What follows belongs to an exercise in optimizing a design on an open flow for small area; a production flow would make more cautious choices.
Where RTL was checked, it was by simulation tests only, not by an equivalence proof against the original.
Some runs may be left out. An edit can pass the tests and still lose a function that they never use.
Function not checked in run 10: the RTL went through the layout flow alone.

[design/flow/config.mk]
export PLATFORM = sky130hd
export DESIGN_NAME = vga_sync_gen
export DESIGN_NICKNAME = vga_sync_gen
export VERILOG_FILES = /design/flow/design.v
export SDC_FILE = /design/flow/constraint.sdc
export NUM_CORES = 4
export LEC_CHECK = 0
export CAP_MARGIN = 20
export CORE_MARGIN = 2
export CORE_UTILIZATION = 40
export SLEW_MARGIN = 20
[design/flow/constraint.sdc]
create_clock -name core_clock -period 5.0 [get_ports {CLK}]
set_input_delay 1.0000 -clock core_clock [delete_from_list [all_inputs] [get_ports {CLK}]]
set_output_delay 1.0000 -clock core_clock [all_outputs]
set_load 0.01 [all_outputs]
[design/flow/design.v]
`timescale 1ns / 1ns
module vga_sync_gen
(
input wire          CLK,    
input wire          RST,    
output wire         GEN_ACTIVE,
output wire  [23:0] GEN_RGB,
output wire  [10:0] GEN_HCNT,
output wire         GEN_HSYNC,
output wire         GEN_HSYNCP,
output wire  [10:0] GEN_VCNT,
output wire         GEN_VSYNC,
output wire         GEN_VSYNCP,
input wire   [10:0] V_FRONT_PORCH,
input wire   [10:0] V_SYNC,
input wire   [10:0] V_BACK_PORCH,
input wire   [10:0] V_ACTIVE,
input wire          V_SYNC_POL,
input wire   [10:0] H_FRONT_PORCH,
input wire   [10:0] H_SYNC,
input wire   [10:0] H_BACK_PORCH,
input wire   [10:0] H_ACTIVE,
input wire          H_SYNC_POL
);
localparam  FSM_IDLE                = 0;
localparam  FSM_SYNC                = 30;
localparam  FSM_BACK_PORCH          = 40;
localparam  FSM_ACTIVE              = 50;
localparam  FSM_FRONT_PORCH         = 60;
reg   [7:0] fsm_h;
reg         fsm_tic;
reg         fsm_cv;
reg   [7:0] fsm_v;
reg  [10:0] cnt_h;
reg  [10:0] cnt_ha;
reg  [10:0] cnt_v;
reg  [10:0] cnt_va;
reg  [23:0] test_pattern;
reg         active_v;
reg         active_h;
reg         active_hv;
reg         sync_h;
reg         sync_hp;
reg         sync_v;
reg         sync_vp;
wire                             [7:0] test_y = cnt_ha[7:0];
always @(posedge CLK or posedge RST)
 if(RST)                                  test_pattern <= 24'h000000;
 else if(cnt_ha[3:0]==4'd0)               test_pattern <= 24'hFFFFFF;
 else if(cnt_va[3:0]==4'd0)               test_pattern <= 24'hFFFFFF;
 else if(cnt_va[5:4]==2'd0)               test_pattern <= {test_y,test_y,test_y};
 else if(cnt_va[5:4]==2'd1)               test_pattern <= {test_y,8'd0  ,8'd0  };
 else if(cnt_va[5:4]==2'd2)               test_pattern <= {8'd0  ,test_y,8'd0  };
 else if(cnt_va[5:4]==2'd3)               test_pattern <= {8'd0  ,8'd0  ,test_y};
always @(posedge CLK or posedge RST)
    if(RST)                                 fsm_h   <= FSM_IDLE;
    else case(fsm_h)                      
    FSM_IDLE:                               fsm_h   <= FSM_SYNC;
    FSM_SYNC:           if(cnt_h==1)        fsm_h   <= FSM_BACK_PORCH;
    FSM_BACK_PORCH:     if(cnt_h==1)        fsm_h   <= FSM_ACTIVE;
    FSM_ACTIVE:         if(cnt_h==1)        fsm_h   <= FSM_FRONT_PORCH;   
    FSM_FRONT_PORCH:    if(cnt_h==1)        fsm_h   <= FSM_SYNC;  
    endcase
always @(posedge CLK or posedge RST)
    if(RST)                                 fsm_tic <= 1'b0;
    else if(fsm_h == FSM_FRONT_PORCH)       fsm_tic <= cnt_h == 2;
    else                                    fsm_tic <= 1'b0;
always @(posedge CLK or posedge RST)
    if(RST)                                 fsm_cv <= 1'b0;
    else if(fsm_h == FSM_ACTIVE)            fsm_cv <= cnt_h == 1;
    else                                    fsm_cv <= 1'b0;
always @(posedge CLK or posedge RST)
    if(RST)                                 fsm_v  <= FSM_IDLE;
    else if(fsm_tic) case(fsm_v)                   
    FSM_IDLE:                               fsm_v  <= FSM_SYNC;
    FSM_SYNC:           if(cnt_v==1)        fsm_v  <= FSM_BACK_PORCH;
    FSM_BACK_PORCH:     if(cnt_v==1)        fsm_v  <= FSM_ACTIVE;
    FSM_ACTIVE:         if(cnt_v==1)        fsm_v  <= FSM_FRONT_PORCH;   
    FSM_FRONT_PORCH:    if(cnt_v==1)        fsm_v  <= FSM_SYNC;  
    endcase
always @(posedge CLK or posedge RST)
    if(RST)          cnt_h <= 1;
    else case(fsm_h)
    FSM_IDLE:           cnt_h <=              H_SYNC;
    FSM_SYNC:           cnt_h <= (cnt_h==1) ? H_BACK_PORCH      : (cnt_h - 1);
    FSM_BACK_PORCH:     cnt_h <= (cnt_h==1) ? H_ACTIVE          : (cnt_h - 1);
    FSM_ACTIVE:         cnt_h <= (cnt_h==1) ? H_FRONT_PORCH     : (cnt_h - 1);
    FSM_FRONT_PORCH:    cnt_h <= (cnt_h==1) ? H_SYNC            : (cnt_h - 1);
    endcase
always @(posedge CLK or posedge RST)
    if(RST)          cnt_v <= 1;
    else if(fsm_tic) case(fsm_v)
    FSM_IDLE:           cnt_v <=              V_SYNC;
    FSM_SYNC:           cnt_v <= (cnt_v==1) ? V_BACK_PORCH     : (cnt_v - 1);
    FSM_BACK_PORCH:     cnt_v <= (cnt_v==1) ? V_ACTIVE         : (cnt_v - 1);
    FSM_ACTIVE:         cnt_v <= (cnt_v==1) ? V_FRONT_PORCH    : (cnt_v - 1);
    FSM_FRONT_PORCH:    cnt_v <= (cnt_v==1) ? V_SYNC           : (cnt_v - 1);
    endcase
always @(posedge CLK or posedge RST)
    if(RST)                      sync_hp   <=        1'b0;
    else if(fsm_h == FSM_SYNC)   sync_hp   <=  H_SYNC_POL;
    else                         sync_hp   <= !H_SYNC_POL;
always @(posedge CLK or posedge RST)
    if(RST)                      sync_h    <=        1'b0;
    else if(fsm_h == FSM_SYNC)   sync_h    <=        1'b1;
    else                         sync_h    <=        1'b0;
always @(posedge CLK or posedge RST)
    if(RST)                      sync_vp   <=        1'b0;
    else if(fsm_v == FSM_SYNC)   sync_vp   <=  V_SYNC_POL;
    else                         sync_vp   <= !V_SYNC_POL;
always @(posedge CLK or posedge RST)
    if(RST)                      sync_v    <=        1'b0;
    else if(fsm_v == FSM_SYNC)   sync_v    <=        1'b1;
    else                         sync_v    <=        1'b0;
always @(posedge CLK or posedge RST)
    if(RST)                     active_h  <= 1'b0;
    else if(fsm_h != FSM_ACTIVE)active_h  <= 1'b0;
   else                         active_h  <= 1'b1;  
always @(posedge CLK or posedge RST)
    if(RST)                     active_v  <= 1'b0;
    else if(fsm_v != FSM_ACTIVE)active_v  <= 1'b0;
   else                         active_v  <= 1'b1;  
always @(posedge CLK or posedge RST)
    if(RST)                     active_hv <= 1'b0;
    else if(fsm_v != FSM_ACTIVE)active_hv <= 1'b0;
    else if(fsm_h != FSM_ACTIVE)active_hv <= 1'b0;
   else                         active_hv <= 1'b1;  
always @(posedge CLK or posedge RST)
    if(RST)                     cnt_ha    <= 11'd0;
    else if(active_h)           cnt_ha    <= cnt_ha + 11'd1;
    else                        cnt_ha    <= 11'd0;
always @(posedge CLK or posedge RST)
    if(RST)                     cnt_va    <= 11'd0;
    else if( active_v && fsm_cv)cnt_va    <= cnt_va + 11'd1;
    else if(!active_v)          cnt_va    <= 11'd0;
assign GEN_ACTIVE  = active_hv;
assign GEN_RGB     = test_pattern;
assign GEN_HCNT    = cnt_ha;
assign GEN_VCNT    = cnt_va;
assign GEN_HSYNC   = sync_h;
assign GEN_VSYNC   = sync_v;
assign GEN_HSYNCP  = sync_hp;
assign GEN_VSYNCP  = sync_vp;
endmodule
[design/flow/run.sh]
#!/bin/bash
# synth_recipe.tcl (not shown) runs the flow's synth.tcl, then flattens the netlist and writes it again
# the make line also repeats each setting of config.mk as NAME=value (left out here)
make -C /OpenROAD-flow-scripts/flow DESIGN_CONFIG=/design/flow/config.mk WORK_HOME=/design/flow/orfs CLKGATE_MAP_FILE= SYNTH_SCRIPT=/design/flow/synth_recipe.tcl finish
**Run 1: routed metal per tile**

Drawn at 3 px/um. 23 x 23 tiles, from white (low) to dark blue (high), scaled to the fullest tile. Values are wire area over tile area, all layers added.
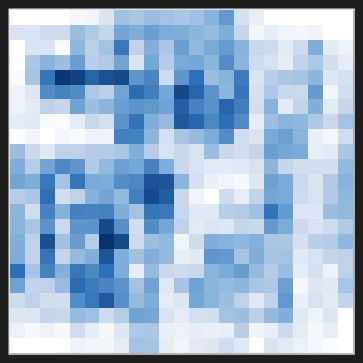
tiles over half the peak: 23%
nearly empty tiles: 4.7%
mean over tiles: 0.16
densest ninth of the die: north
WL per Instance: 16.6 um
via count: 4570

**Run 1: I/O nets highlighted**

Drawn at 4 px/um.
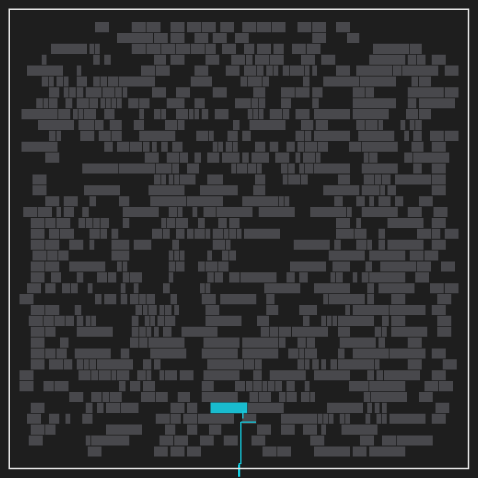
legend:
  cyan:
    port: GEN_HSYNCP
    bits: 1
    direction: output
    edge: south
    end_cells: 1
    buffers: 1
    wire: 17.8 um
number of I/O pins: 143
# port buffers: 142

**Run 1: routed metal, one colour a layer**

Drawn at 4 px/um.
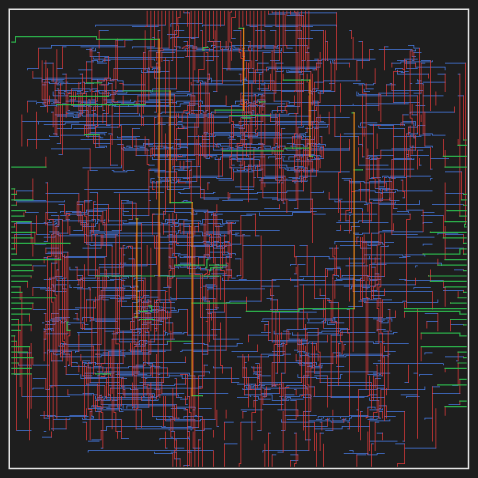
legend:
  red:
    layer: met2
    wire_length: 6620 um
  blue:
    layer: met1
    wire_length: 6150 um
  orange:
    layer: met4
    wire_length: 248 um
  green:
    layer: met3
    wire_length: 599 um
Final Routed Wirelength: 13600 um
overall global routing resource usage: 21.3%

==> results.yml, run 1 <==
run_status:
  status: "timing/DRC/antenna clean"
synthesis:
  netlist_instances: 540
  synthArstFlopShare_pct: 100
  yosysSeqAreaShare_pct: 44.7
  synth_edf_count: 0
  synthTopCellsByCount: "85 x dfrtp_1, 51 x nand2_1, 49 x o21ai_0"
  ys_warn_count: 1
  synth.area.mux_share_pct: 1.28
  synth.most_common_cell: "dfrtp_1"
  synth.cell_area_mm2: 0.00488
  synthAdderAreaFrac_pct: 2.31
route:
  ant_nets: 0
  first_pass_iters: 5
  met2_length_um: 6620
  first_iter_violations: 252
  highest_layer: "met4"
  wl_met3_um: 599
  drt-vias-per-instance: 5.59
  drc_errors: 0
global_route:
  use_met2_pct: 35.8
  grt_antenna_before_repair: 0
  grt_pass1_vias: 4514
  met3_usage_pct: 3.44
  grt_max_degree: 62
  overflow: 0
  grt_first_pass_wirelength_um: 22100
setup_path:
  critical_path.startpoint: "cnt_h[4]"
  path_depth: 5
  crit_chain: "nor4_1, nand4_1, nand2_1, a32oi_1, a221o_1"
  crit_fanout: 23
  cp_num_buf_inv: 0
  r2r_slack_ns: 2.01
  crit_path_start_kind: "register"
  rr_worst_depth: 5
  arrival_ns: 3.22
  crit_type: "reg -> reg"
  slowest_stage: "nand4_1"
  critPathMaxStageDelay_ns: 0.89
  crit_family: "simple AND/OR/NAND/NOR gates"
  crit_required_ns: 5.23
  r2r-end: "cnt_h[5]"
sta:
  holdWs_ns: 0.527
  worst_clock_skew_ns: 0.00843
  min_period_ns: 2.99
  timing.final.crit_share_pct: 59.8
  final.setup.tns_ns: 0
  relSlewSlack_pct: 34.7
  tightest_slew_ns: 0.976
  rsz0062_at_grt: "no"
  drv_slew: 0
clock_tree:
  tritoncts: "done"
  root_buffer: "clkbuf_16"
  cts.htree.levels: 3
  cts_setup_buffers: 0
  clockBufferDepth: 2
  clk_pin_slew_ns: 0.07
  cts_hold_buf: 0
  cts_made_buffers: 9
layout:
  post-route-util_pct: 56.0
  multi_input_area_mm2: 0.00246
  drive_above_1_share_pct: 5.37
  finalInstanceArea_mm2: 0.00670
  final_common_cell: "clkdlybuf4s50_1"
  num-nonclk-buffers: 149
  layout_common_cells: "142 x clkdlybuf4s50_1, 85 x dfrtp_1, 51 x nand2_1"
  multi_input_gates: 396
  n_all_inverters: 23
  largest_register: "test_pattern"
  area_growth_pct: 37.3
  largest_cell_class: "multi-input combinational cells"
  antennaDiodeCount: 0
  design.seq.count: 87
min_path:
  worstHoldPathType: "reg -> reg"
floorplanning:
  die-area_mm2: 0.0131
  rows: 40
  die_h_um: 114
  n_tap_cell: 147
  initial_core_util_pct: 40.8
flow_run:
  drv_cap: 0
place:
  dp_hpwl_um: 10000
  place_inst: 802
  gp_congestion: 0.912
**Run 1: local utilization**

Drawn at 3 px/um. 11 x 11 tiles, from white (low) to dark blue (high), 0 to 100% covered.
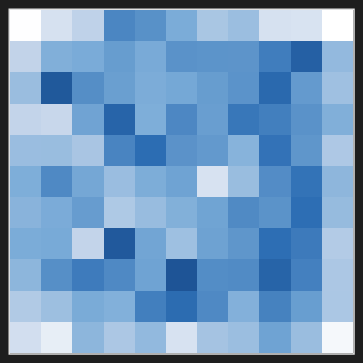

## Run 2: files that changed since run 1, shown whole
==> design/flow/design.v <==
`timescale 1ns / 1ns
module vga_sync_gen
(
input wire          CLK,
input wire          RST,
output wire         GEN_ACTIVE,
output wire  [23:0] GEN_RGB,
output wire  [10:0] GEN_HCNT,
output wire         GEN_HSYNC,
output wire         GEN_HSYNCP,
output wire  [10:0] GEN_VCNT,
output wire         GEN_VSYNC,
output wire         GEN_VSYNCP,
input wire   [10:0] V_FRONT_PORCH,
input wire   [10:0] V_SYNC,
input wire   [10:0] V_BACK_PORCH,
input wire   [10:0] V_ACTIVE,
input wire          V_SYNC_POL,
input wire   [10:0] H_FRONT_PORCH,
input wire   [10:0] H_SYNC,
input wire   [10:0] H_BACK_PORCH,
input wire   [10:0] H_ACTIVE,
input wire          H_SYNC_POL
);
localparam  FSM_IDLE                = 3'd0;
localparam  FSM_SYNC                = 3'd4;
localparam  FSM_BACK_PORCH          = 3'd5;
localparam  FSM_ACTIVE              = 3'd7;
localparam  FSM_FRONT_PORCH         = 3'd6;
reg   [2:0] fsm_h;
reg   [2:0] fsm_v;
reg  [10:0] cnt_h;
reg  [10:0] cnt_v;
reg         active_h;    
reg         active_h2;   
reg         active_v;    
reg         active_v2;   
reg         sync_h;
reg         sync_v;
reg         sync_hp;
reg         sync_vp;
reg  [10:0] xa;          
reg  [10:0] ya;          
wire        h_idle  = (fsm_h == FSM_IDLE);
wire        h_last  = (cnt_h == 11'd1);
wire        v_last  = (cnt_v == 11'd1);
wire        fsm_tic = (fsm_h == FSM_FRONT_PORCH) && h_last && !active_h;
wire        cv_d    = active_h2 && !active_h;
always @(posedge CLK or posedge RST)
    if(RST)                                 fsm_h   <= FSM_IDLE;
    else case(fsm_h)
    FSM_SYNC:           if(h_last)          fsm_h   <= FSM_BACK_PORCH;
    FSM_BACK_PORCH:     if(h_last)          fsm_h   <= FSM_ACTIVE;
    FSM_ACTIVE:         if(h_last)          fsm_h   <= FSM_FRONT_PORCH;
    FSM_FRONT_PORCH:    if(h_last)          fsm_h   <= FSM_SYNC;
    default:                                fsm_h   <= FSM_SYNC;
    endcase
always @(posedge CLK)
    case(fsm_h)
    FSM_SYNC:           cnt_h <= h_last ? H_BACK_PORCH  : (cnt_h - 11'd1);
    FSM_BACK_PORCH:     cnt_h <= h_last ? H_ACTIVE      : (cnt_h - 11'd1);
    FSM_ACTIVE:         cnt_h <= h_last ? H_FRONT_PORCH : (cnt_h - 11'd1);
    FSM_FRONT_PORCH:    cnt_h <= h_last ? H_SYNC        : (cnt_h - 11'd1);
    default:            cnt_h <= H_SYNC;
    endcase
always @(posedge CLK or posedge RST)
    if(RST)                                 fsm_v  <= FSM_IDLE;
    else if(fsm_tic) case(fsm_v)
    FSM_SYNC:           if(v_last)          fsm_v  <= FSM_BACK_PORCH;
    FSM_BACK_PORCH:     if(v_last)          fsm_v  <= FSM_ACTIVE;
    FSM_ACTIVE:         if(v_last)          fsm_v  <= FSM_FRONT_PORCH;
    FSM_FRONT_PORCH:    if(v_last)          fsm_v  <= FSM_SYNC;
    default:                                fsm_v  <= FSM_SYNC;
    endcase
always @(posedge CLK)
    if(fsm_tic) case(fsm_v)
    FSM_SYNC:           cnt_v <= v_last ? V_BACK_PORCH  : (cnt_v - 11'd1);
    FSM_BACK_PORCH:     cnt_v <= v_last ? V_ACTIVE      : (cnt_v - 11'd1);
    FSM_ACTIVE:         cnt_v <= v_last ? V_FRONT_PORCH : (cnt_v - 11'd1);
    FSM_FRONT_PORCH:    cnt_v <= v_last ? V_SYNC        : (cnt_v - 11'd1);
    default:            cnt_v <= V_SYNC;
    endcase
always @(posedge CLK or posedge RST)
    if(RST) begin
        active_h  <= 1'b0;
        active_h2 <= 1'b0;
        active_v  <= 1'b0;
        active_v2 <= 1'b0;
        sync_h    <= 1'b0;
        sync_v    <= 1'b0;
        sync_hp   <= 1'b0;
        sync_vp   <= 1'b0;
    end else begin
        active_h  <= (fsm_h == FSM_ACTIVE);
        active_h2 <= active_h;
        active_v  <= (fsm_v == FSM_ACTIVE);
        active_v2 <= active_v;
        sync_h    <= (fsm_h == FSM_SYNC);
        sync_v    <= (fsm_v == FSM_SYNC);
        sync_hp   <= (fsm_h == FSM_SYNC) ? H_SYNC_POL : !H_SYNC_POL;
        sync_vp   <= (fsm_v == FSM_SYNC) ? V_SYNC_POL : !V_SYNC_POL;
    end
wire [10:0] cnt_ha = active_h2 ? (xa + 11'd1) : 11'd0;
wire [10:0] cnt_va = !active_v2 ? 11'd0 : cv_d ? (ya + 11'd1) : ya;
always @(posedge CLK) begin
    xa <= cnt_ha;
    ya <= cnt_va;
end
wire  [7:0] test_y = xa[7:0];
wire        white  = (xa[3:0] == 4'd0) || (ya[3:0] == 4'd0);
reg  [23:0] test_pattern;
always @*
    if(h_idle)                    test_pattern = 24'h000000;
    else if(white)                test_pattern = 24'hFFFFFF;
    else case(ya[5:4])
    2'd0:                         test_pattern = {test_y,test_y,test_y};
    2'd1:                         test_pattern = {test_y,8'd0  ,8'd0  };
    2'd2:                         test_pattern = {8'd0  ,test_y,8'd0  };
    default:                      test_pattern = {8'd0  ,8'd0  ,test_y};
    endcase
assign GEN_ACTIVE  = active_h & active_v;
assign GEN_RGB     = test_pattern;
assign GEN_HCNT    = cnt_ha;
assign GEN_VCNT    = cnt_va;
assign GEN_HSYNC   = sync_h;
assign GEN_VSYNC   = sync_v;
assign GEN_HSYNCP  = sync_hp;
assign GEN_VSYNCP  = sync_vp;
endmodule
**Run 2: local utilization**

Drawn at 4 px/um. 10 x 10 tiles, from white (low) to dark blue (high), 0 to 100% covered.
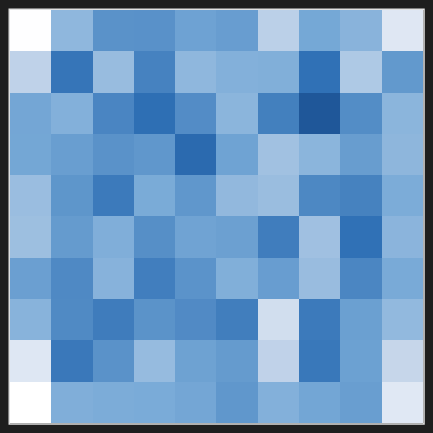
fullest tile: 84%
tiles over 75% full: 2.0%
nearly empty tiles: 2.0%
Core Util, Final: 58.2%
Initial Utilization: 40.7%

**Run 2: I/O nets highlighted**

Drawn at 6 px/um.
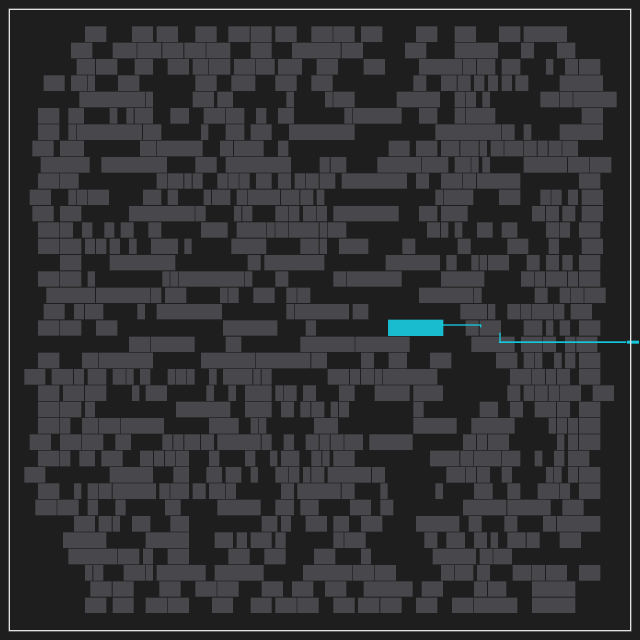
legend:
  cyan:
    port: GEN_HSYNCP
    bits: 1
    direction: output
    edge: east
    end_cells: 1
    buffers: 1
    wire: 29.6 um

==> run 2 against run 1 <==
Synthesized area fell by 19%. Worst hold slack got worse by 0.15 ns. Core utilization rose by 2.2 points. Largest cell class unchanged.
==> results.yml, run 2 <==
clock_tree:
  cts.sinks: 58
  cts.htree.levels: 3
  cts_hold_buf: 0
  cts_resized: 0
  tritoncts: "done"
  cts_made_buffers: 9
  clockBufferDepth: 2
  clk_pin_slew_ns: 0.07
  cts_setup_buffers: 0
  clock_latency_ns: 0.33
  root_buffer: "clkbuf_8"
place:
  dp_hpwl_um: 7690
  place_inst: 700
  place_ws_ns: 1.65
  io_buffers: 142
  place_area_mm2: 0.00545
  gp_congestion: 0.841
route:
  wl_met3_um: 658
  m1WireLength_um: 4650
  first_pass_iters: 5
  first_iter_violations: 245
  drt-vias-per-instance: 5.34
  met2_length_um: 5040
  highest_layer: "met4"
  ant_nets: 0
  drc_errors: 0
  post_drt_wl_per_cell_um: 14.6
sta:
  tightest_slew_ns: 0.803
  setup_ws_ns: 1.60
  rsz0062_at_grt: "no"
  worst_clock_skew_ns: 0.00904
  holdWs_ns: 0.377
  finalHoldViolCount: 0
  min_period_ns: 3.40
  fmax_mhz: 295
  timing.final.crit_share_pct: 67.9
  relSlewSlack_pct: 46.3
  final.setup.tns_ns: 0
  finalSetupViolCount: 0
  drv_slew: 0
synthesis:
  synthTopCellsByCount: "39 x a21oi_1, 33 x dfxtp_1, 33 x nand2_1"
  ys_types: 60
  synth.area.mux_share_pct: 9.93
  synthAdderAreaFrac_pct: 2.54
  syn-num-nets: 550
  synth_xor_area_share_pct: 5.55
  synthFlopType: "dfxtp_1"
  synthesis.area_per_instance_um2: 8.77
  yosys.area.top_type: "dfxtp_1"
  netlist_instances: 450
  synth_top_family_by_area: "simple AND/OR/NAND/NOR gates"
  synthArstFlopShare_pct: 24.1
  synth-simple-area-share_pct: 25.9
  synth_top_area_share_pct: 16.7
  synth_compound_area_share_pct: 17.2
  ys_ff_latch: 58
  synth_edf_count: 11
  yosys-top-cells-area: "dfxtp_1 17%, dfrtp_1 8.9%, edfxtp_1 8.4%, mux4_2 5.1%, a21oi_1 4.9%"
  ys_warn_count: 1
  synth.most_common_cell: "a21oi_1"
  synth.cell_area_mm2: 0.00395
  yosysSeqAreaShare_pct: 34.0
global_route:
  grt_busiest_layer: "met2"
  grt_max_degree: 32
  met3_usage_pct: 4.23
  use_met2_pct: 33.7
  overflow: 0
  grt_antenna_before_repair: 0
  globalRouteMet1Util_pct: 25.1
  grt_pass1_vias: 3547
  grt_first_pass_wirelength_um: 16800
setup_path:
  crit_chain: "nor3_4, a21oi_1, clkdlybuf4s50_1"
  crit_end: "GEN_RGB[13]"
  crit_required_ns: 4.00
  r2r_slack_ns: 2.62
  crit_fanout: 25
  crit_type: "reg -> out"
  critical_path.startpoint: "fsm_h[2]"
  crit_path_start_kind: "register"
  path_depth: 3
  rr_worst_depth: 6
  crit_family: "simple AND/OR/NAND/NOR gates"
  endpoint_kind: "primary output"
  r2r-end: "cnt_v[2]"
  arrival_ns: 2.40
  slowest_stage: "nor3_4"
  cp_num_buf_inv: 1
  rr_startpoint: "cnt_v[1]"
  critPathMaxStageDelay_ns: 0.76
layout:
  drive_above_1_share_pct: 7.55
  final_common_cell: "clkdlybuf4s50_1"
  layout_common_cells: "142 x clkdlybuf4s50_1, 39 x a21oi_1, 33 x nand2_1, 33 x dfxtp_1, 24 x nand2b_1"
  n_all_inverters: 17
  fill_cells: 897
  seqCellArea_mm2: 0.00134
  n_clock_buffer: 10
  bufAreaShareNonClock_pct: 25.9
  antennaDiodeCount: 0
  multi_input_area_share_pct: 43.0
  multi_input_area_mm2: 0.00242
  finalInstanceArea_mm2: 0.00564
  design.seq.count: 58
  largest_cell_class: "multi-input combinational cells"
  area_growth_pct: 42.9
  seq_share_pct: 23.8
  nets: 678
  clkCellAreaFrac_pct: 3.26
  num-nonclk-buffers: 147
  multi_input_gates: 345
  stdcell_count: 716
floorplanning:
  die_h_um: 103
  rows: 36
  io_pins: 143
  core_mm2: 0.00968
  chipWidth_um: 103
  n_tap_cell: 133
  die-area_mm2: 0.0107
min_path:
  whs_endpoint: "active_v2"
  min_from: "active_v"
  whs_path_depth: 0
  worstHoldPathType: "reg -> reg"
flow_run:
  drv_cap: 0
run_status:
  status: "timing/DRC/antenna clean"
**Run 2: routed metal per tile**

Drawn at 4 px/um. 21 x 21 tiles, from white (low) to dark blue (high), scaled to the fullest tile. Values are wire area over tile area, all layers added.
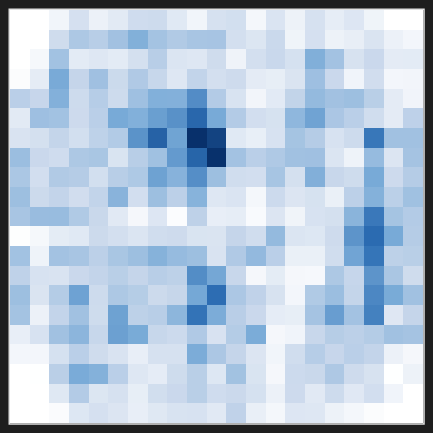
fullest tile: 0.60
nearly empty tiles: 4.8%
mean over tiles: 0.16
overall global routing resource usage: 20.0%
via count: 3822
Final Routed Wirelength: 10500 um

**Run 2: routed metal, one colour a layer**

Drawn at 6 px/um.
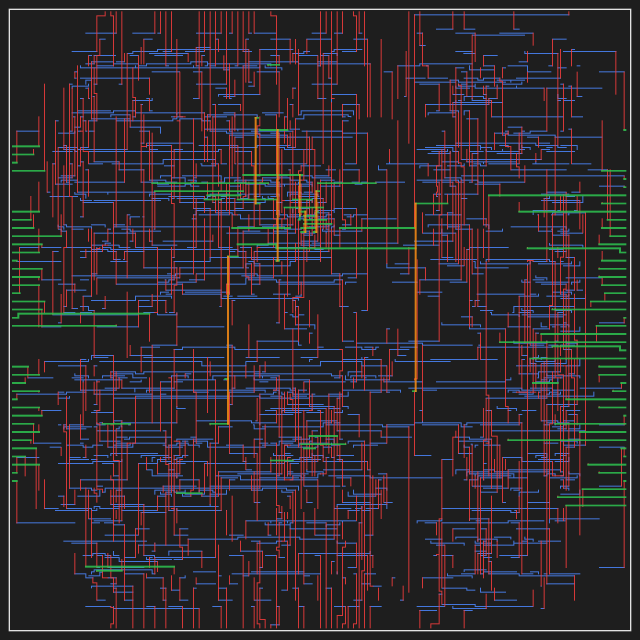
legend:
  blue:
    layer: met1
    wire_length: 4650 um
  orange:
    layer: met4
    wire_length: 112 um
  green:
    layer: met3
    wire_length: 659 um
  red:
    layer: met2
    wire_length: 5040 um

**Run 2: clock tree branches**

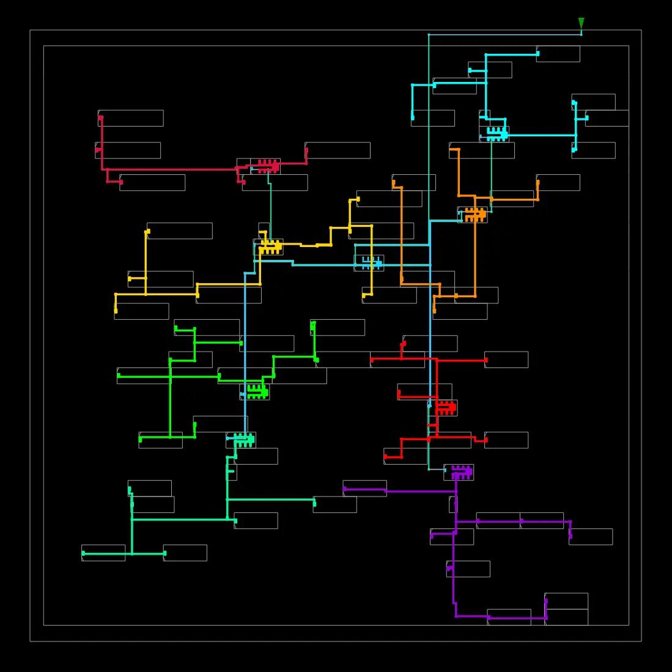

==> run 3, diff against run 2 <==
==> design/flow/flow/run.sh (new file) <==
#!/bin/bash
# Standard ORFS layout, with the port buffers made from the smallest buffer.
set -e
export BUFFER_PORTS_ARGS="-buffer_cell sky130_fd_sc_hd__buf_1"
bash standard.sh finish > standard.log 2>&1
==> design/flow/standard.sh (new file) <==
#!/bin/bash
# synth_recipe.tcl (not shown) runs the flow's synth.tcl, then flattens the netlist and writes it again
# the make line also repeats each setting of config.mk as NAME=value (left out here)
make -C /OpenROAD-flow-scripts/flow DESIGN_CONFIG=/design/flow/config.mk WORK_HOME=/design/flow/orfs CLKGATE_MAP_FILE= SYNTH_SCRIPT=/design/flow/synth_recipe.tcl "${@:-finish}"
removed: design/flow/run.sh
**Run 3: clock tree branches**

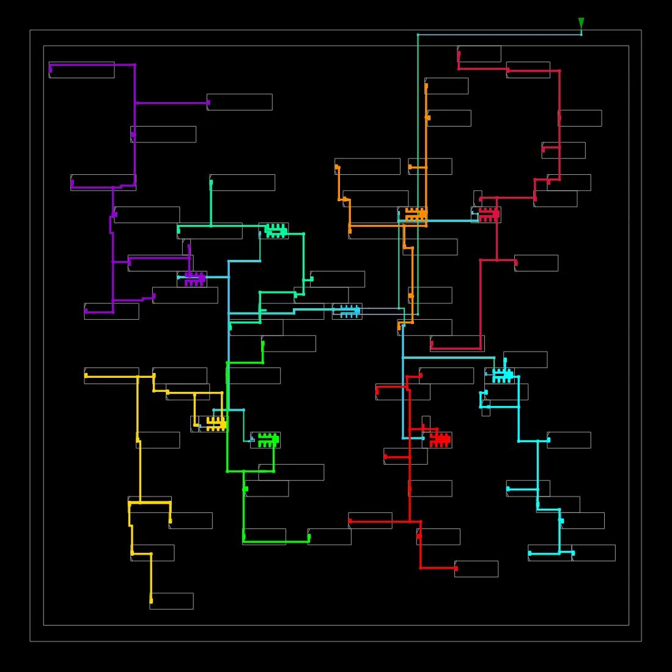
Num CTS Buffers: 9
H-tree depth: 3

**Run 3: routed metal, one colour a layer**

Drawn at 6 px/um.
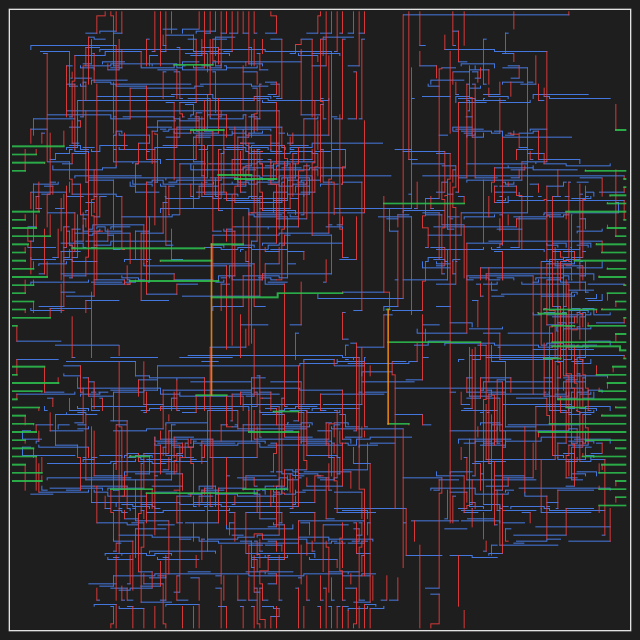
legend:
  red:
    layer: met2
    wire_length: 4760 um
  green:
    layer: met3
    wire_length: 520 um
  orange:
    layer: met4
    wire_length: 44.2 um
  blue:
    layer: met1
    wire_length: 4710 um

**Run 3: routed metal per tile**

Drawn at 4 px/um. 21 x 21 tiles, from white (low) to dark blue (high), scaled to the fullest tile. Values are wire area over tile area, all layers added.
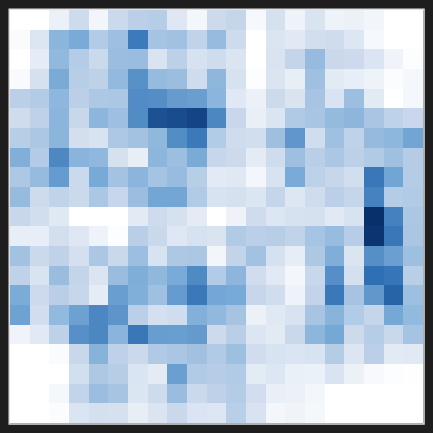
mean over tiles: 0.15
fullest tile: 0.53
nearly empty tiles: 9.1%
densest ninth of the die: east
tiles over half the peak: 12%

**Run 3: local utilization**

Drawn at 4 px/um. 10 x 10 tiles, from white (low) to dark blue (high), 0 to 100% covered.
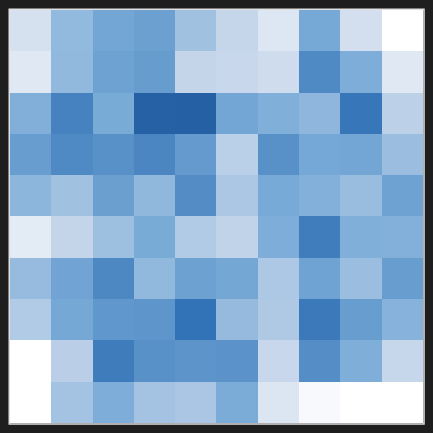
fullest tile: 81%
mean over tiles: 43%
tiles over 75% full: 2.0%
nearly empty tiles: 5.0%

==> run 3 against run 2 <==
Still clean. Worst hold slack got worse by 0.0065 ns. Wire length fell by 4.0%. Global-route usage down 1.2 points. Non-clock buffer count fell by 1. First-iteration DRC count fell by 26%. Via count is 1.3% lower.
==> results.yml, run 3 <==
setup_path:
  crit_path_start_kind: "register"
  critPathMaxStageDelay_ns: 0.81
  path_depth: 3
  cp_num_buf_inv: 1
  crit_end: "GEN_RGB[23]"
  crit_fanout: 24
  endpoint_kind: "primary output"
  crit_family: "simple AND/OR/NAND/NOR gates"
  rr_worst_depth: 4
synthesis:
  synth_top_family_by_area: "simple AND/OR/NAND/NOR gates"
  yosysSeqAreaShare_pct: 34.0
  synthArstFlopShare_pct: 24.1
  synthFlopType: "dfxtp_1"
  synth.cell_area_mm2: 0.00395
  synth.area.mux_share_pct: 9.93
  yosys.area.top_type: "dfxtp_1"
  synth_edf_count: 11
  synthAdderAreaFrac_pct: 2.54
  synth.most_common_cell: "a21oi_1"
  ys_types: 60
  synth-simple-area-share_pct: 25.9
layout:
  multi_input_area_mm2: 0.00242
  multi_input_area_share_pct: 50.9
  bufAreaShareNonClock_pct: 11.8
  antennaDiodeCount: 0
  clkCellAreaFrac_pct: 4.26
  n_clock_buffer: 13
  num-nonclk-buffers: 146
  nets: 677
  finalInstanceArea_mm2: 0.00476
  post-route-util_pct: 49.2
  drive_above_1_share_pct: 6.70
  stdcell_count: 715
  seqCellArea_mm2: 0.00134
  multi_input_gates: 345
  area_growth_pct: 20.7
place:
  place_ws_ns: 1.96
  gp_congestion: 0.848
  place_inst: 699
run_status:
  status: "timing/DRC/antenna clean"
global_route:
  grt_pass1_vias: 3393
  overflow: 0
  track_usage_pct: 18.7
  grt_antenna_before_repair: 0
  globalRouteMet1Util_pct: 24.2
  met3_usage_pct: 3.63
  grt_busiest_layer: "met2"
floorplanning:
  io_pins: 143
  initial_core_util_pct: 40.7
  rows: 36
  chipWidth_um: 103
  n_tap_cell: 133
  core_mm2: 0.00968
route:
  wl_um: 10000
  post_drt_wl_per_cell_um: 14.0
  drc_errors: 0
  drt-vias-per-instance: 5.27
  first_pass_iters: 4
  wl_met3_um: 520
sta:
  tightest_slew_ns: 0.822
  finalSetupViolCount: 0
  relSlewSlack_pct: 45.2
  timing.final.crit_share_pct: 61.9
clock_tree:
  tritoncts: "done"
  cts_setup_buffers: 0
  clock_latency_ns: 0.34
  clockBufferDepth: 2
  root_buffer: "clkbuf_8"
min_path:
  whs_endpoint: "active_v2"
  min_from: "active_v"
  worstHoldPathType: "reg -> reg"
**Run 3: I/O nets highlighted**

Drawn at 6 px/um.
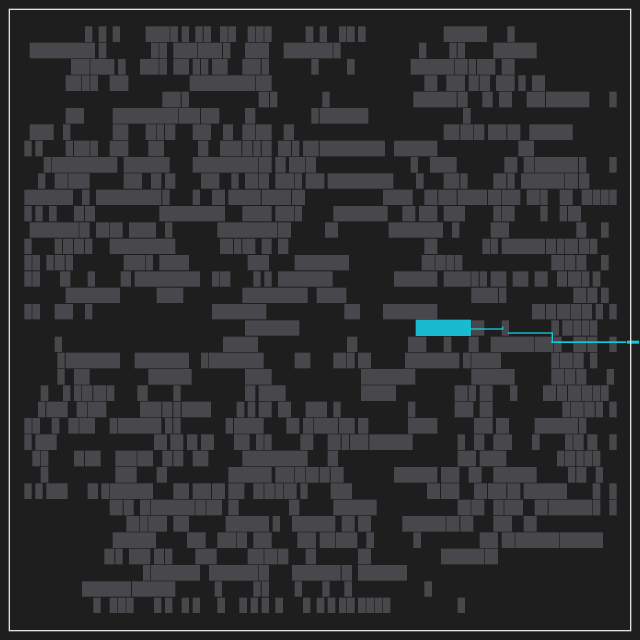

--- run 4 (changed files replaced; the others as in run 3) ---
==> design/flow/design.v <==
`timescale 1ns / 1ns
module vga_sync_gen
(
input wire          CLK,
input wire          RST,
output wire         GEN_ACTIVE,
output wire  [23:0] GEN_RGB,
output wire  [10:0] GEN_HCNT,
output wire         GEN_HSYNC,
output wire         GEN_HSYNCP,
output wire  [10:0] GEN_VCNT,
output wire         GEN_VSYNC,
output wire         GEN_VSYNCP,
input wire   [10:0] V_FRONT_PORCH,
input wire   [10:0] V_SYNC,
input wire   [10:0] V_BACK_PORCH,
input wire   [10:0] V_ACTIVE,
input wire          V_SYNC_POL,
input wire   [10:0] H_FRONT_PORCH,
input wire   [10:0] H_SYNC,
input wire   [10:0] H_BACK_PORCH,
input wire   [10:0] H_ACTIVE,
input wire          H_SYNC_POL
);
reg   [1:0] ph_h;
reg   [1:0] ph_v;
reg         h_run;       
reg         v_run;       
reg  [10:0] cnt_h;
reg  [10:0] cnt_v;
reg         active_h;    
reg         active_h2;   
reg         active_v;    
reg         active_v2;   
reg         sync_h;
reg         sync_v;
reg         sync_hp;
reg         sync_vp;
reg  [10:0] xa;          
reg  [10:0] ya;          
wire        h_sync  = h_run & (ph_h == 2'b01);
wire        h_bp    = h_run & (ph_h == 2'b11);
wire        h_act   = h_run & (ph_h == 2'b10);
wire        h_fp    = h_run & (ph_h == 2'b00);
wire        v_sync  = v_run & (ph_v == 2'b01);
wire        v_bp    = v_run & (ph_v == 2'b11);
wire        v_act   = v_run & (ph_v == 2'b10);
wire        v_fp    = v_run & (ph_v == 2'b00);
wire        h_last  = (cnt_h == 11'd1);
wire        v_last  = (cnt_v == 11'd1);
wire        h_next  = h_last | !h_run;           
wire        fsm_tic = h_fp & h_last & !active_h;
wire        v_next  = fsm_tic & (v_last | !v_run);
wire        cv_d    = active_h2 & !active_h;
always @(posedge CLK or posedge RST)
    if(RST) begin
        ph_h  <= 2'b00;
        h_run <= 1'b0;
    end else begin
        h_run <= 1'b1;
        if(h_next) ph_h <= {ph_h[0], !ph_h[1]};
    end
always @(posedge CLK or posedge RST)
    if(RST) begin
        ph_v  <= 2'b00;
        v_run <= 1'b0;
    end else if(v_next) begin
        v_run <= 1'b1;
        ph_v  <= {ph_v[0], !ph_v[1]};
    end
wire [10:0] h_dec = (cnt_h - 11'd1) & {11{h_run}};
always @(posedge CLK)
    cnt_h <= h_dec
           | ({11{(h_fp | !h_run) & h_last | !h_run}} & H_SYNC)
           | ({11{h_sync & h_last}} & H_BACK_PORCH)
           | ({11{h_bp   & h_last}} & H_ACTIVE)
           | ({11{h_act  & h_last}} & H_FRONT_PORCH);
wire [10:0] v_dec = (cnt_v - {10'd0, fsm_tic}) & {11{v_run}};
always @(posedge CLK)
    cnt_v <= v_dec
           | ({11{fsm_tic & !v_run}}   & V_SYNC)
           | ({11{fsm_tic & v_fp   & v_last}} & V_SYNC)
           | ({11{fsm_tic & v_sync & v_last}} & V_BACK_PORCH)
           | ({11{fsm_tic & v_bp   & v_last}} & V_ACTIVE)
           | ({11{fsm_tic & v_act  & v_last}} & V_FRONT_PORCH);
always @(posedge CLK or posedge RST)
    if(RST) begin
        active_h  <= 1'b0;
        active_h2 <= 1'b0;
        active_v  <= 1'b0;
        active_v2 <= 1'b0;
        sync_h    <= 1'b0;
        sync_v    <= 1'b0;
        sync_hp   <= 1'b0;
        sync_vp   <= 1'b0;
    end else begin
        active_h  <= h_act;
        active_h2 <= active_h;
        active_v  <= v_act;
        active_v2 <= active_v;
        sync_h    <= h_sync;
        sync_v    <= v_sync;
        sync_hp   <= h_sync ~^ H_SYNC_POL;
        sync_vp   <= v_sync ~^ V_SYNC_POL;
    end
wire [10:0] cnt_ha = (xa + 11'd1) & {11{active_h2}};
wire [10:0] cnt_va = (ya + {10'd0, cv_d}) & {11{active_v2}};
always @(posedge CLK) begin
    xa <= cnt_ha;
    ya <= cnt_va;
end
wire  [7:0] test_y = xa[7:0];
wire        white  = h_run & ((xa[3:0] == 4'd0) | (ya[3:0] == 4'd0));
wire        sel_r  = h_run & !ya[5];
wire        sel_g  = h_run & !ya[4];
wire        sel_b  = h_run & (ya[5] ~^ ya[4]);
assign GEN_ACTIVE  = active_h & active_v;
assign GEN_RGB     = {{8{white}} | ({8{sel_r}} & test_y),
                      {8{white}} | ({8{sel_g}} & test_y),
                      {8{white}} | ({8{sel_b}} & test_y)};
assign GEN_HCNT    = cnt_ha;
assign GEN_VCNT    = cnt_va;
assign GEN_HSYNC   = sync_h;
assign GEN_VSYNC   = sync_v;
assign GEN_HSYNCP  = sync_hp;
assign GEN_VSYNCP  = sync_vp;
endmodule
==> design/flow/flow/run.sh <==
#!/bin/bash
# Layout flow: the standard ORFS flow (standard.sh) with three changes.
#  1. Synthesis is the standard flow's synthesis script with ABC's mapping step run from
#     flow/abc_area.script (area-oriented); registers and names are unchanged.
#  2. Port buffers are the smallest buffer, sky130_fd_sc_hd__buf_1.
#  3. The clock tree is built from sky130_fd_sc_hd__clkbuf_4 without dummy loads.
# Each tool's output goes to a log of its own in this folder (and ORFS's logs
# under orfs/logs).
set -euo pipefail
W=$(pwd)
export AREA_ABC_SCRIPT=$W/flow/abc_area.script
export FLOW_SYNTH_TCL=$W/synth_recipe.tcl
export BUFFER_PORTS_ARGS="-buffer_cell sky130_fd_sc_hd__buf_1"
export CTS_ARGS="-sink_clustering_enable -repair_clock_nets -buf_list sky130_fd_sc_hd__clkbuf_4 -root_buf sky130_fd_sc_hd__clkbuf_4 -dont_use_dummy_load"

sed "s#SYNTH_SCRIPT=[^ ]*#SYNTH_SCRIPT=$W/flow/area_synth.tcl#" standard.sh > area_synth.sh
bash area_synth.sh synth > synth.log 2>&1
bash standard.sh finish > standard.log 2>&1
==> design/flow/flow/abc_area.script <==
strash
dc2
dch -f
amap
topo
==> design/flow/flow/area_synth.tcl <==
# The standard flow's synthesis script (synth_recipe.tcl, unchanged) with ABC's technology
# mapping run from flow/abc_area.script instead of ORFS's speed script.
# Only the abc call changes: the flip-flops, their names and every other
# synthesis step stay as in the standard synthesis.
proc abc {args} {
  set i [lsearch -exact $args -script]
  if { $i >= 0 } {
    lset args [expr { $i + 1 }] $::env(AREA_ABC_SCRIPT)
  }
  yosys abc {*}$args
}
source $::env(FLOW_SYNTH_TCL)
**Run 4: I/O nets highlighted**

Drawn at 6 px/um.
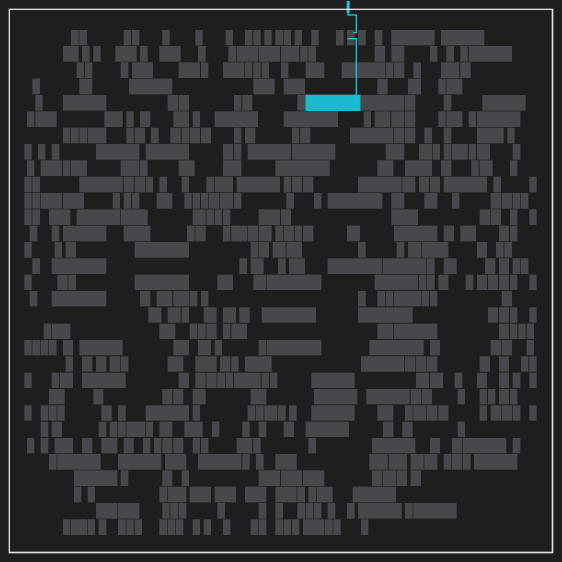
legend:
  cyan:
    port: GEN_HSYNCP
    bits: 1
    direction: output
    edge: north
    end_cells: 1
    buffers: 1
    wire: 17.1 um

**Run 4: local utilization**

Drawn at 4 px/um. 9 x 9 tiles, from white (low) to dark blue (high), 0 to 100% covered.
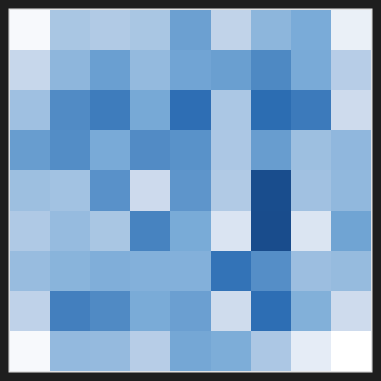
fullest tile: 89%
densest ninth of the die: east
mean over tiles: 45%
Placeable Area: 0.00721 mm^2
Core Util, Final: 52.0%
Initial Utilization: 41.3%

==> run 4 against run 3 <==
Maximum frequency down 16%. Wire length fell by 21%. Critical path depth is 7 higher. Still clean. Worst hold slack lost 0.0014 ns. Non-clock buffer count is 2 higher. Global-route usage increased by 0.86 points. Worst setup slack got worse by 0.57 ns.
==> results.yml, run 4 <==
run_status:
  status: "timing/DRC/antenna clean"
sta:
  fmax_mhz: 272
  drv_slew: 0
  finalHoldViolCount: 0
  timing.final.crit_share_pct: 73.4
  finalSetupViolCount: 0
  relSlewSlack_pct: 52.0
  rsz0062_at_grt: "no"
  tightest_slew_ns: 0.717
  final.setup.tns_ns: 0
  setup_ws_ns: 1.33
  worst_clock_skew_ns: 0.0317
  holdWs_ns: 0.369
  min_period_ns: 3.67
layout:
  stdcell_count: 622
  area_growth_pct: 26.0
  fill_cells: 767
  antennaDiodeCount: 0
  clkCellAreaFrac_pct: 1.80
  layout_common_cells: "142 x buf_1, 50 x clkinv_1, 50 x o21ai_0"
  seqCellArea_mm2: 0.00123
  seq_share_pct: 32.8
  n_all_inverters: 50
  bufAreaShareNonClock_pct: 15.4
  finalInstanceArea_mm2: 0.00375
  n_clock_buffer: 9
  final_common_cell: "buf_1"
  design.seq.count: 58
  nets: 626
  largest_cell_class: "multi-input combinational cells"
  multi_input_gates: 258
  multi_input_area_mm2: 0.00156
  num-nonclk-buffers: 148
  multi_input_area_share_pct: 41.7
  drive_above_1_share_pct: 3.06
setup_path:
  path_depth: 10
  slowest_stage: "dfrtp_1"
  arrival_ns: 2.67
  crit_family: "simple AND/OR/NAND/NOR gates"
  crit_path_start_kind: "register"
  rr_startpoint: "cnt_h[4]"
  rr_worst_depth: 16
  endpoint_kind: "primary output"
  crit_end: "GEN_VCNT[10]"
  critical_path.startpoint: "active_h2"
  r2r-end: "cnt_v[7]"
  cp_num_buf_inv: 2
  crit_type: "reg -> out"
  r2r_slack_ns: 1.62
  crit_fanout: 7
  crit_required_ns: 4.00
  crit_chain: "clkinv_1, nor2_1, ha_1, ha_1, and3_1, and3_1, nor2b_1, a31oi_1, nor3_1, buf_1"
  critPathMaxStageDelay_ns: 0.43
clock_tree:
  clockBufferDepth: 2
  clock_latency_ns: 0.38
  cts_hold_buf: 0
  clk_pin_slew_ns: 0.08
  cts.htree.levels: 3
  cts_made_buffers: 9
  root_buffer: "clkbuf_4"
  cts_setup_buffers: 0
  tritoncts: "done"
  cts.sinks: 58
route:
  m1WireLength_um: 3700
  wl_met3_um: 452
  met2_length_um: 3670
  first_iter_violations: 136
  highest_layer: "met4"
  drt-vias-per-instance: 5.27
  first_pass_iters: 4
  ant_nets: 0
  wl_um: 7920
  drc_errors: 0
synthesis:
  synth_compound_area_share_pct: 29.2
  syn-num-nets: 467
  synthAdderAreaFrac_pct: 3.78
  synth_edf_count: 0
  synthFlopType: "dfxtp_1"
  yosys-top-cells-area: "dfxtp_1 30%, dfrtp_1 12%, o21ai_0 8.4%, a221o_1 6.7%, clkinv_1 6.3%"
  synth_top_family_by_area: "compound AO/OA/AOI/OAI gates"
  synth-simple-area-share_pct: 19.3
  yosys.area.top_type: "dfxtp_1"
  synthTopCellsByCount: "50 x clkinv_1, 50 x o21ai_0, 44 x dfxtp_1"
  synth_xor_area_share_pct: 0
  ys_ff_latch: 58
  netlist_instances: 366
  synth.cell_area_mm2: 0.00298
  synthArstFlopShare_pct: 24.1
  synth.area.mux_share_pct: 0
  yosysSeqAreaShare_pct: 41.3
  ys_warn_count: 1
  synth_top_area_share_pct: 29.6
  synthesis.area_per_instance_um2: 8.14
  ys_types: 34
place:
  dp_hpwl_um: 6240
  place_inst: 613
  place_area_mm2: 0.00368
  gp_congestion: 0.813
  place_ws_ns: 1.66
  io_buffers: 142
min_path:
  whs_path_depth: 0
  worstHoldPathType: "reg -> reg"
  min_from: "active_v"
  whs_endpoint: "active_v2"
floorplanning:
  n_tap_cell: 99
  die-area_mm2: 0.00815
  die_h_um: 90.3
  io_pins: 143
  rows: 31
global_route:
  use_met2_pct: 31.6
  globalRouteMet1Util_pct: 26.5
  grt_pass1_vias: 2836
  grt_first_pass_wirelength_um: 13100
  overflow: 0
  grt_antenna_before_repair: 0
  grt_max_degree: 25
  grt_busiest_layer: "met2"
  met3_usage_pct: 3.26
flow_run:
  drv_cap: 0
**Run 4: routed metal per tile**

Drawn at 4 px/um. 18 x 18 tiles, from white (low) to dark blue (high), scaled to the fullest tile. Values are wire area over tile area, all layers added.
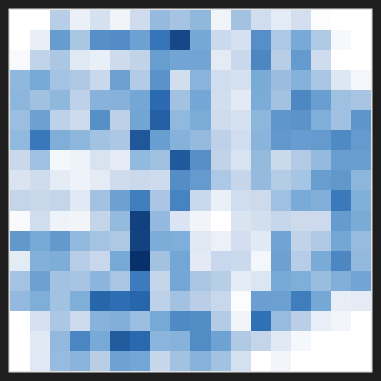
nearly empty tiles: 6.8%
tiles over half the peak: 26%
mean over tiles: 0.16
fullest tile: 0.44

**Run 4: routed metal, one colour a layer**

Drawn at 6 px/um.
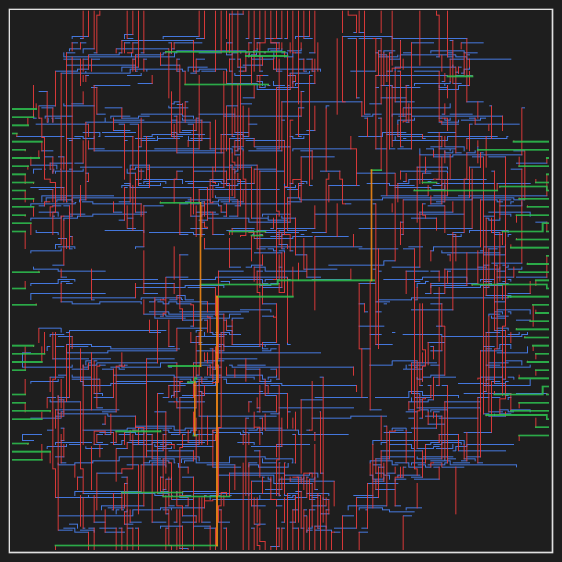
legend:
  orange:
    layer: met4
    wire_length: 95.9 um
  green:
    layer: met3
    wire_length: 452 um
  red:
    layer: met2
    wire_length: 3670 um
  blue:
    layer: met1
    wire_length: 3700 um
overall global routing resource usage: 19.6%
WL per Instance: 12.7 um
via count: 3277

**Run 4: clock tree branches**

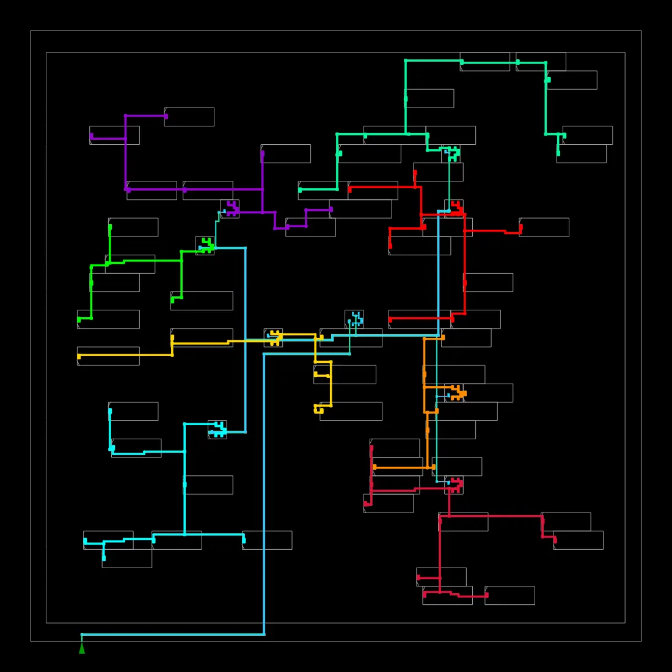

==> run 5: a larger rewrite; changed files in full <==
removed: design/flow/flow/abc_area.script
==> design/flow/design.v <==
`timescale 1ns / 1ns
module vga_sync_gen
(
input wire          CLK,
input wire          RST,
output wire         GEN_ACTIVE,
output wire  [23:0] GEN_RGB,
output wire  [10:0] GEN_HCNT,
output wire         GEN_HSYNC,
output wire         GEN_HSYNCP,
output wire  [10:0] GEN_VCNT,
output wire         GEN_VSYNC,
output wire         GEN_VSYNCP,
input wire   [10:0] V_FRONT_PORCH,
input wire   [10:0] V_SYNC,
input wire   [10:0] V_BACK_PORCH,
input wire   [10:0] V_ACTIVE,
input wire          V_SYNC_POL,
input wire   [10:0] H_FRONT_PORCH,
input wire   [10:0] H_SYNC,
input wire   [10:0] H_BACK_PORCH,
input wire   [10:0] H_ACTIVE,
input wire          H_SYNC_POL
);
reg   [1:0] ph_h;
reg   [1:0] ph_v;
reg         h_run;       
reg  [10:0] cnt_h;
reg  [10:0] cnt_v;
reg         active_h;    
reg         active_h2;   
reg         active_v;    
reg         active_v2;   
reg         sync_h;
reg         sync_v;
reg         sync_hp;
reg         sync_vp;
reg  [10:0] xa;          
reg  [10:0] ya;          
wire        h_sync  = (ph_h == 2'b01);
wire        h_bp    = (ph_h == 2'b11);
wire        h_act   = (ph_h == 2'b10);
wire        h_fp    = (ph_h == 2'b00);
wire        v_sync  = (ph_v == 2'b01);
wire        v_bp    = (ph_v == 2'b11);
wire        v_act   = (ph_v == 2'b10);
wire        v_fp    = (ph_v == 2'b00);
wire        h_last  = (cnt_h == 11'd1);
wire        v_last  = (cnt_v == 11'd1);
wire        fsm_tic = h_fp & h_last & !active_h & h_run;
wire        v_next  = fsm_tic & v_last;
wire        cv_d    = active_h2 & !active_h;
always @(posedge CLK or posedge RST)
    if(RST) begin
        ph_h  <= 2'b00;
        h_run <= 1'b0;
    end else begin
        h_run <= 1'b1;
        if(h_last) ph_h <= {ph_h[0], !ph_h[1]};
    end
always @(posedge CLK or posedge RST)
    if(RST)             ph_v  <= 2'b00;
    else if(v_next)     ph_v  <= {ph_v[0], !ph_v[1]};
wire [10:0] h_dec = cnt_h - 11'd1;
always @(posedge CLK or posedge RST)
    if(RST) cnt_h <= 11'd1;
    else cnt_h <= h_dec
           | ({11{h_fp   & h_last}} & H_SYNC)
           | ({11{h_sync & h_last}} & H_BACK_PORCH)
           | ({11{h_bp   & h_last}} & H_ACTIVE)
           | ({11{h_act  & h_last}} & H_FRONT_PORCH);
wire [10:0] v_dec = cnt_v - {10'd0, fsm_tic};
always @(posedge CLK or posedge RST)
    if(RST) cnt_v <= 11'd1;
    else cnt_v <= v_dec
           | ({11{fsm_tic & v_fp   & v_last}} & V_SYNC)
           | ({11{fsm_tic & v_sync & v_last}} & V_BACK_PORCH)
           | ({11{fsm_tic & v_bp   & v_last}} & V_ACTIVE)
           | ({11{fsm_tic & v_act  & v_last}} & V_FRONT_PORCH);
always @(posedge CLK or posedge RST)
    if(RST) begin
        active_h  <= 1'b0;
        active_h2 <= 1'b0;
        active_v  <= 1'b0;
        active_v2 <= 1'b0;
        sync_h    <= 1'b0;
        sync_v    <= 1'b0;
        sync_hp   <= 1'b0;
        sync_vp   <= 1'b0;
    end else begin
        active_h  <= h_act;
        active_h2 <= active_h;
        active_v  <= v_act;
        active_v2 <= active_v;
        sync_h    <= h_sync;
        sync_v    <= v_sync;
        sync_hp   <= h_sync ~^ H_SYNC_POL;
        sync_vp   <= v_sync ~^ V_SYNC_POL;
    end
wire [10:0] cnt_ha = (xa + 11'd1) & {11{active_h2}};
wire [10:0] cnt_va = (ya + {10'd0, cv_d}) & {11{active_v2}};
always @(posedge CLK) begin
    xa <= cnt_ha;
    ya <= cnt_va;
end
wire  [7:0] test_y = xa[7:0];
wire        white  = h_run & ((xa[3:0] == 4'd0) | (ya[3:0] == 4'd0));
wire        sel_r  = h_run & !ya[5];
wire        sel_g  = h_run & !ya[4];
wire        sel_b  = h_run & (ya[5] ~^ ya[4]);
assign GEN_ACTIVE  = active_h & active_v;
assign GEN_RGB     = {{8{white}} | ({8{sel_r}} & test_y),
                      {8{white}} | ({8{sel_g}} & test_y),
                      {8{white}} | ({8{sel_b}} & test_y)};
assign GEN_HCNT    = cnt_ha;
assign GEN_VCNT    = cnt_va;
assign GEN_HSYNC   = sync_h;
assign GEN_VSYNC   = sync_v;
assign GEN_HSYNCP  = sync_hp;
assign GEN_VSYNCP  = sync_vp;
endmodule
==> design/flow/flow/run.sh <==
#!/bin/bash
# Layout flow: the standard ORFS flow (standard.sh) with these changes.
#  1. Synthesis is the standard flow's synthesis script (synth_recipe.tcl) with ABC's
#     mapping step tried with each area-oriented script flow/abc*.script,
#     keeping the smallest netlist (flow/area_synth.tcl), and without ORFS's
#     full/half-adder cell mapping, so ABC maps the adders too. The registers
#     and their names are those of the standard synthesis.
#  2. Port buffers are the smallest buffer, sky130_fd_sc_hd__buf_1.
#  3. The clock tree is built from small clock buffers, without dummy loads.
# Each tool's output goes to a log of its own in this folder (synth.log,
# standard.log) and to ORFS's logs under orfs/logs.
set -euo pipefail
W=$(pwd)
export AREA_ABC_SCRIPTS="$W/flow/abc1.script $W/flow/abc2.script $W/flow/abc3.script $W/flow/abc4.script"
export FLOW_SYNTH_TCL=$W/synth_recipe.tcl
export BUFFER_PORTS_ARGS="-buffer_cell sky130_fd_sc_hd__buf_1"
export CTS_ARGS="-sink_clustering_enable -repair_clock_nets -buf_list sky130_fd_sc_hd__clkbuf_8 -root_buf sky130_fd_sc_hd__clkbuf_8 -sink_clustering_size 64 -sink_clustering_max_diameter 400 -dont_use_dummy_load"

sed "s#SYNTH_SCRIPT=[^ ]*#SYNTH_SCRIPT=$W/flow/area_synth.tcl ADDER_MAP_FILE=#" standard.sh > area_synth.sh
bash area_synth.sh synth > synth.log 2>&1
bash standard.sh finish > standard.log 2>&1
==> design/flow/flow/abc1.script <==
strash
dc2
dch -f
amap
strash
dch -f
amap
topo
==> design/flow/flow/abc2.script <==
strash
&get -n
&deepsyn -T 30
&put
dch -f
amap
strash
dch -f
amap
topo
==> design/flow/flow/abc3.script <==
strash
balance
rewrite -z
refactor -z
rewrite -z
dch -f
amap
strash
dch -f
amap
topo
==> design/flow/flow/abc4.script <==
strash
dc2
dch -f
amap
strash
dc2
dch -f
amap
strash
dc2
dch -f
amap
strash
dc2
dch -f
amap
topo
==> design/flow/flow/area_synth.tcl <==
# The standard flow's synthesis script (synth_recipe.tcl, unchanged) with ABC's technology
# mapping done by area-oriented scripts: abc is run once with each script in
# $AREA_ABC_SCRIPTS on the same netlist, and the smallest result is kept.
# Only the abc call changes: the flip-flops, their names and every other
# synthesis step stay as in the standard synthesis.
proc abc_area_of { } {
  set f $::env(OBJECTS_DIR)/abc_area_stat.txt
  set lib_args {}
  foreach l $::env(LIB_FILES) {
    lappend lib_args -liberty $l
  }
  yosys tee -q -o $f stat {*}$lib_args
  set fh [open $f r]
  set txt [read $fh]
  close $fh
  if { ![regexp {Chip area for module [^:]*: *([0-9.]+)} $txt -> area] } {
    error "no area in stat output"
  }
  return $area
}

proc abc {args} {
  set i [lsearch -exact $args -script]
  yosys design -save pre_abc
  set best_area ""
  foreach s $::env(AREA_ABC_SCRIPTS) {
    yosys design -load pre_abc
    lset args [expr { $i + 1 }] $s
    yosys abc {*}$args
    set area [abc_area_of]
    puts "AREA_ABC: $s -> $area"
    if { $best_area eq "" || $area < $best_area } {
      set best_area $area
      set best $s
      yosys design -save best_abc
    }
  }
  puts "AREA_ABC: kept $best ($best_area)"
  yosys design -load best_abc
}
source $::env(FLOW_SYNTH_TCL)
**Run 5: clock tree branches**

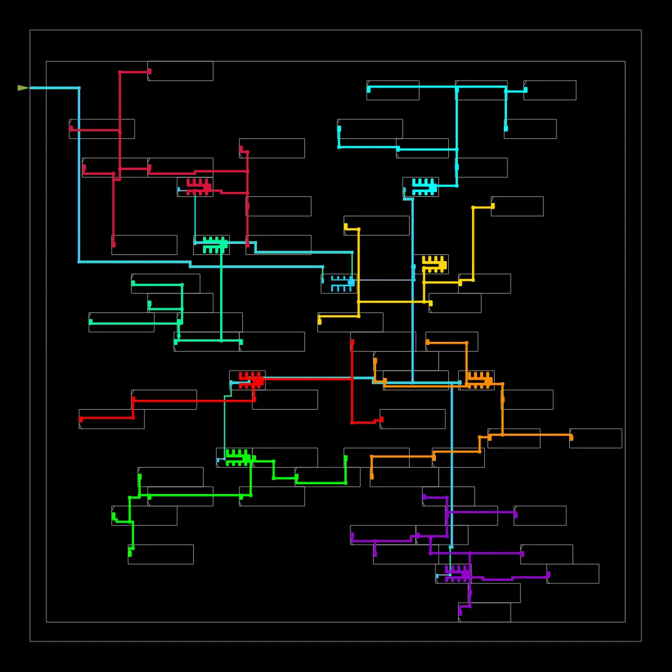
clock sink count: 57
root cell of the clock tree: clkbuf_8
num sequential: 57

**Run 5: I/O nets highlighted**

Drawn at 6 px/um.
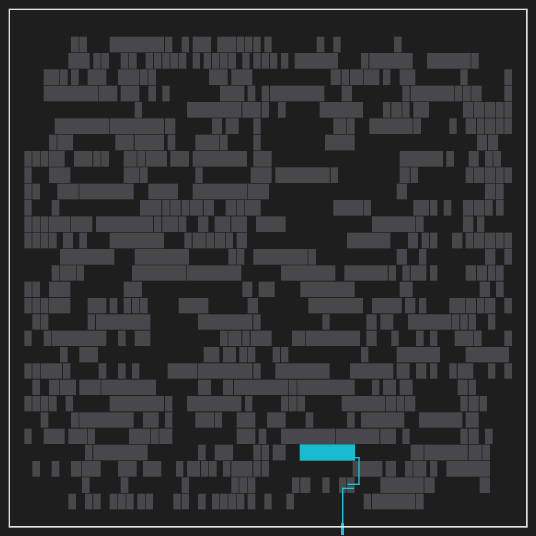
legend:
  cyan:
    port: GEN_HSYNCP
    bits: 1
    direction: output
    edge: south
    end_cells: 1
    buffers: 1
    wire: 15.0 um

==> run 5 against run 4 <==
Clock-buffer cell count is the same. Worst setup slack lost 0.21 ns. Synthesized cell count decreased by 16%. Non-clock buffer count is 1 higher. Highest routed layer unchanged.
==> results.yml, run 5 <==
layout:
  multi_input_gates: 213
  bufAreaShareNonClock_pct: 16.7
  largest_cell_class: "registers"
  post-route-util_pct: 54.5
  stdcell_count: 542
  num-nonclk-buffers: 149
  fill_cells: 638
  layout_common_cells: "142 x buf_1, 40 x nor2_1, 37 x clkinv_1"
  finalInstanceArea_mm2: 0.00350
  seqCellArea_mm2: 0.00132
  nets: 559
  clkCellAreaFrac_pct: 3.54
  n_all_inverters: 37
  multi_input_area_share_pct: 35.3
  n_clock_buffer: 9
  area_growth_pct: 30.1
  antennaDiodeCount: 0
  drive_above_1_share_pct: 4.09
setup_path:
  crit_required_ns: 5.26
  crit_type: "reg -> reg"
  slowest_stage: "nor2_1"
  r2r-end: "cnt_v[1]"
  crit_path_start_kind: "register"
  cp_num_buf_inv: 3
  arrival_ns: 4.14
  rr_worst_depth: 11
  critPathMaxStageDelay_ns: 0.63
  crit_family: "simple AND/OR/NAND/NOR gates"
  critical_path.startpoint: "cnt_h[6]"
  r2r_slack_ns: 1.12
  path_depth: 11
  endpoint_kind: "register"
  rr_startpoint: "cnt_h[6]"
synthesis:
  synth.most_common_cell: "nor2_1"
  synth-simple-area-share_pct: 18.9
  synthFlopType: "dfrtp_1"
  synthTopCellsByCount: "40 x nor2_1, 37 x clkinv_1, 33 x dfrtp_1"
  ys_types: 33
  ys_warn_count: 1
  ys_ff_latch: 57
  synth.cell_area_mm2: 0.00269
  synthesis.area_per_instance_um2: 8.76
  yosys-top-cells-area: "dfrtp_1 31%, dfxtp_1 16%, o21ai_0 5.8%, nor2_1 5.6%, clkinv_1 5.2%"
  netlist_instances: 307
  synth_top_area_share_pct: 30.7
  synthAdderAreaFrac_pct: 0
  synth_compound_area_share_pct: 26.5
  synthArstFlopShare_pct: 61.4
  yosysSeqAreaShare_pct: 49.0
route:
  first_pass_iters: 5
  ant_nets: 0
  highest_layer: "met4"
  drc_errors: 0
  first_iter_violations: 105
global_route:
  grt_busiest_layer: "met2"
  grt_pass1_vias: 2629
  grt_antenna_before_repair: 0
  globalRouteMet1Util_pct: 26.6
  met3_usage_pct: 3.66
  overflow: 0
  grt_max_degree: 36
  use_met2_pct: 31.2
clock_tree:
  clockBufferDepth: 2
  cts_hold_buf: 0
  cts_made_buffers: 9
  cts_resized: 0
  tritoncts: "done"
  cts_setup_buffers: 0
  clock_latency_ns: 0.33
sta:
  relSlewSlack_pct: 49.3
  tightest_slew_ns: 0.758
  worst_clock_skew_ns: 0.0174
  timing.final.crit_share_pct: 77.5
  min_period_ns: 3.88
  holdWs_ns: 0.371
  finalHoldViolCount: 0
  setup_ws_ns: 1.12
  finalSetupViolCount: 0
  drv_slew: 0
  final.setup.tns_ns: 0
  fmax_mhz: 258
floorplanning:
  die-area_mm2: 0.00740
  rows: 29
  initial_core_util_pct: 41.9
  io_pins: 143
  chipWidth_um: 86.0
  die_h_um: 86.0
  n_tap_cell: 77
  core_mm2: 0.00642
place:
  place_ws_ns: 1.13
  io_buffers: 142
  place_inst: 533
  gp_congestion: 0.779
flow_run:
  drv_cap: 0
run_status:
  status: "timing/DRC/antenna clean"
min_path:
  whs_path_depth: 0
**Run 5: routed metal per tile**

Drawn at 4 px/um. 17 x 17 tiles, from white (low) to dark blue (high), scaled to the fullest tile. Values are wire area over tile area, all layers added.
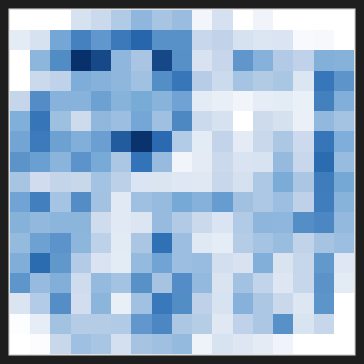
fullest tile: 0.45
mean over tiles: 0.16
nearly empty tiles: 6.9%
via count: 2843
overall global routing resource usage: 19.7%
WL per Instance: 13.1 um

**Run 5: local utilization**

Drawn at 4 px/um. 9 x 9 tiles, from white (low) to dark blue (high), 0 to 100% covered.
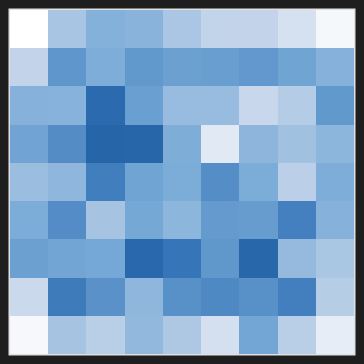
mean over tiles: 46%
emptiest ninth of the die: north-east
nearly empty tiles: 1.2%

**Run 5: routed metal, one colour a layer**

Drawn at 6 px/um.
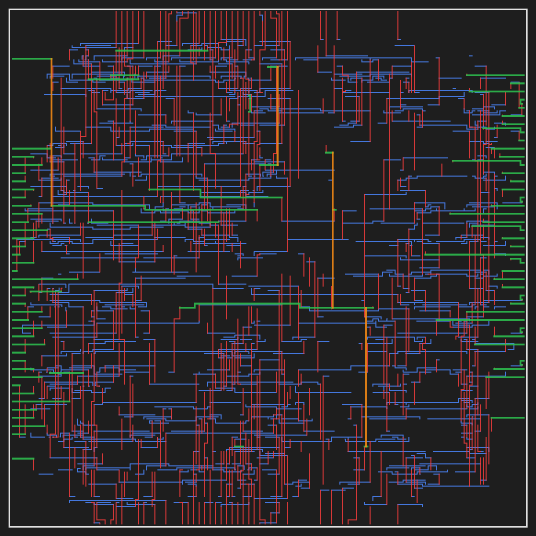

==> run 6, diff against run 5 <==
--- a/design/flow/flow/run.sh
+++ b/design/flow/flow/run.sh
@@ -15,5 +15,5 @@
 export FLOW_SYNTH_TCL=$W/synth_recipe.tcl
 export BUFFER_PORTS_ARGS="-buffer_cell sky130_fd_sc_hd__buf_1"
-export CTS_ARGS="-sink_clustering_enable -repair_clock_nets -buf_list sky130_fd_sc_hd__clkbuf_8 -root_buf sky130_fd_sc_hd__clkbuf_8 -sink_clustering_size 64 -sink_clustering_max_diameter 400 -dont_use_dummy_load"
+export CTS_ARGS="-sink_clustering_enable -repair_clock_nets -buf_list sky130_fd_sc_hd__clkbuf_4 -root_buf sky130_fd_sc_hd__clkbuf_4 -sink_clustering_size 20 -dont_use_dummy_load"
 
 sed "s#SYNTH_SCRIPT=[^ ]*#SYNTH_SCRIPT=$W/flow/area_synth.tcl ADDER_MAP_FILE=#" standard.sh > area_synth.sh
**Run 6: routed metal, one colour a layer**

Drawn at 6 px/um.
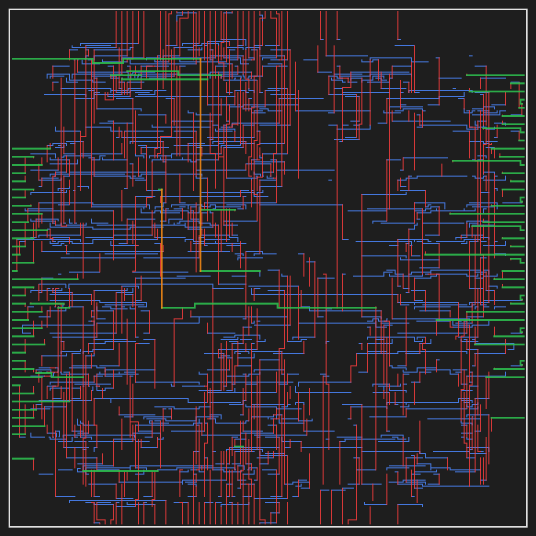
legend:
  green:
    layer: met3
    wire_length: 486 um
  orange:
    layer: met4
    wire_length: 55.1 um
  blue:
    layer: met1
    wire_length: 3260 um
  red:
    layer: met2
    wire_length: 3300 um

**Run 6: routed metal per tile**

Drawn at 4 px/um. 17 x 17 tiles, from white (low) to dark blue (high), scaled to the fullest tile. Values are wire area over tile area, all layers added.
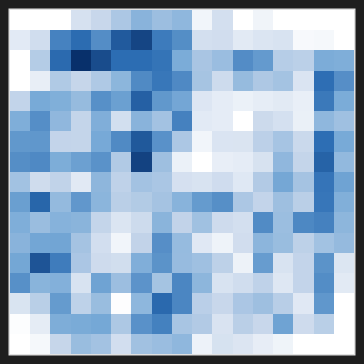
mean over tiles: 0.15
nearly empty tiles: 7.3%
tiles over half the peak: 26%
fullest tile: 0.43

==> run 6 against run 5 <==
Register-to-register slack worse by 0.04 ns. Die area unchanged. First-iteration DRC count is 5.7% higher. Maximum frequency fell by 1.1%. Global-route usage barely moved. Cell area fell by 1.6%. Clock skew up 0.0040 ns. Via count grew 0.28%. Synthesized area is the same. Critical path type unchanged. Largest cell class unchanged.
==> results.yml, run 6 <==
layout:
  bufAreaShareNonClock_pct: 17.0
  largest_cell_class: "registers"
  multi_input_gates: 213
  design.seq.count: 57
  antennaDiodeCount: 0
  finalInstanceArea_mm2: 0.00344
  fill_cells: 647
  area_growth_pct: 28.0
  multi_input_area_share_pct: 35.9
  n_all_inverters: 37
  seqCellArea_mm2: 0.00132
  nets: 559
  n_clock_buffer: 9
  clkCellAreaFrac_pct: 1.96
  stdcell_count: 542
  drive_above_1_share_pct: 4.09
  multi_input_area_mm2: 0.00124
  post-route-util_pct: 53.6
  final_common_cell: "buf_1"
  layout_common_cells: "142 x buf_1, 40 x nor2_1, 37 x clkinv_1"
  seq_share_pct: 38.3
  num-nonclk-buffers: 149
global_route:
  use_met2_pct: 31.4
  grt_pass1_vias: 2623
  overflow: 0
  track_usage_pct: 19.8
  grt_first_pass_wirelength_um: 11600
  grt_antenna_before_repair: 0
  globalRouteMet1Util_pct: 26.5
  met3_usage_pct: 3.66
  grt_busiest_layer: "met2"
  grt_max_degree: 36
setup_path:
  path_depth: 11
  critPathMaxStageDelay_ns: 0.66
  crit_chain: "or4_1, nor4_1, clkinv_1, nor3_1, buf_4, nand3_1, nor3_1, clkinv_1, nor2_1, a221o_1, a221o_1"
  crit_family: "simple AND/OR/NAND/NOR gates"
  critical_path.startpoint: "cnt_h[6]"
  endpoint_kind: "register"
  rr_worst_depth: 11
  rr_startpoint: "cnt_h[6]"
  crit_required_ns: 5.32
  cp_num_buf_inv: 3
  crit_type: "reg -> reg"
  r2r_slack_ns: 1.08
  crit_end: "cnt_v[1]"
  crit_fanout: 12
  arrival_ns: 4.24
  slowest_stage: "nor2_1"
  r2r-end: "cnt_v[1]"
  crit_path_start_kind: "register"
route:
  met2_length_um: 3300
  vias: 2851
  m1WireLength_um: 3260
  post_drt_wl_per_cell_um: 13.1
  highest_layer: "met4"
  drc_errors: 0
  wl_um: 7090
  first_pass_iters: 6
  ant_nets: 0
  drt-vias-per-instance: 5.26
  wl_met3_um: 485
  first_iter_violations: 111
synthesis:
  ys_warn_count: 1
  synthArstFlopShare_pct: 61.4
  synth.cell_area_mm2: 0.00269
  synth_xor_area_share_pct: 0.326
  netlist_instances: 307
  synth.most_common_cell: "nor2_1"
  synthAdderAreaFrac_pct: 0
  yosys-top-cells-area: "dfrtp_1 31%, dfxtp_1 16%, o21ai_0 5.8%, nor2_1 5.6%, clkinv_1 5.2%"
  synth.area.mux_share_pct: 0
  yosysSeqAreaShare_pct: 49.0
  synth_top_family_by_area: "compound AO/OA/AOI/OAI gates"
  synth-simple-area-share_pct: 18.9
  ys_types: 33
  synthFlopType: "dfrtp_1"
  ys_ff_latch: 57
  synth_top_area_share_pct: 30.7
  synthTopCellsByCount: "40 x nor2_1, 37 x clkinv_1, 33 x dfrtp_1"
  synth_compound_area_share_pct: 26.5
  yosys.area.top_type: "dfrtp_1"
  synthesis.area_per_instance_um2: 8.76
  synth_edf_count: 0
  syn-num-nets: 399
min_path:
  min_from: "active_h"
  whs_endpoint: "active_h2"
  worstHoldPathType: "reg -> reg"
  whs_path_depth: 0
floorplanning:
  rows: 29
  die_h_um: 86.0
  core_mm2: 0.00642
  initial_core_util_pct: 41.9
  die-area_mm2: 0.00740
  n_tap_cell: 77
  chipWidth_um: 86.0
  io_pins: 143
run_status:
  status: "timing/DRC/antenna clean"
place:
  place_area_mm2: 0.00338
  place_ws_ns: 1.13
  place_inst: 533
  gp_congestion: 0.779
  io_buffers: 142
  dp_hpwl_um: 5510
flow_run:
  drv_cap: 0
sta:
  rsz0062_at_grt: "no"
  holdWs_ns: 0.372
  finalHoldViolCount: 0
  min_period_ns: 3.92
  timing.final.crit_share_pct: 78.4
  finalSetupViolCount: 0
  relSlewSlack_pct: 46.6
  drv_slew: 0
  tightest_slew_ns: 0.797
  setup_ws_ns: 1.08
  fmax_mhz: 255
  worst_clock_skew_ns: 0.0214
  final.setup.tns_ns: 0
clock_tree:
  cts_resized: 0
  root_buffer: "clkbuf_4"
  cts_setup_buffers: 0
  tritoncts: "done"
  cts_made_buffers: 9
  clockBufferDepth: 2
  cts_hold_buf: 0
  clk_pin_slew_ns: 0.09
  clock_latency_ns: 0.37
  cts.sinks: 57
  cts.htree.levels: 3
**Run 6: local utilization**

Drawn at 4 px/um. 9 x 9 tiles, from white (low) to dark blue (high), 0 to 100% covered.
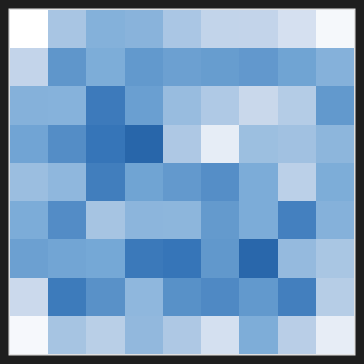
emptiest ninth of the die: north-east
tiles over 75% full: 2.5%
fullest tile: 78%
nearly empty tiles: 1.2%
mean over tiles: 45%

**Run 6: I/O nets highlighted**

Drawn at 6 px/um.
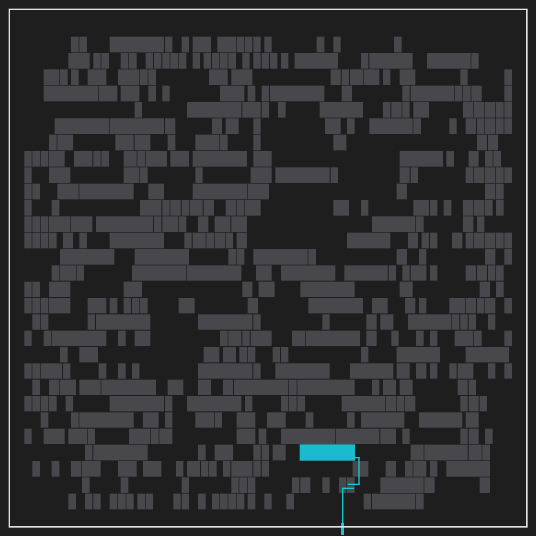
legend:
  cyan:
    port: GEN_HSYNCP
    bits: 1
    direction: output
    edge: south
    end_cells: 1
    buffers: 1
    wire: 15.0 um

**Run 6: clock tree branches**

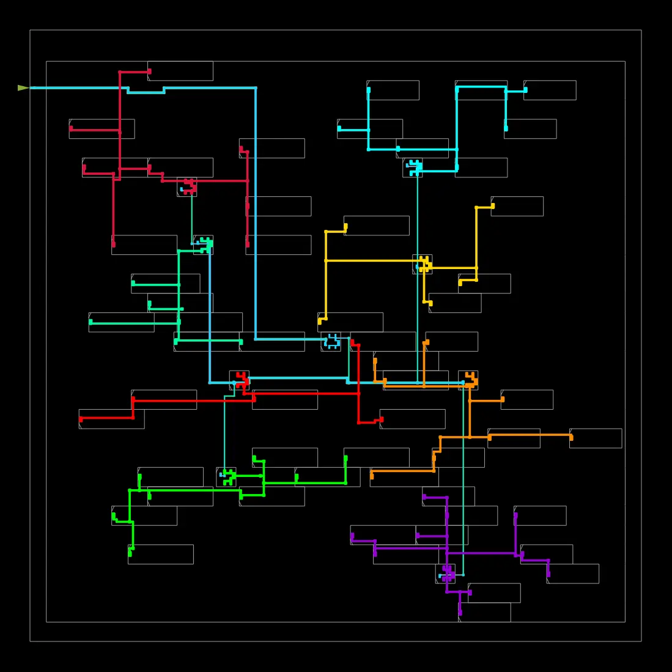

==> run 7, diff against run 6 <==
--- a/design/flow/config.mk
+++ b/design/flow/config.mk
@@ -9,3 +9,4 @@
 export CORE_MARGIN = 2
 export CORE_UTILIZATION = 40
+export GPL_TIMING_DRIVEN = 0
 export SLEW_MARGIN = 20
**Run 7: clock tree branches**

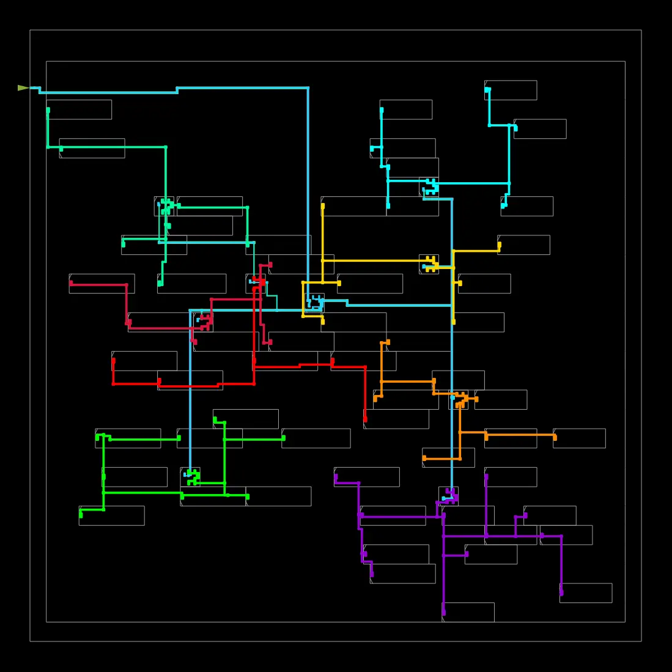
root cell of the clock tree: clkbuf_4

**Run 7: local utilization**

Drawn at 4 px/um. 9 x 9 tiles, from white (low) to dark blue (high), 0 to 100% covered.
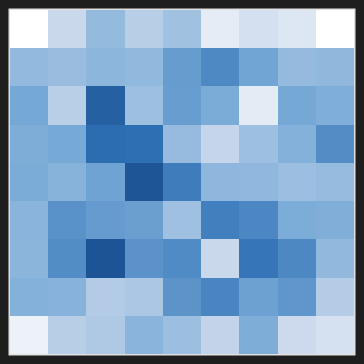
emptiest ninth of the die: north-east
nearly empty tiles: 2.5%
mean over tiles: 45%
tiles over 75% full: 4.9%

**Run 7: I/O nets highlighted**

Drawn at 6 px/um.
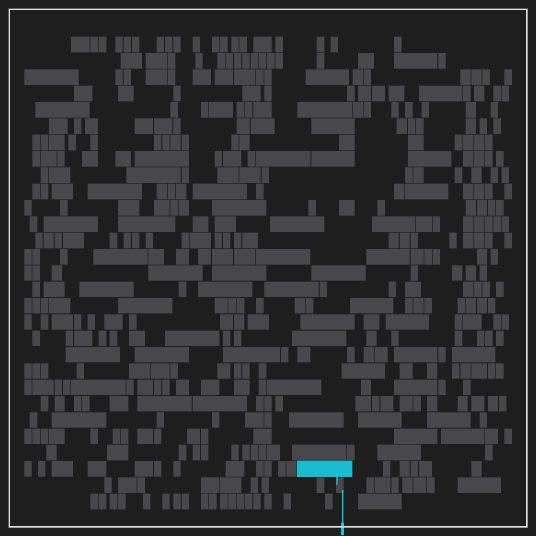
legend:
  cyan:
    port: GEN_HSYNCP
    bits: 1
    direction: output
    edge: south
    end_cells: 1
    buffers: 1
    wire: 9.60 um

**Run 7: routed metal, one colour a layer**

Drawn at 6 px/um.
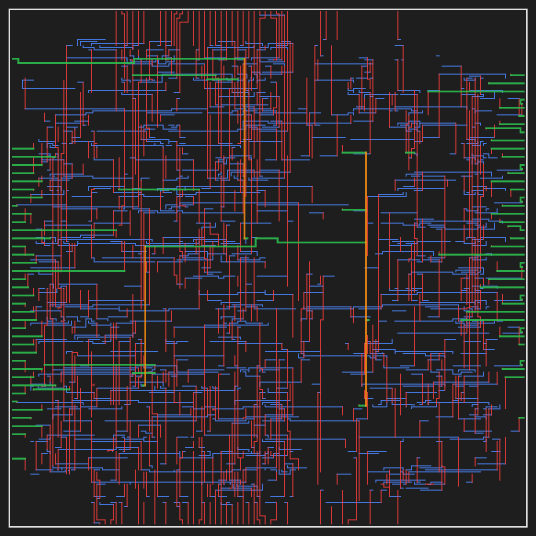
legend:
  red:
    layer: met2
    wire_length: 3430 um
  blue:
    layer: met1
    wire_length: 3140 um
  orange:
    layer: met4
    wire_length: 95.2 um
  green:
    layer: met3
    wire_length: 472 um
via count: 2891
overall global routing resource usage: 19.8%
WL per Instance: 13.3 um

==> run 7 against run 6 <==
Cell count fell by 1.1%. Clock-buffer cell count did not move. Critical endpoint unchanged.
==> results.yml, run 7 <==
layout:
  multi_input_area_share_pct: 36.8
  layout_common_cells: "142 x buf_1, 40 x nor2_1, 36 x clkinv_1"
  seq_share_pct: 38.6
  drive_above_1_share_pct: 3.92
  multi_input_gates: 213
  num-nonclk-buffers: 143
  clkCellAreaFrac_pct: 1.98
  largest_cell_class: "registers"
  fill_cells: 656
  n_clock_buffer: 9
  post-route-util_pct: 53.3
  nets: 553
clock_tree:
  cts_hold_buf: 0
  cts_resized: 0
  cts_setup_buffers: 0
  cts.sinks: 57
  clk_pin_slew_ns: 0.09
  clock_latency_ns: 0.40
synthesis:
  synthesis.area_per_instance_um2: 8.76
  synth_edf_count: 0
  synth_top_family_by_area: "compound AO/OA/AOI/OAI gates"
  ys_ff_latch: 57
  syn-num-nets: 399
  synth.most_common_cell: "nor2_1"
  synth_top_area_share_pct: 30.7
  synthAdderAreaFrac_pct: 0
  synth-simple-area-share_pct: 18.9
  synth.cell_area_mm2: 0.00269
  ys_warn_count: 1
  synth.area.mux_share_pct: 0
sta:
  tightest_slew_ns: 1.00
  holdWs_ns: 0.371
  min_period_ns: 4.40
  final.setup.tns_ns: 0
  worst_clock_skew_ns: 0.0355
  drv_slew: 0
global_route:
  grt_antenna_before_repair: 0
  grt_busiest_layer: "met2"
  globalRouteMet1Util_pct: 24.9
  grt_max_degree: 36
  met3_usage_pct: 4.14
setup_path:
  arrival_ns: 4.71
  rr_worst_depth: 10
  crit_path_start_kind: "register"
  r2r-end: "cnt_v[1]"
  crit_type: "reg -> reg"
  crit_end: "cnt_v[1]"
  crit_fanout: 12
  r2r_slack_ns: 0.60
place:
  gp_congestion: 0.790
  place_area_mm2: 0.00335
floorplanning:
  initial_core_util_pct: 41.9
  chipWidth_um: 86.0
  core_mm2: 0.00642
  die_h_um: 86.0
  n_tap_cell: 77
  die-area_mm2: 0.00740
run_status:
  status: "timing/DRC/antenna clean"
route:
  drc_errors: 0
  met2_length_um: 3430
  highest_layer: "met4"
  wl_um: 7130
min_path:
  worstHoldPathType: "reg -> reg"
**Run 7: routed metal per tile**

Drawn at 4 px/um. 17 x 17 tiles, from white (low) to dark blue (high), scaled to the fullest tile. Values are wire area over tile area, all layers added.
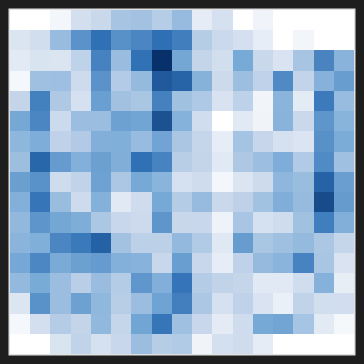

==> run 8, diff against run 7 <==
--- a/design/flow/flow/run.sh
+++ b/design/flow/flow/run.sh
@@ -12,5 +12,5 @@
 set -euo pipefail
 W=$(pwd)
-export AREA_ABC_SCRIPTS="$W/flow/abc1.script $W/flow/abc2.script $W/flow/abc3.script $W/flow/abc4.script"
+export AREA_ABC_SCRIPTS="$W/flow/abc1.script $W/flow/abc2.script $W/flow/abc3.script $W/flow/abc4.script $W/flow/abc5.script $W/flow/abc6.script"
 export FLOW_SYNTH_TCL=$W/synth_recipe.tcl
 export BUFFER_PORTS_ARGS="-buffer_cell sky130_fd_sc_hd__buf_1"
==> design/flow/flow/abc5.script (new file) <==
strash
&get -n
&deepsyn -T 30 -S 1
&put
dch -f
amap
strash
dch -f
amap
topo
==> design/flow/flow/abc6.script (new file) <==
strash
&get -n
&deepsyn -T 30 -S 2
&put
dch -f
amap
strash
dch -f
amap
topo
--- a/design/flow/config.mk
+++ b/design/flow/config.mk
@@ -8,5 +8,4 @@
 export CAP_MARGIN = 20
 export CORE_MARGIN = 2
-export CORE_UTILIZATION = 40
-export GPL_TIMING_DRIVEN = 0
+export CORE_UTILIZATION = 65
 export SLEW_MARGIN = 20
**Run 8: routed metal per tile**

Drawn at 6 px/um. 14 x 14 tiles, from white (low) to dark blue (high), scaled to the fullest tile. Values are wire area over tile area, all layers added.
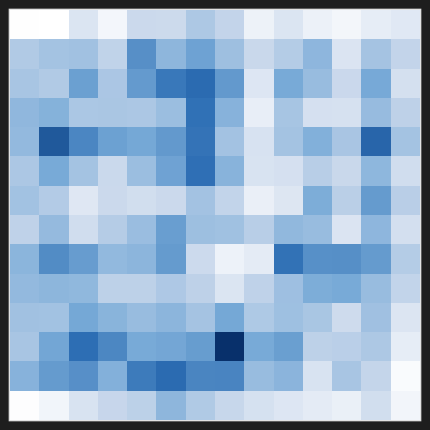
fullest tile: 0.68
mean over tiles: 0.25
nearly empty tiles: 1.5%
tiles over half the peak: 23%
densest ninth of the die: south

**Run 8: I/O nets highlighted**

Drawn at 8 px/um.
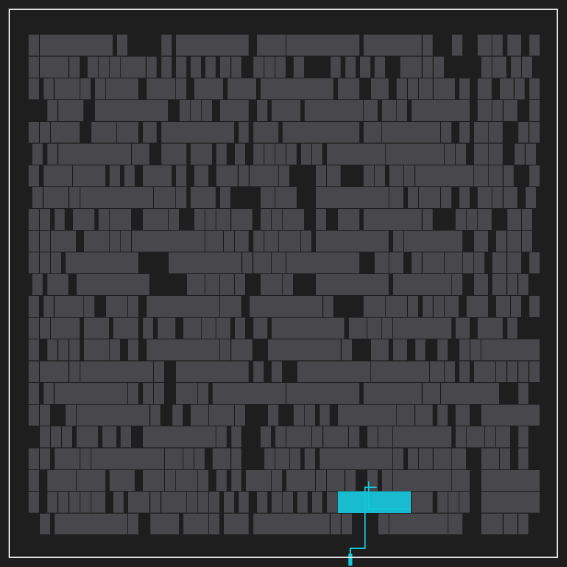
legend:
  cyan:
    port: GEN_HSYNCP
    bits: 1
    direction: output
    edge: south
    end_cells: 1
    buffers: 1
    wire: 20.0 um

==> run 8 against run 7 <==
Register-to-register slack better by 0.58 ns. Core utilization is 32 points higher. Highest routed layer unchanged. Clock-buffer cell count unchanged. Worst setup slack improved by 0.58 ns. Maximum frequency rose by 15%. Critical path type unchanged. Die area is 37% lower. Worst hold slack worse by 0.0019 ns. Clock skew fell by 0.0038 ns. First-iteration DRC count grew 100%.
==> results.yml, run 8 <==
layout:
  n_clock_buffer: 9
  design.seq.count: 57
  seq_share_pct: 38.6
  clkCellAreaFrac_pct: 1.98
  area_growth_pct: 26.9
  largest_cell_class: "registers"
  multi_input_area_share_pct: 36.1
  multi_input_gates: 213
  seqCellArea_mm2: 0.00132
  multi_input_area_mm2: 0.00123
  nets: 560
  antennaDiodeCount: 0
  n_all_inverters: 37
  stdcell_count: 516
  drive_above_1_share_pct: 4.08
  bufAreaShareNonClock_pct: 17.4
  layout_common_cells: "142 x buf_1, 40 x nor2_1, 37 x clkinv_1"
  finalInstanceArea_mm2: 0.00341
  fill_cells: 283
  num-nonclk-buffers: 150
  final_common_cell: "buf_1"
sta:
  setup_ws_ns: 1.18
  finalSetupViolCount: 0
  min_period_ns: 3.82
  fmax_mhz: 262
  tightest_slew_ns: 0.816
  final.setup.tns_ns: 0
  relSlewSlack_pct: 45.4
  drv_slew: 0
  rsz0062_at_grt: "no"
  holdWs_ns: 0.369
  timing.final.crit_share_pct: 76.4
  worst_clock_skew_ns: 0.0317
  finalHoldViolCount: 0
place:
  place_inst: 507
  place_ws_ns: 1.28
  io_buffers: 142
  dp_hpwl_um: 5410
  gp_congestion: 0.796
  place_area_mm2: 0.00335
flow_run:
  drv_cap: 0
min_path:
  min_from: "active_v"
  worstHoldPathType: "reg -> reg"
  whs_endpoint: "active_v2"
  whs_path_depth: 0
setup_path:
  rr_worst_depth: 10
  critPathMaxStageDelay_ns: 0.67
  rr_startpoint: "cnt_h[6]"
  r2r_slack_ns: 1.18
  crit_family: "simple AND/OR/NAND/NOR gates"
  slowest_stage: "nor2_1"
  crit_type: "reg -> reg"
  crit_fanout: 11
  endpoint_kind: "register"
  cp_num_buf_inv: 2
  crit_required_ns: 5.29
  critical_path.startpoint: "cnt_h[6]"
  path_depth: 10
  arrival_ns: 4.12
  crit_end: "cnt_v[2]"
  crit_chain: "or4_1, nor4_1, clkinv_1, nor3_1, nand3_1, nor3_1, clkinv_1, nor2_1, a221o_1, a221o_1"
  crit_path_start_kind: "register"
  r2r-end: "cnt_v[2]"
clock_tree:
  root_buffer: "clkbuf_4"
  cts_resized: 0
  clock_latency_ns: 0.39
  cts_hold_buf: 0
  tritoncts: "done"
  cts.htree.levels: 3
  cts_setup_buffers: 0
  cts_made_buffers: 9
  clk_pin_slew_ns: 0.10
  cts.sinks: 57
  clockBufferDepth: 2
route:
  m1WireLength_um: 2650
  first_iter_violations: 206
  highest_layer: "met4"
  vias: 3047
  wl_um: 7000
  met2_length_um: 3600
  drc_errors: 0
  drt-vias-per-instance: 5.91
  first_pass_iters: 7
  ant_nets: 0
  wl_met3_um: 608
  post_drt_wl_per_cell_um: 13.6
synthesis:
  synth_top_family_by_area: "compound AO/OA/AOI/OAI gates"
  synthArstFlopShare_pct: 61.4
  synth_top_area_share_pct: 30.7
  synth.cell_area_mm2: 0.00269
  synth.most_common_cell: "nor2_1"
  yosys-top-cells-area: "dfrtp_1 31%, dfxtp_1 16%, o21ai_0 5.8%, nor2_1 5.6%, clkinv_1 5.2%"
  synth_compound_area_share_pct: 26.5
  synth_xor_area_share_pct: 0.326
  synthTopCellsByCount: "40 x nor2_1, 37 x clkinv_1, 33 x dfrtp_1"
  netlist_instances: 307
  ys_warn_count: 1
  synthFlopType: "dfrtp_1"
  synthesis.area_per_instance_um2: 8.76
  yosysSeqAreaShare_pct: 49.0
  synth.area.mux_share_pct: 0
  ys_types: 33
  synthAdderAreaFrac_pct: 0
  ys_ff_latch: 57
  syn-num-nets: 399
  yosys.area.top_type: "dfrtp_1"
  synth_edf_count: 0
  synth-simple-area-share_pct: 18.9
floorplanning:
  io_pins: 143
  die-area_mm2: 0.00467
  n_tap_cell: 50
  rows: 23
  chipWidth_um: 68.3
  die_h_um: 68.3
global_route:
  met3_usage_pct: 10.2
  grt_first_pass_wirelength_um: 10900
  track_usage_pct: 31.7
  grt_busiest_layer: "met2"
  use_met2_pct: 54.6
  grt_pass1_vias: 2699
  globalRouteMet1Util_pct: 35.0
  grt_max_degree: 36
  overflow: 0
  grt_antenna_before_repair: 0
run_status:
  status: "timing/DRC/antenna clean"
**Run 8: local utilization**

Drawn at 6 px/um. 7 x 7 tiles, from white (low) to dark blue (high), 0 to 100% covered.
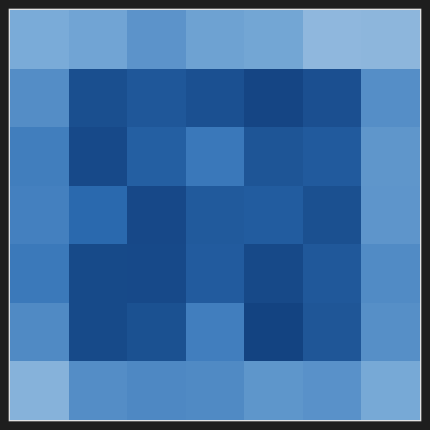
fullest tile: 92%
tiles over 75% full: 47%
mean over tiles: 72%
Core Util, Final: 85.3%
Initial Utilization: 67.3%
Placeable Area: 0.00400 mm^2

**Run 8: clock tree branches**

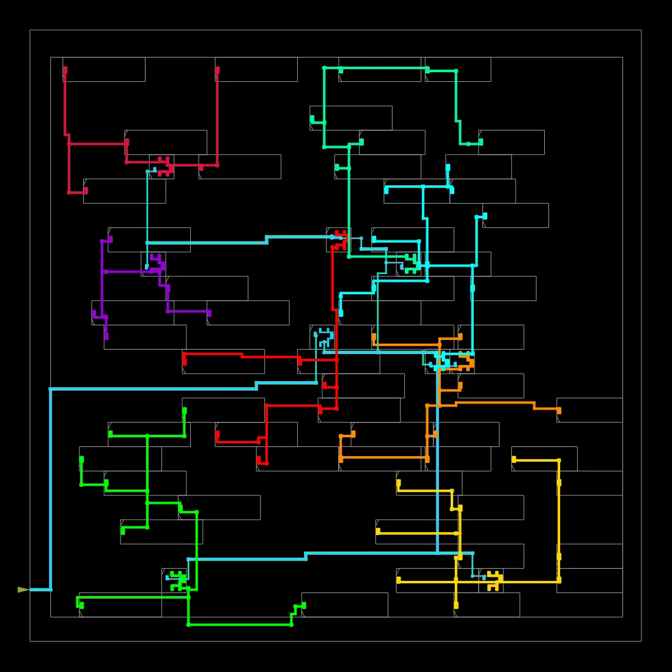

==> run 9, diff against run 8 <==
--- a/design/flow/config.mk
+++ b/design/flow/config.mk
@@ -8,4 +8,4 @@
 export CAP_MARGIN = 20
 export CORE_MARGIN = 2
-export CORE_UTILIZATION = 65
+export CORE_UTILIZATION = 40
 export SLEW_MARGIN = 20
==> run 9 against run 8 <==
Global-route usage down 12 points. Worst hold slack better by 0.0028 ns. Synthesized area unchanged. Clock skew shrank 0.010 ns. Via count is 6.4% lower. Cell count increased by 5.0%. Critical path depth is 1 higher. Highest routed layer unchanged. Register-to-register slack worse by 0.099 ns. Clock-buffer cell count unchanged. Still clean on timing, DRC and antenna.
==> results.yml, run 9 <==
run_status:
  status: "timing/DRC/antenna clean"
route:
  drc_errors: 0
  m1WireLength_um: 3260
  ant_nets: 0
  wl_um: 7090
  wl_met3_um: 485
  first_iter_violations: 111
  first_pass_iters: 6
  met2_length_um: 3300
  vias: 2851
  post_drt_wl_per_cell_um: 13.1
  highest_layer: "met4"
layout:
  bufAreaShareNonClock_pct: 17.0
  fill_cells: 647
  seq_share_pct: 38.3
  multi_input_area_mm2: 0.00124
  area_growth_pct: 28.0
  layout_common_cells: "142 x buf_1, 40 x nor2_1, 37 x clkinv_1"
  num-nonclk-buffers: 149
  drive_above_1_share_pct: 4.09
  largest_cell_class: "registers"
  multi_input_gates: 213
  seqCellArea_mm2: 0.00132
  design.seq.count: 57
  n_clock_buffer: 9
  multi_input_area_share_pct: 35.9
  stdcell_count: 542
  final_common_cell: "buf_1"
  clkCellAreaFrac_pct: 1.96
  nets: 559
  antennaDiodeCount: 0
  n_all_inverters: 37
  post-route-util_pct: 53.6
  finalInstanceArea_mm2: 0.00344
setup_path:
  endpoint_kind: "register"
  critical_path.startpoint: "cnt_h[6]"
  rr_startpoint: "cnt_h[6]"
  critPathMaxStageDelay_ns: 0.66
  crit_required_ns: 5.32
  r2r-end: "cnt_v[1]"
  crit_family: "simple AND/OR/NAND/NOR gates"
  path_depth: 11
  r2r_slack_ns: 1.08
  crit_path_start_kind: "register"
  rr_worst_depth: 11
  arrival_ns: 4.24
  crit_chain: "or4_1, nor4_1, clkinv_1, nor3_1, buf_4, nand3_1, nor3_1, clkinv_1, nor2_1, a221o_1, a221o_1"
  crit_end: "cnt_v[1]"
  crit_type: "reg -> reg"
  slowest_stage: "nor2_1"
synthesis:
  ys_warn_count: 1
  synth.most_common_cell: "nor2_1"
  synth_top_family_by_area: "compound AO/OA/AOI/OAI gates"
  synth_compound_area_share_pct: 26.5
  synthesis.area_per_instance_um2: 8.76
  synthArstFlopShare_pct: 61.4
  yosysSeqAreaShare_pct: 49.0
  synth.area.mux_share_pct: 0
  yosys-top-cells-area: "dfrtp_1 31%, dfxtp_1 16%, o21ai_0 5.8%, nor2_1 5.6%, clkinv_1 5.2%"
  synth_edf_count: 0
  netlist_instances: 307
  yosys.area.top_type: "dfrtp_1"
  synthAdderAreaFrac_pct: 0
  synth.cell_area_mm2: 0.00269
  synth_top_area_share_pct: 30.7
  synth_xor_area_share_pct: 0.326
  synth-simple-area-share_pct: 18.9
  synthFlopType: "dfrtp_1"
floorplanning:
  chipWidth_um: 86.0
  core_mm2: 0.00642
  die-area_mm2: 0.00740
  die_h_um: 86.0
  n_tap_cell: 77
  initial_core_util_pct: 41.9
  rows: 29
  io_pins: 143
sta:
  min_period_ns: 3.92
  worst_clock_skew_ns: 0.0214
  fmax_mhz: 255
  setup_ws_ns: 1.08
  tightest_slew_ns: 0.797
  rsz0062_at_grt: "no"
  drv_slew: 0
  finalSetupViolCount: 0
  finalHoldViolCount: 0
  relSlewSlack_pct: 46.6
  timing.final.crit_share_pct: 78.4
  holdWs_ns: 0.372
  final.setup.tns_ns: 0
place:
  place_inst: 533
  gp_congestion: 0.779
  io_buffers: 142
  dp_hpwl_um: 5510
  place_area_mm2: 0.00338
global_route:
  overflow: 0
  track_usage_pct: 19.8
  grt_max_degree: 36
  globalRouteMet1Util_pct: 26.5
  grt_busiest_layer: "met2"
  grt_antenna_before_repair: 0
  grt_first_pass_wirelength_um: 11600
  use_met2_pct: 31.4
  met3_usage_pct: 3.66
flow_run:
  drv_cap: 0
clock_tree:
  clock_latency_ns: 0.37
  cts.sinks: 57
  cts_made_buffers: 9
  cts_setup_buffers: 0
  root_buffer: "clkbuf_4"
  cts_resized: 0
  cts.htree.levels: 3
  cts_hold_buf: 0
min_path:
  whs_endpoint: "active_h2"
  whs_path_depth: 0
  min_from: "active_h"
==> run 10, diff against run 9 <==
--- a/design/flow/design.v
+++ b/design/flow/design.v
@@ -62,5 +62,11 @@
     if(RST)             ph_v  <= 2'b00;
     else if(v_next)     ph_v  <= {ph_v[0], !ph_v[1]};
-wire [10:0] h_dec = cnt_h - 11'd1;
+wire [10:0] h_bz;
+assign h_bz[0] = 1'b1;
+genvar gi;
+generate for (gi = 1; gi < 11; gi = gi + 1) begin : g_hbz
+    assign h_bz[gi] = h_bz[gi-1] & !cnt_h[gi-1];
+end endgenerate
+wire [10:0] h_dec = cnt_h ^ h_bz;
 always @(posedge CLK or posedge RST)
     if(RST) cnt_h <= 11'd1;
@@ -70,5 +76,10 @@
            | ({11{h_bp   & h_last}} & H_ACTIVE)
            | ({11{h_act  & h_last}} & H_FRONT_PORCH);
-wire [10:0] v_dec = cnt_v - {10'd0, fsm_tic};
+wire [10:0] v_bz;
+assign v_bz[0] = fsm_tic;
+generate for (gi = 1; gi < 11; gi = gi + 1) begin : g_vbz
+    assign v_bz[gi] = v_bz[gi-1] & !cnt_v[gi-1];
+end endgenerate
+wire [10:0] v_dec = cnt_v ^ v_bz;
 always @(posedge CLK or posedge RST)
     if(RST) cnt_v <= 11'd1;
@@ -98,6 +109,14 @@
         sync_vp   <= v_sync ~^ V_SYNC_POL;
     end
-wire [10:0] cnt_ha = (xa + 11'd1) & {11{active_h2}};
-wire [10:0] cnt_va = (ya + {10'd0, cv_d}) & {11{active_v2}};
+wire [10:0] xc;
+wire [10:0] yc;
+assign xc[0] = 1'b1;
+assign yc[0] = cv_d;
+generate for (gi = 1; gi < 11; gi = gi + 1) begin : g_inc
+    assign xc[gi] = xc[gi-1] & xa[gi-1];
+    assign yc[gi] = yc[gi-1] & ya[gi-1];
+end endgenerate
+wire [10:0] cnt_ha = (xa ^ xc) & {11{active_h2}};
+wire [10:0] cnt_va = (ya ^ yc) & {11{active_v2}};
 always @(posedge CLK) begin
     xa <= cnt_ha;
--- a/design/flow/config.mk
+++ b/design/flow/config.mk
@@ -9,3 +9,4 @@
 export CORE_MARGIN = 2
 export CORE_UTILIZATION = 40
+export GPL_TIMING_DRIVEN = 0
 export SLEW_MARGIN = 20
**Run 10: I/O nets highlighted**

Drawn at 6 px/um.
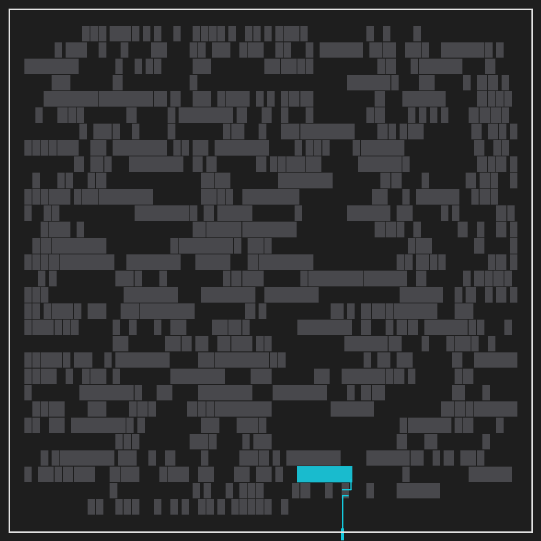
legend:
  cyan:
    port: GEN_HSYNCP
    bits: 1
    direction: output
    edge: south
    end_cells: 1
    buffers: 1
    wire: 9.60 um

**Run 10: local utilization**

Drawn at 4 px/um. 9 x 9 tiles, from white (low) to dark blue (high), 0 to 100% covered.
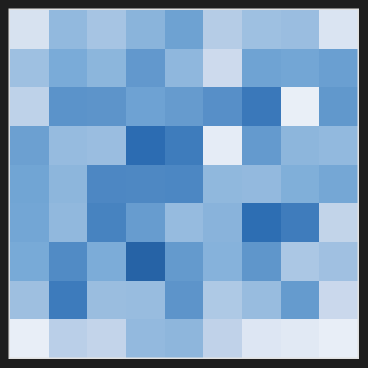
emptiest ninth of the die: south-east
tiles over 75% full: 3.7%
mean over tiles: 45%
fullest tile: 80%
Initial Utilization: 40.9%
Placeable Area: 0.00672 mm^2
Core Util, Final: 52.2%

**Run 10: routed metal, one colour a layer**

Drawn at 6 px/um.
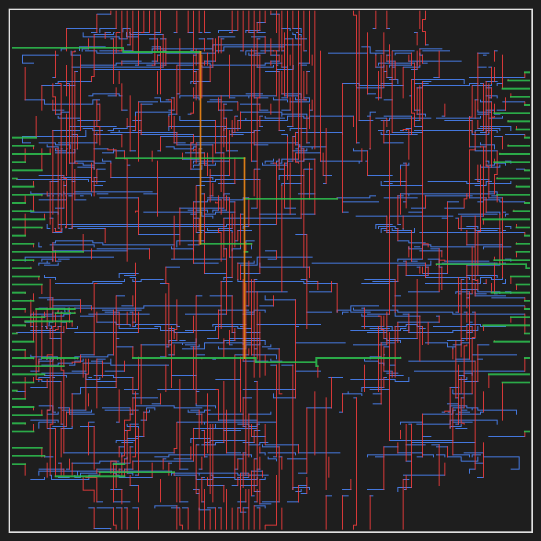
legend:
  blue:
    layer: met1
    wire_length: 3150 um
  red:
    layer: met2
    wire_length: 3270 um
  green:
    layer: met3
    wire_length: 456 um
  orange:
    layer: met4
    wire_length: 65.3 um
via count: 2963
Final Routed Wirelength: 6940 um
overall global routing resource usage: 19.6%
WL per Instance: 12.4 um

**Run 10: routed metal per tile**

Drawn at 4 px/um. 17 x 17 tiles, from white (low) to dark blue (high), scaled to the fullest tile. Values are wire area over tile area, all layers added.
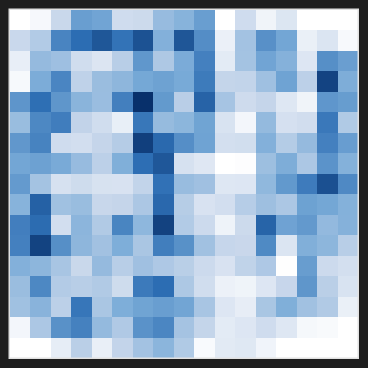
nearly empty tiles: 5.2%
emptiest ninth of the die: south-east
mean over tiles: 0.15
fullest tile: 0.39
tiles over half the peak: 30%

==> run 10 against run 9 <==
Critical path depth rose by 2. Critical path type unchanged. Sequential share of layout area fell by 0.68 points. Maximum frequency fell by 16%. Register-to-register slack got worse by 0.74 ns. Via count rose by 3.9%. Non-clock buffer count fell by 6. Clock skew rose by 0.0038 ns. Wire length fell by 2.1%.
==> results.yml, run 10 <==
sta:
  drv_slew: 0
  worst_clock_skew_ns: 0.0251
  finalHoldViolCount: 0
  min_period_ns: 4.66
  final.setup.tns_ns: 0
  timing.final.crit_share_pct: 93.2
  fmax_mhz: 214
  rsz0062_at_grt: "no"
synthesis:
  netlist_instances: 327
  synth_compound_area_share_pct: 24.9
  synthArstFlopShare_pct: 61.4
  yosys-top-cells-area: "dfrtp_1 30%, dfxtp_1 16%, o21ai_0 6.6%, clkinv_1 5.6%, nor2_1 5.3%"
  synth-simple-area-share_pct: 21.4
  synth.area.mux_share_pct: 0
  yosysSeqAreaShare_pct: 48.0
  synthTopCellsByCount: "41 x clkinv_1, 39 x nor2_1, 36 x o21ai_0"
layout:
  multi_input_area_share_pct: 37.8
  n_all_inverters: 41
  nets: 573
  bufAreaShareNonClock_pct: 15.4
  layout_common_cells: "142 x buf_1, 40 x clkinv_1, 39 x nor2_1"
  num-nonclk-buffers: 143
  antennaDiodeCount: 0
  largest_cell_class: "multi-input combinational cells"
setup_path:
  rr_worst_depth: 13
  crit_path_start_kind: "register"
  crit_family: "simple AND/OR/NAND/NOR gates"
  cp_num_buf_inv: 2
  path_depth: 13
  critical_path.startpoint: "cnt_h[0]"
  crit_fanout: 11
  slowest_stage: "or4_1"
  r2r-end: "cnt_v[9]"
  endpoint_kind: "register"
  crit_type: "reg -> reg"
  r2r_slack_ns: 0.34
  rr_startpoint: "cnt_h[0]"
  arrival_ns: 4.97
min_path:
  whs_endpoint: "active_v2"
  whs_path_depth: 0
  worstHoldPathType: "reg -> reg"
clock_tree:
  cts_hold_buf: 0
  root_buffer: "clkbuf_4"
global_route:
  grt_first_pass_wirelength_um: 11900
  globalRouteMet1Util_pct: 25.0
  grt_antenna_before_repair: 0
run_status:
  status: "timing/DRC/antenna clean"
floorplanning:
  die-area_mm2: 0.00755
  n_tap_cell: 80
place:
  io_buffers: 142
  dp_hpwl_um: 5440
  place_inst: 550
route:
  drt-vias-per-instance: 5.30
  first_pass_iters: 5
flow_run:
  drv_cap: 0

what the ideal ports hide:
No port has a modelled driver above. Below, the same layouts with a new extraction and two added sets of constraints.
Step 1 assumes that a clkbuf_16 drives the clock port and a buf_2 every other input.
Step 2 also shifts input and output timing later by t, the mid clock arrival at the registers, as if the neighbouring blocks saw the same clock.
Three values: no drivers, after step 1, after step 2; two values: the first two.
run | shift t [ns] | setup WS [ns] | latest minus earliest clock arrival (ns) | worst data-port slew with drivers (ns) | pins driven straight from the clock port
run 1 | 0.384 | 2.012 / 2.012 / 2.012 | 0.008 / 0.008 | 0.05 | 1
run 2 | 0.356 | 1.605 / 1.578 / 1.935 | 0.009 / 0.009 | 0.05 | 1
run 3 | 0.359 | 1.903 / 1.875 / 2.235 | 0.013 / 0.013 | 0.05 | 1
run 4 | 0.393 | 1.329 / 1.300 / 1.622 | 0.032 / 0.032 | 0.04 | 1
run 5 | 0.347 | 1.123 / 1.123 / 1.123 | 0.018 / 0.018 | 0.04 | 1
run 6 | 0.393 | 1.080 / 1.080 / 1.080 | 0.022 / 0.022 | 0.04 | 1
run 7 | 0.410 | 0.596 / 0.596 / 0.596 | 0.036 / 0.036 | 0.04 | 1
run 8 | 0.396 | 1.179 / 1.179 / 1.179 | 0.032 / 0.032 | 0.05 | 1
run 9 | 0.393 | 1.080 / 1.080 / 1.080 | 0.022 / 0.022 | 0.04 | 1
run 10 | 0.401 | 0.338 / 0.338 / 0.338 | 0.040 / 0.040 | 0.04 | 1
After both steps setup and hold are still met in every run listed.
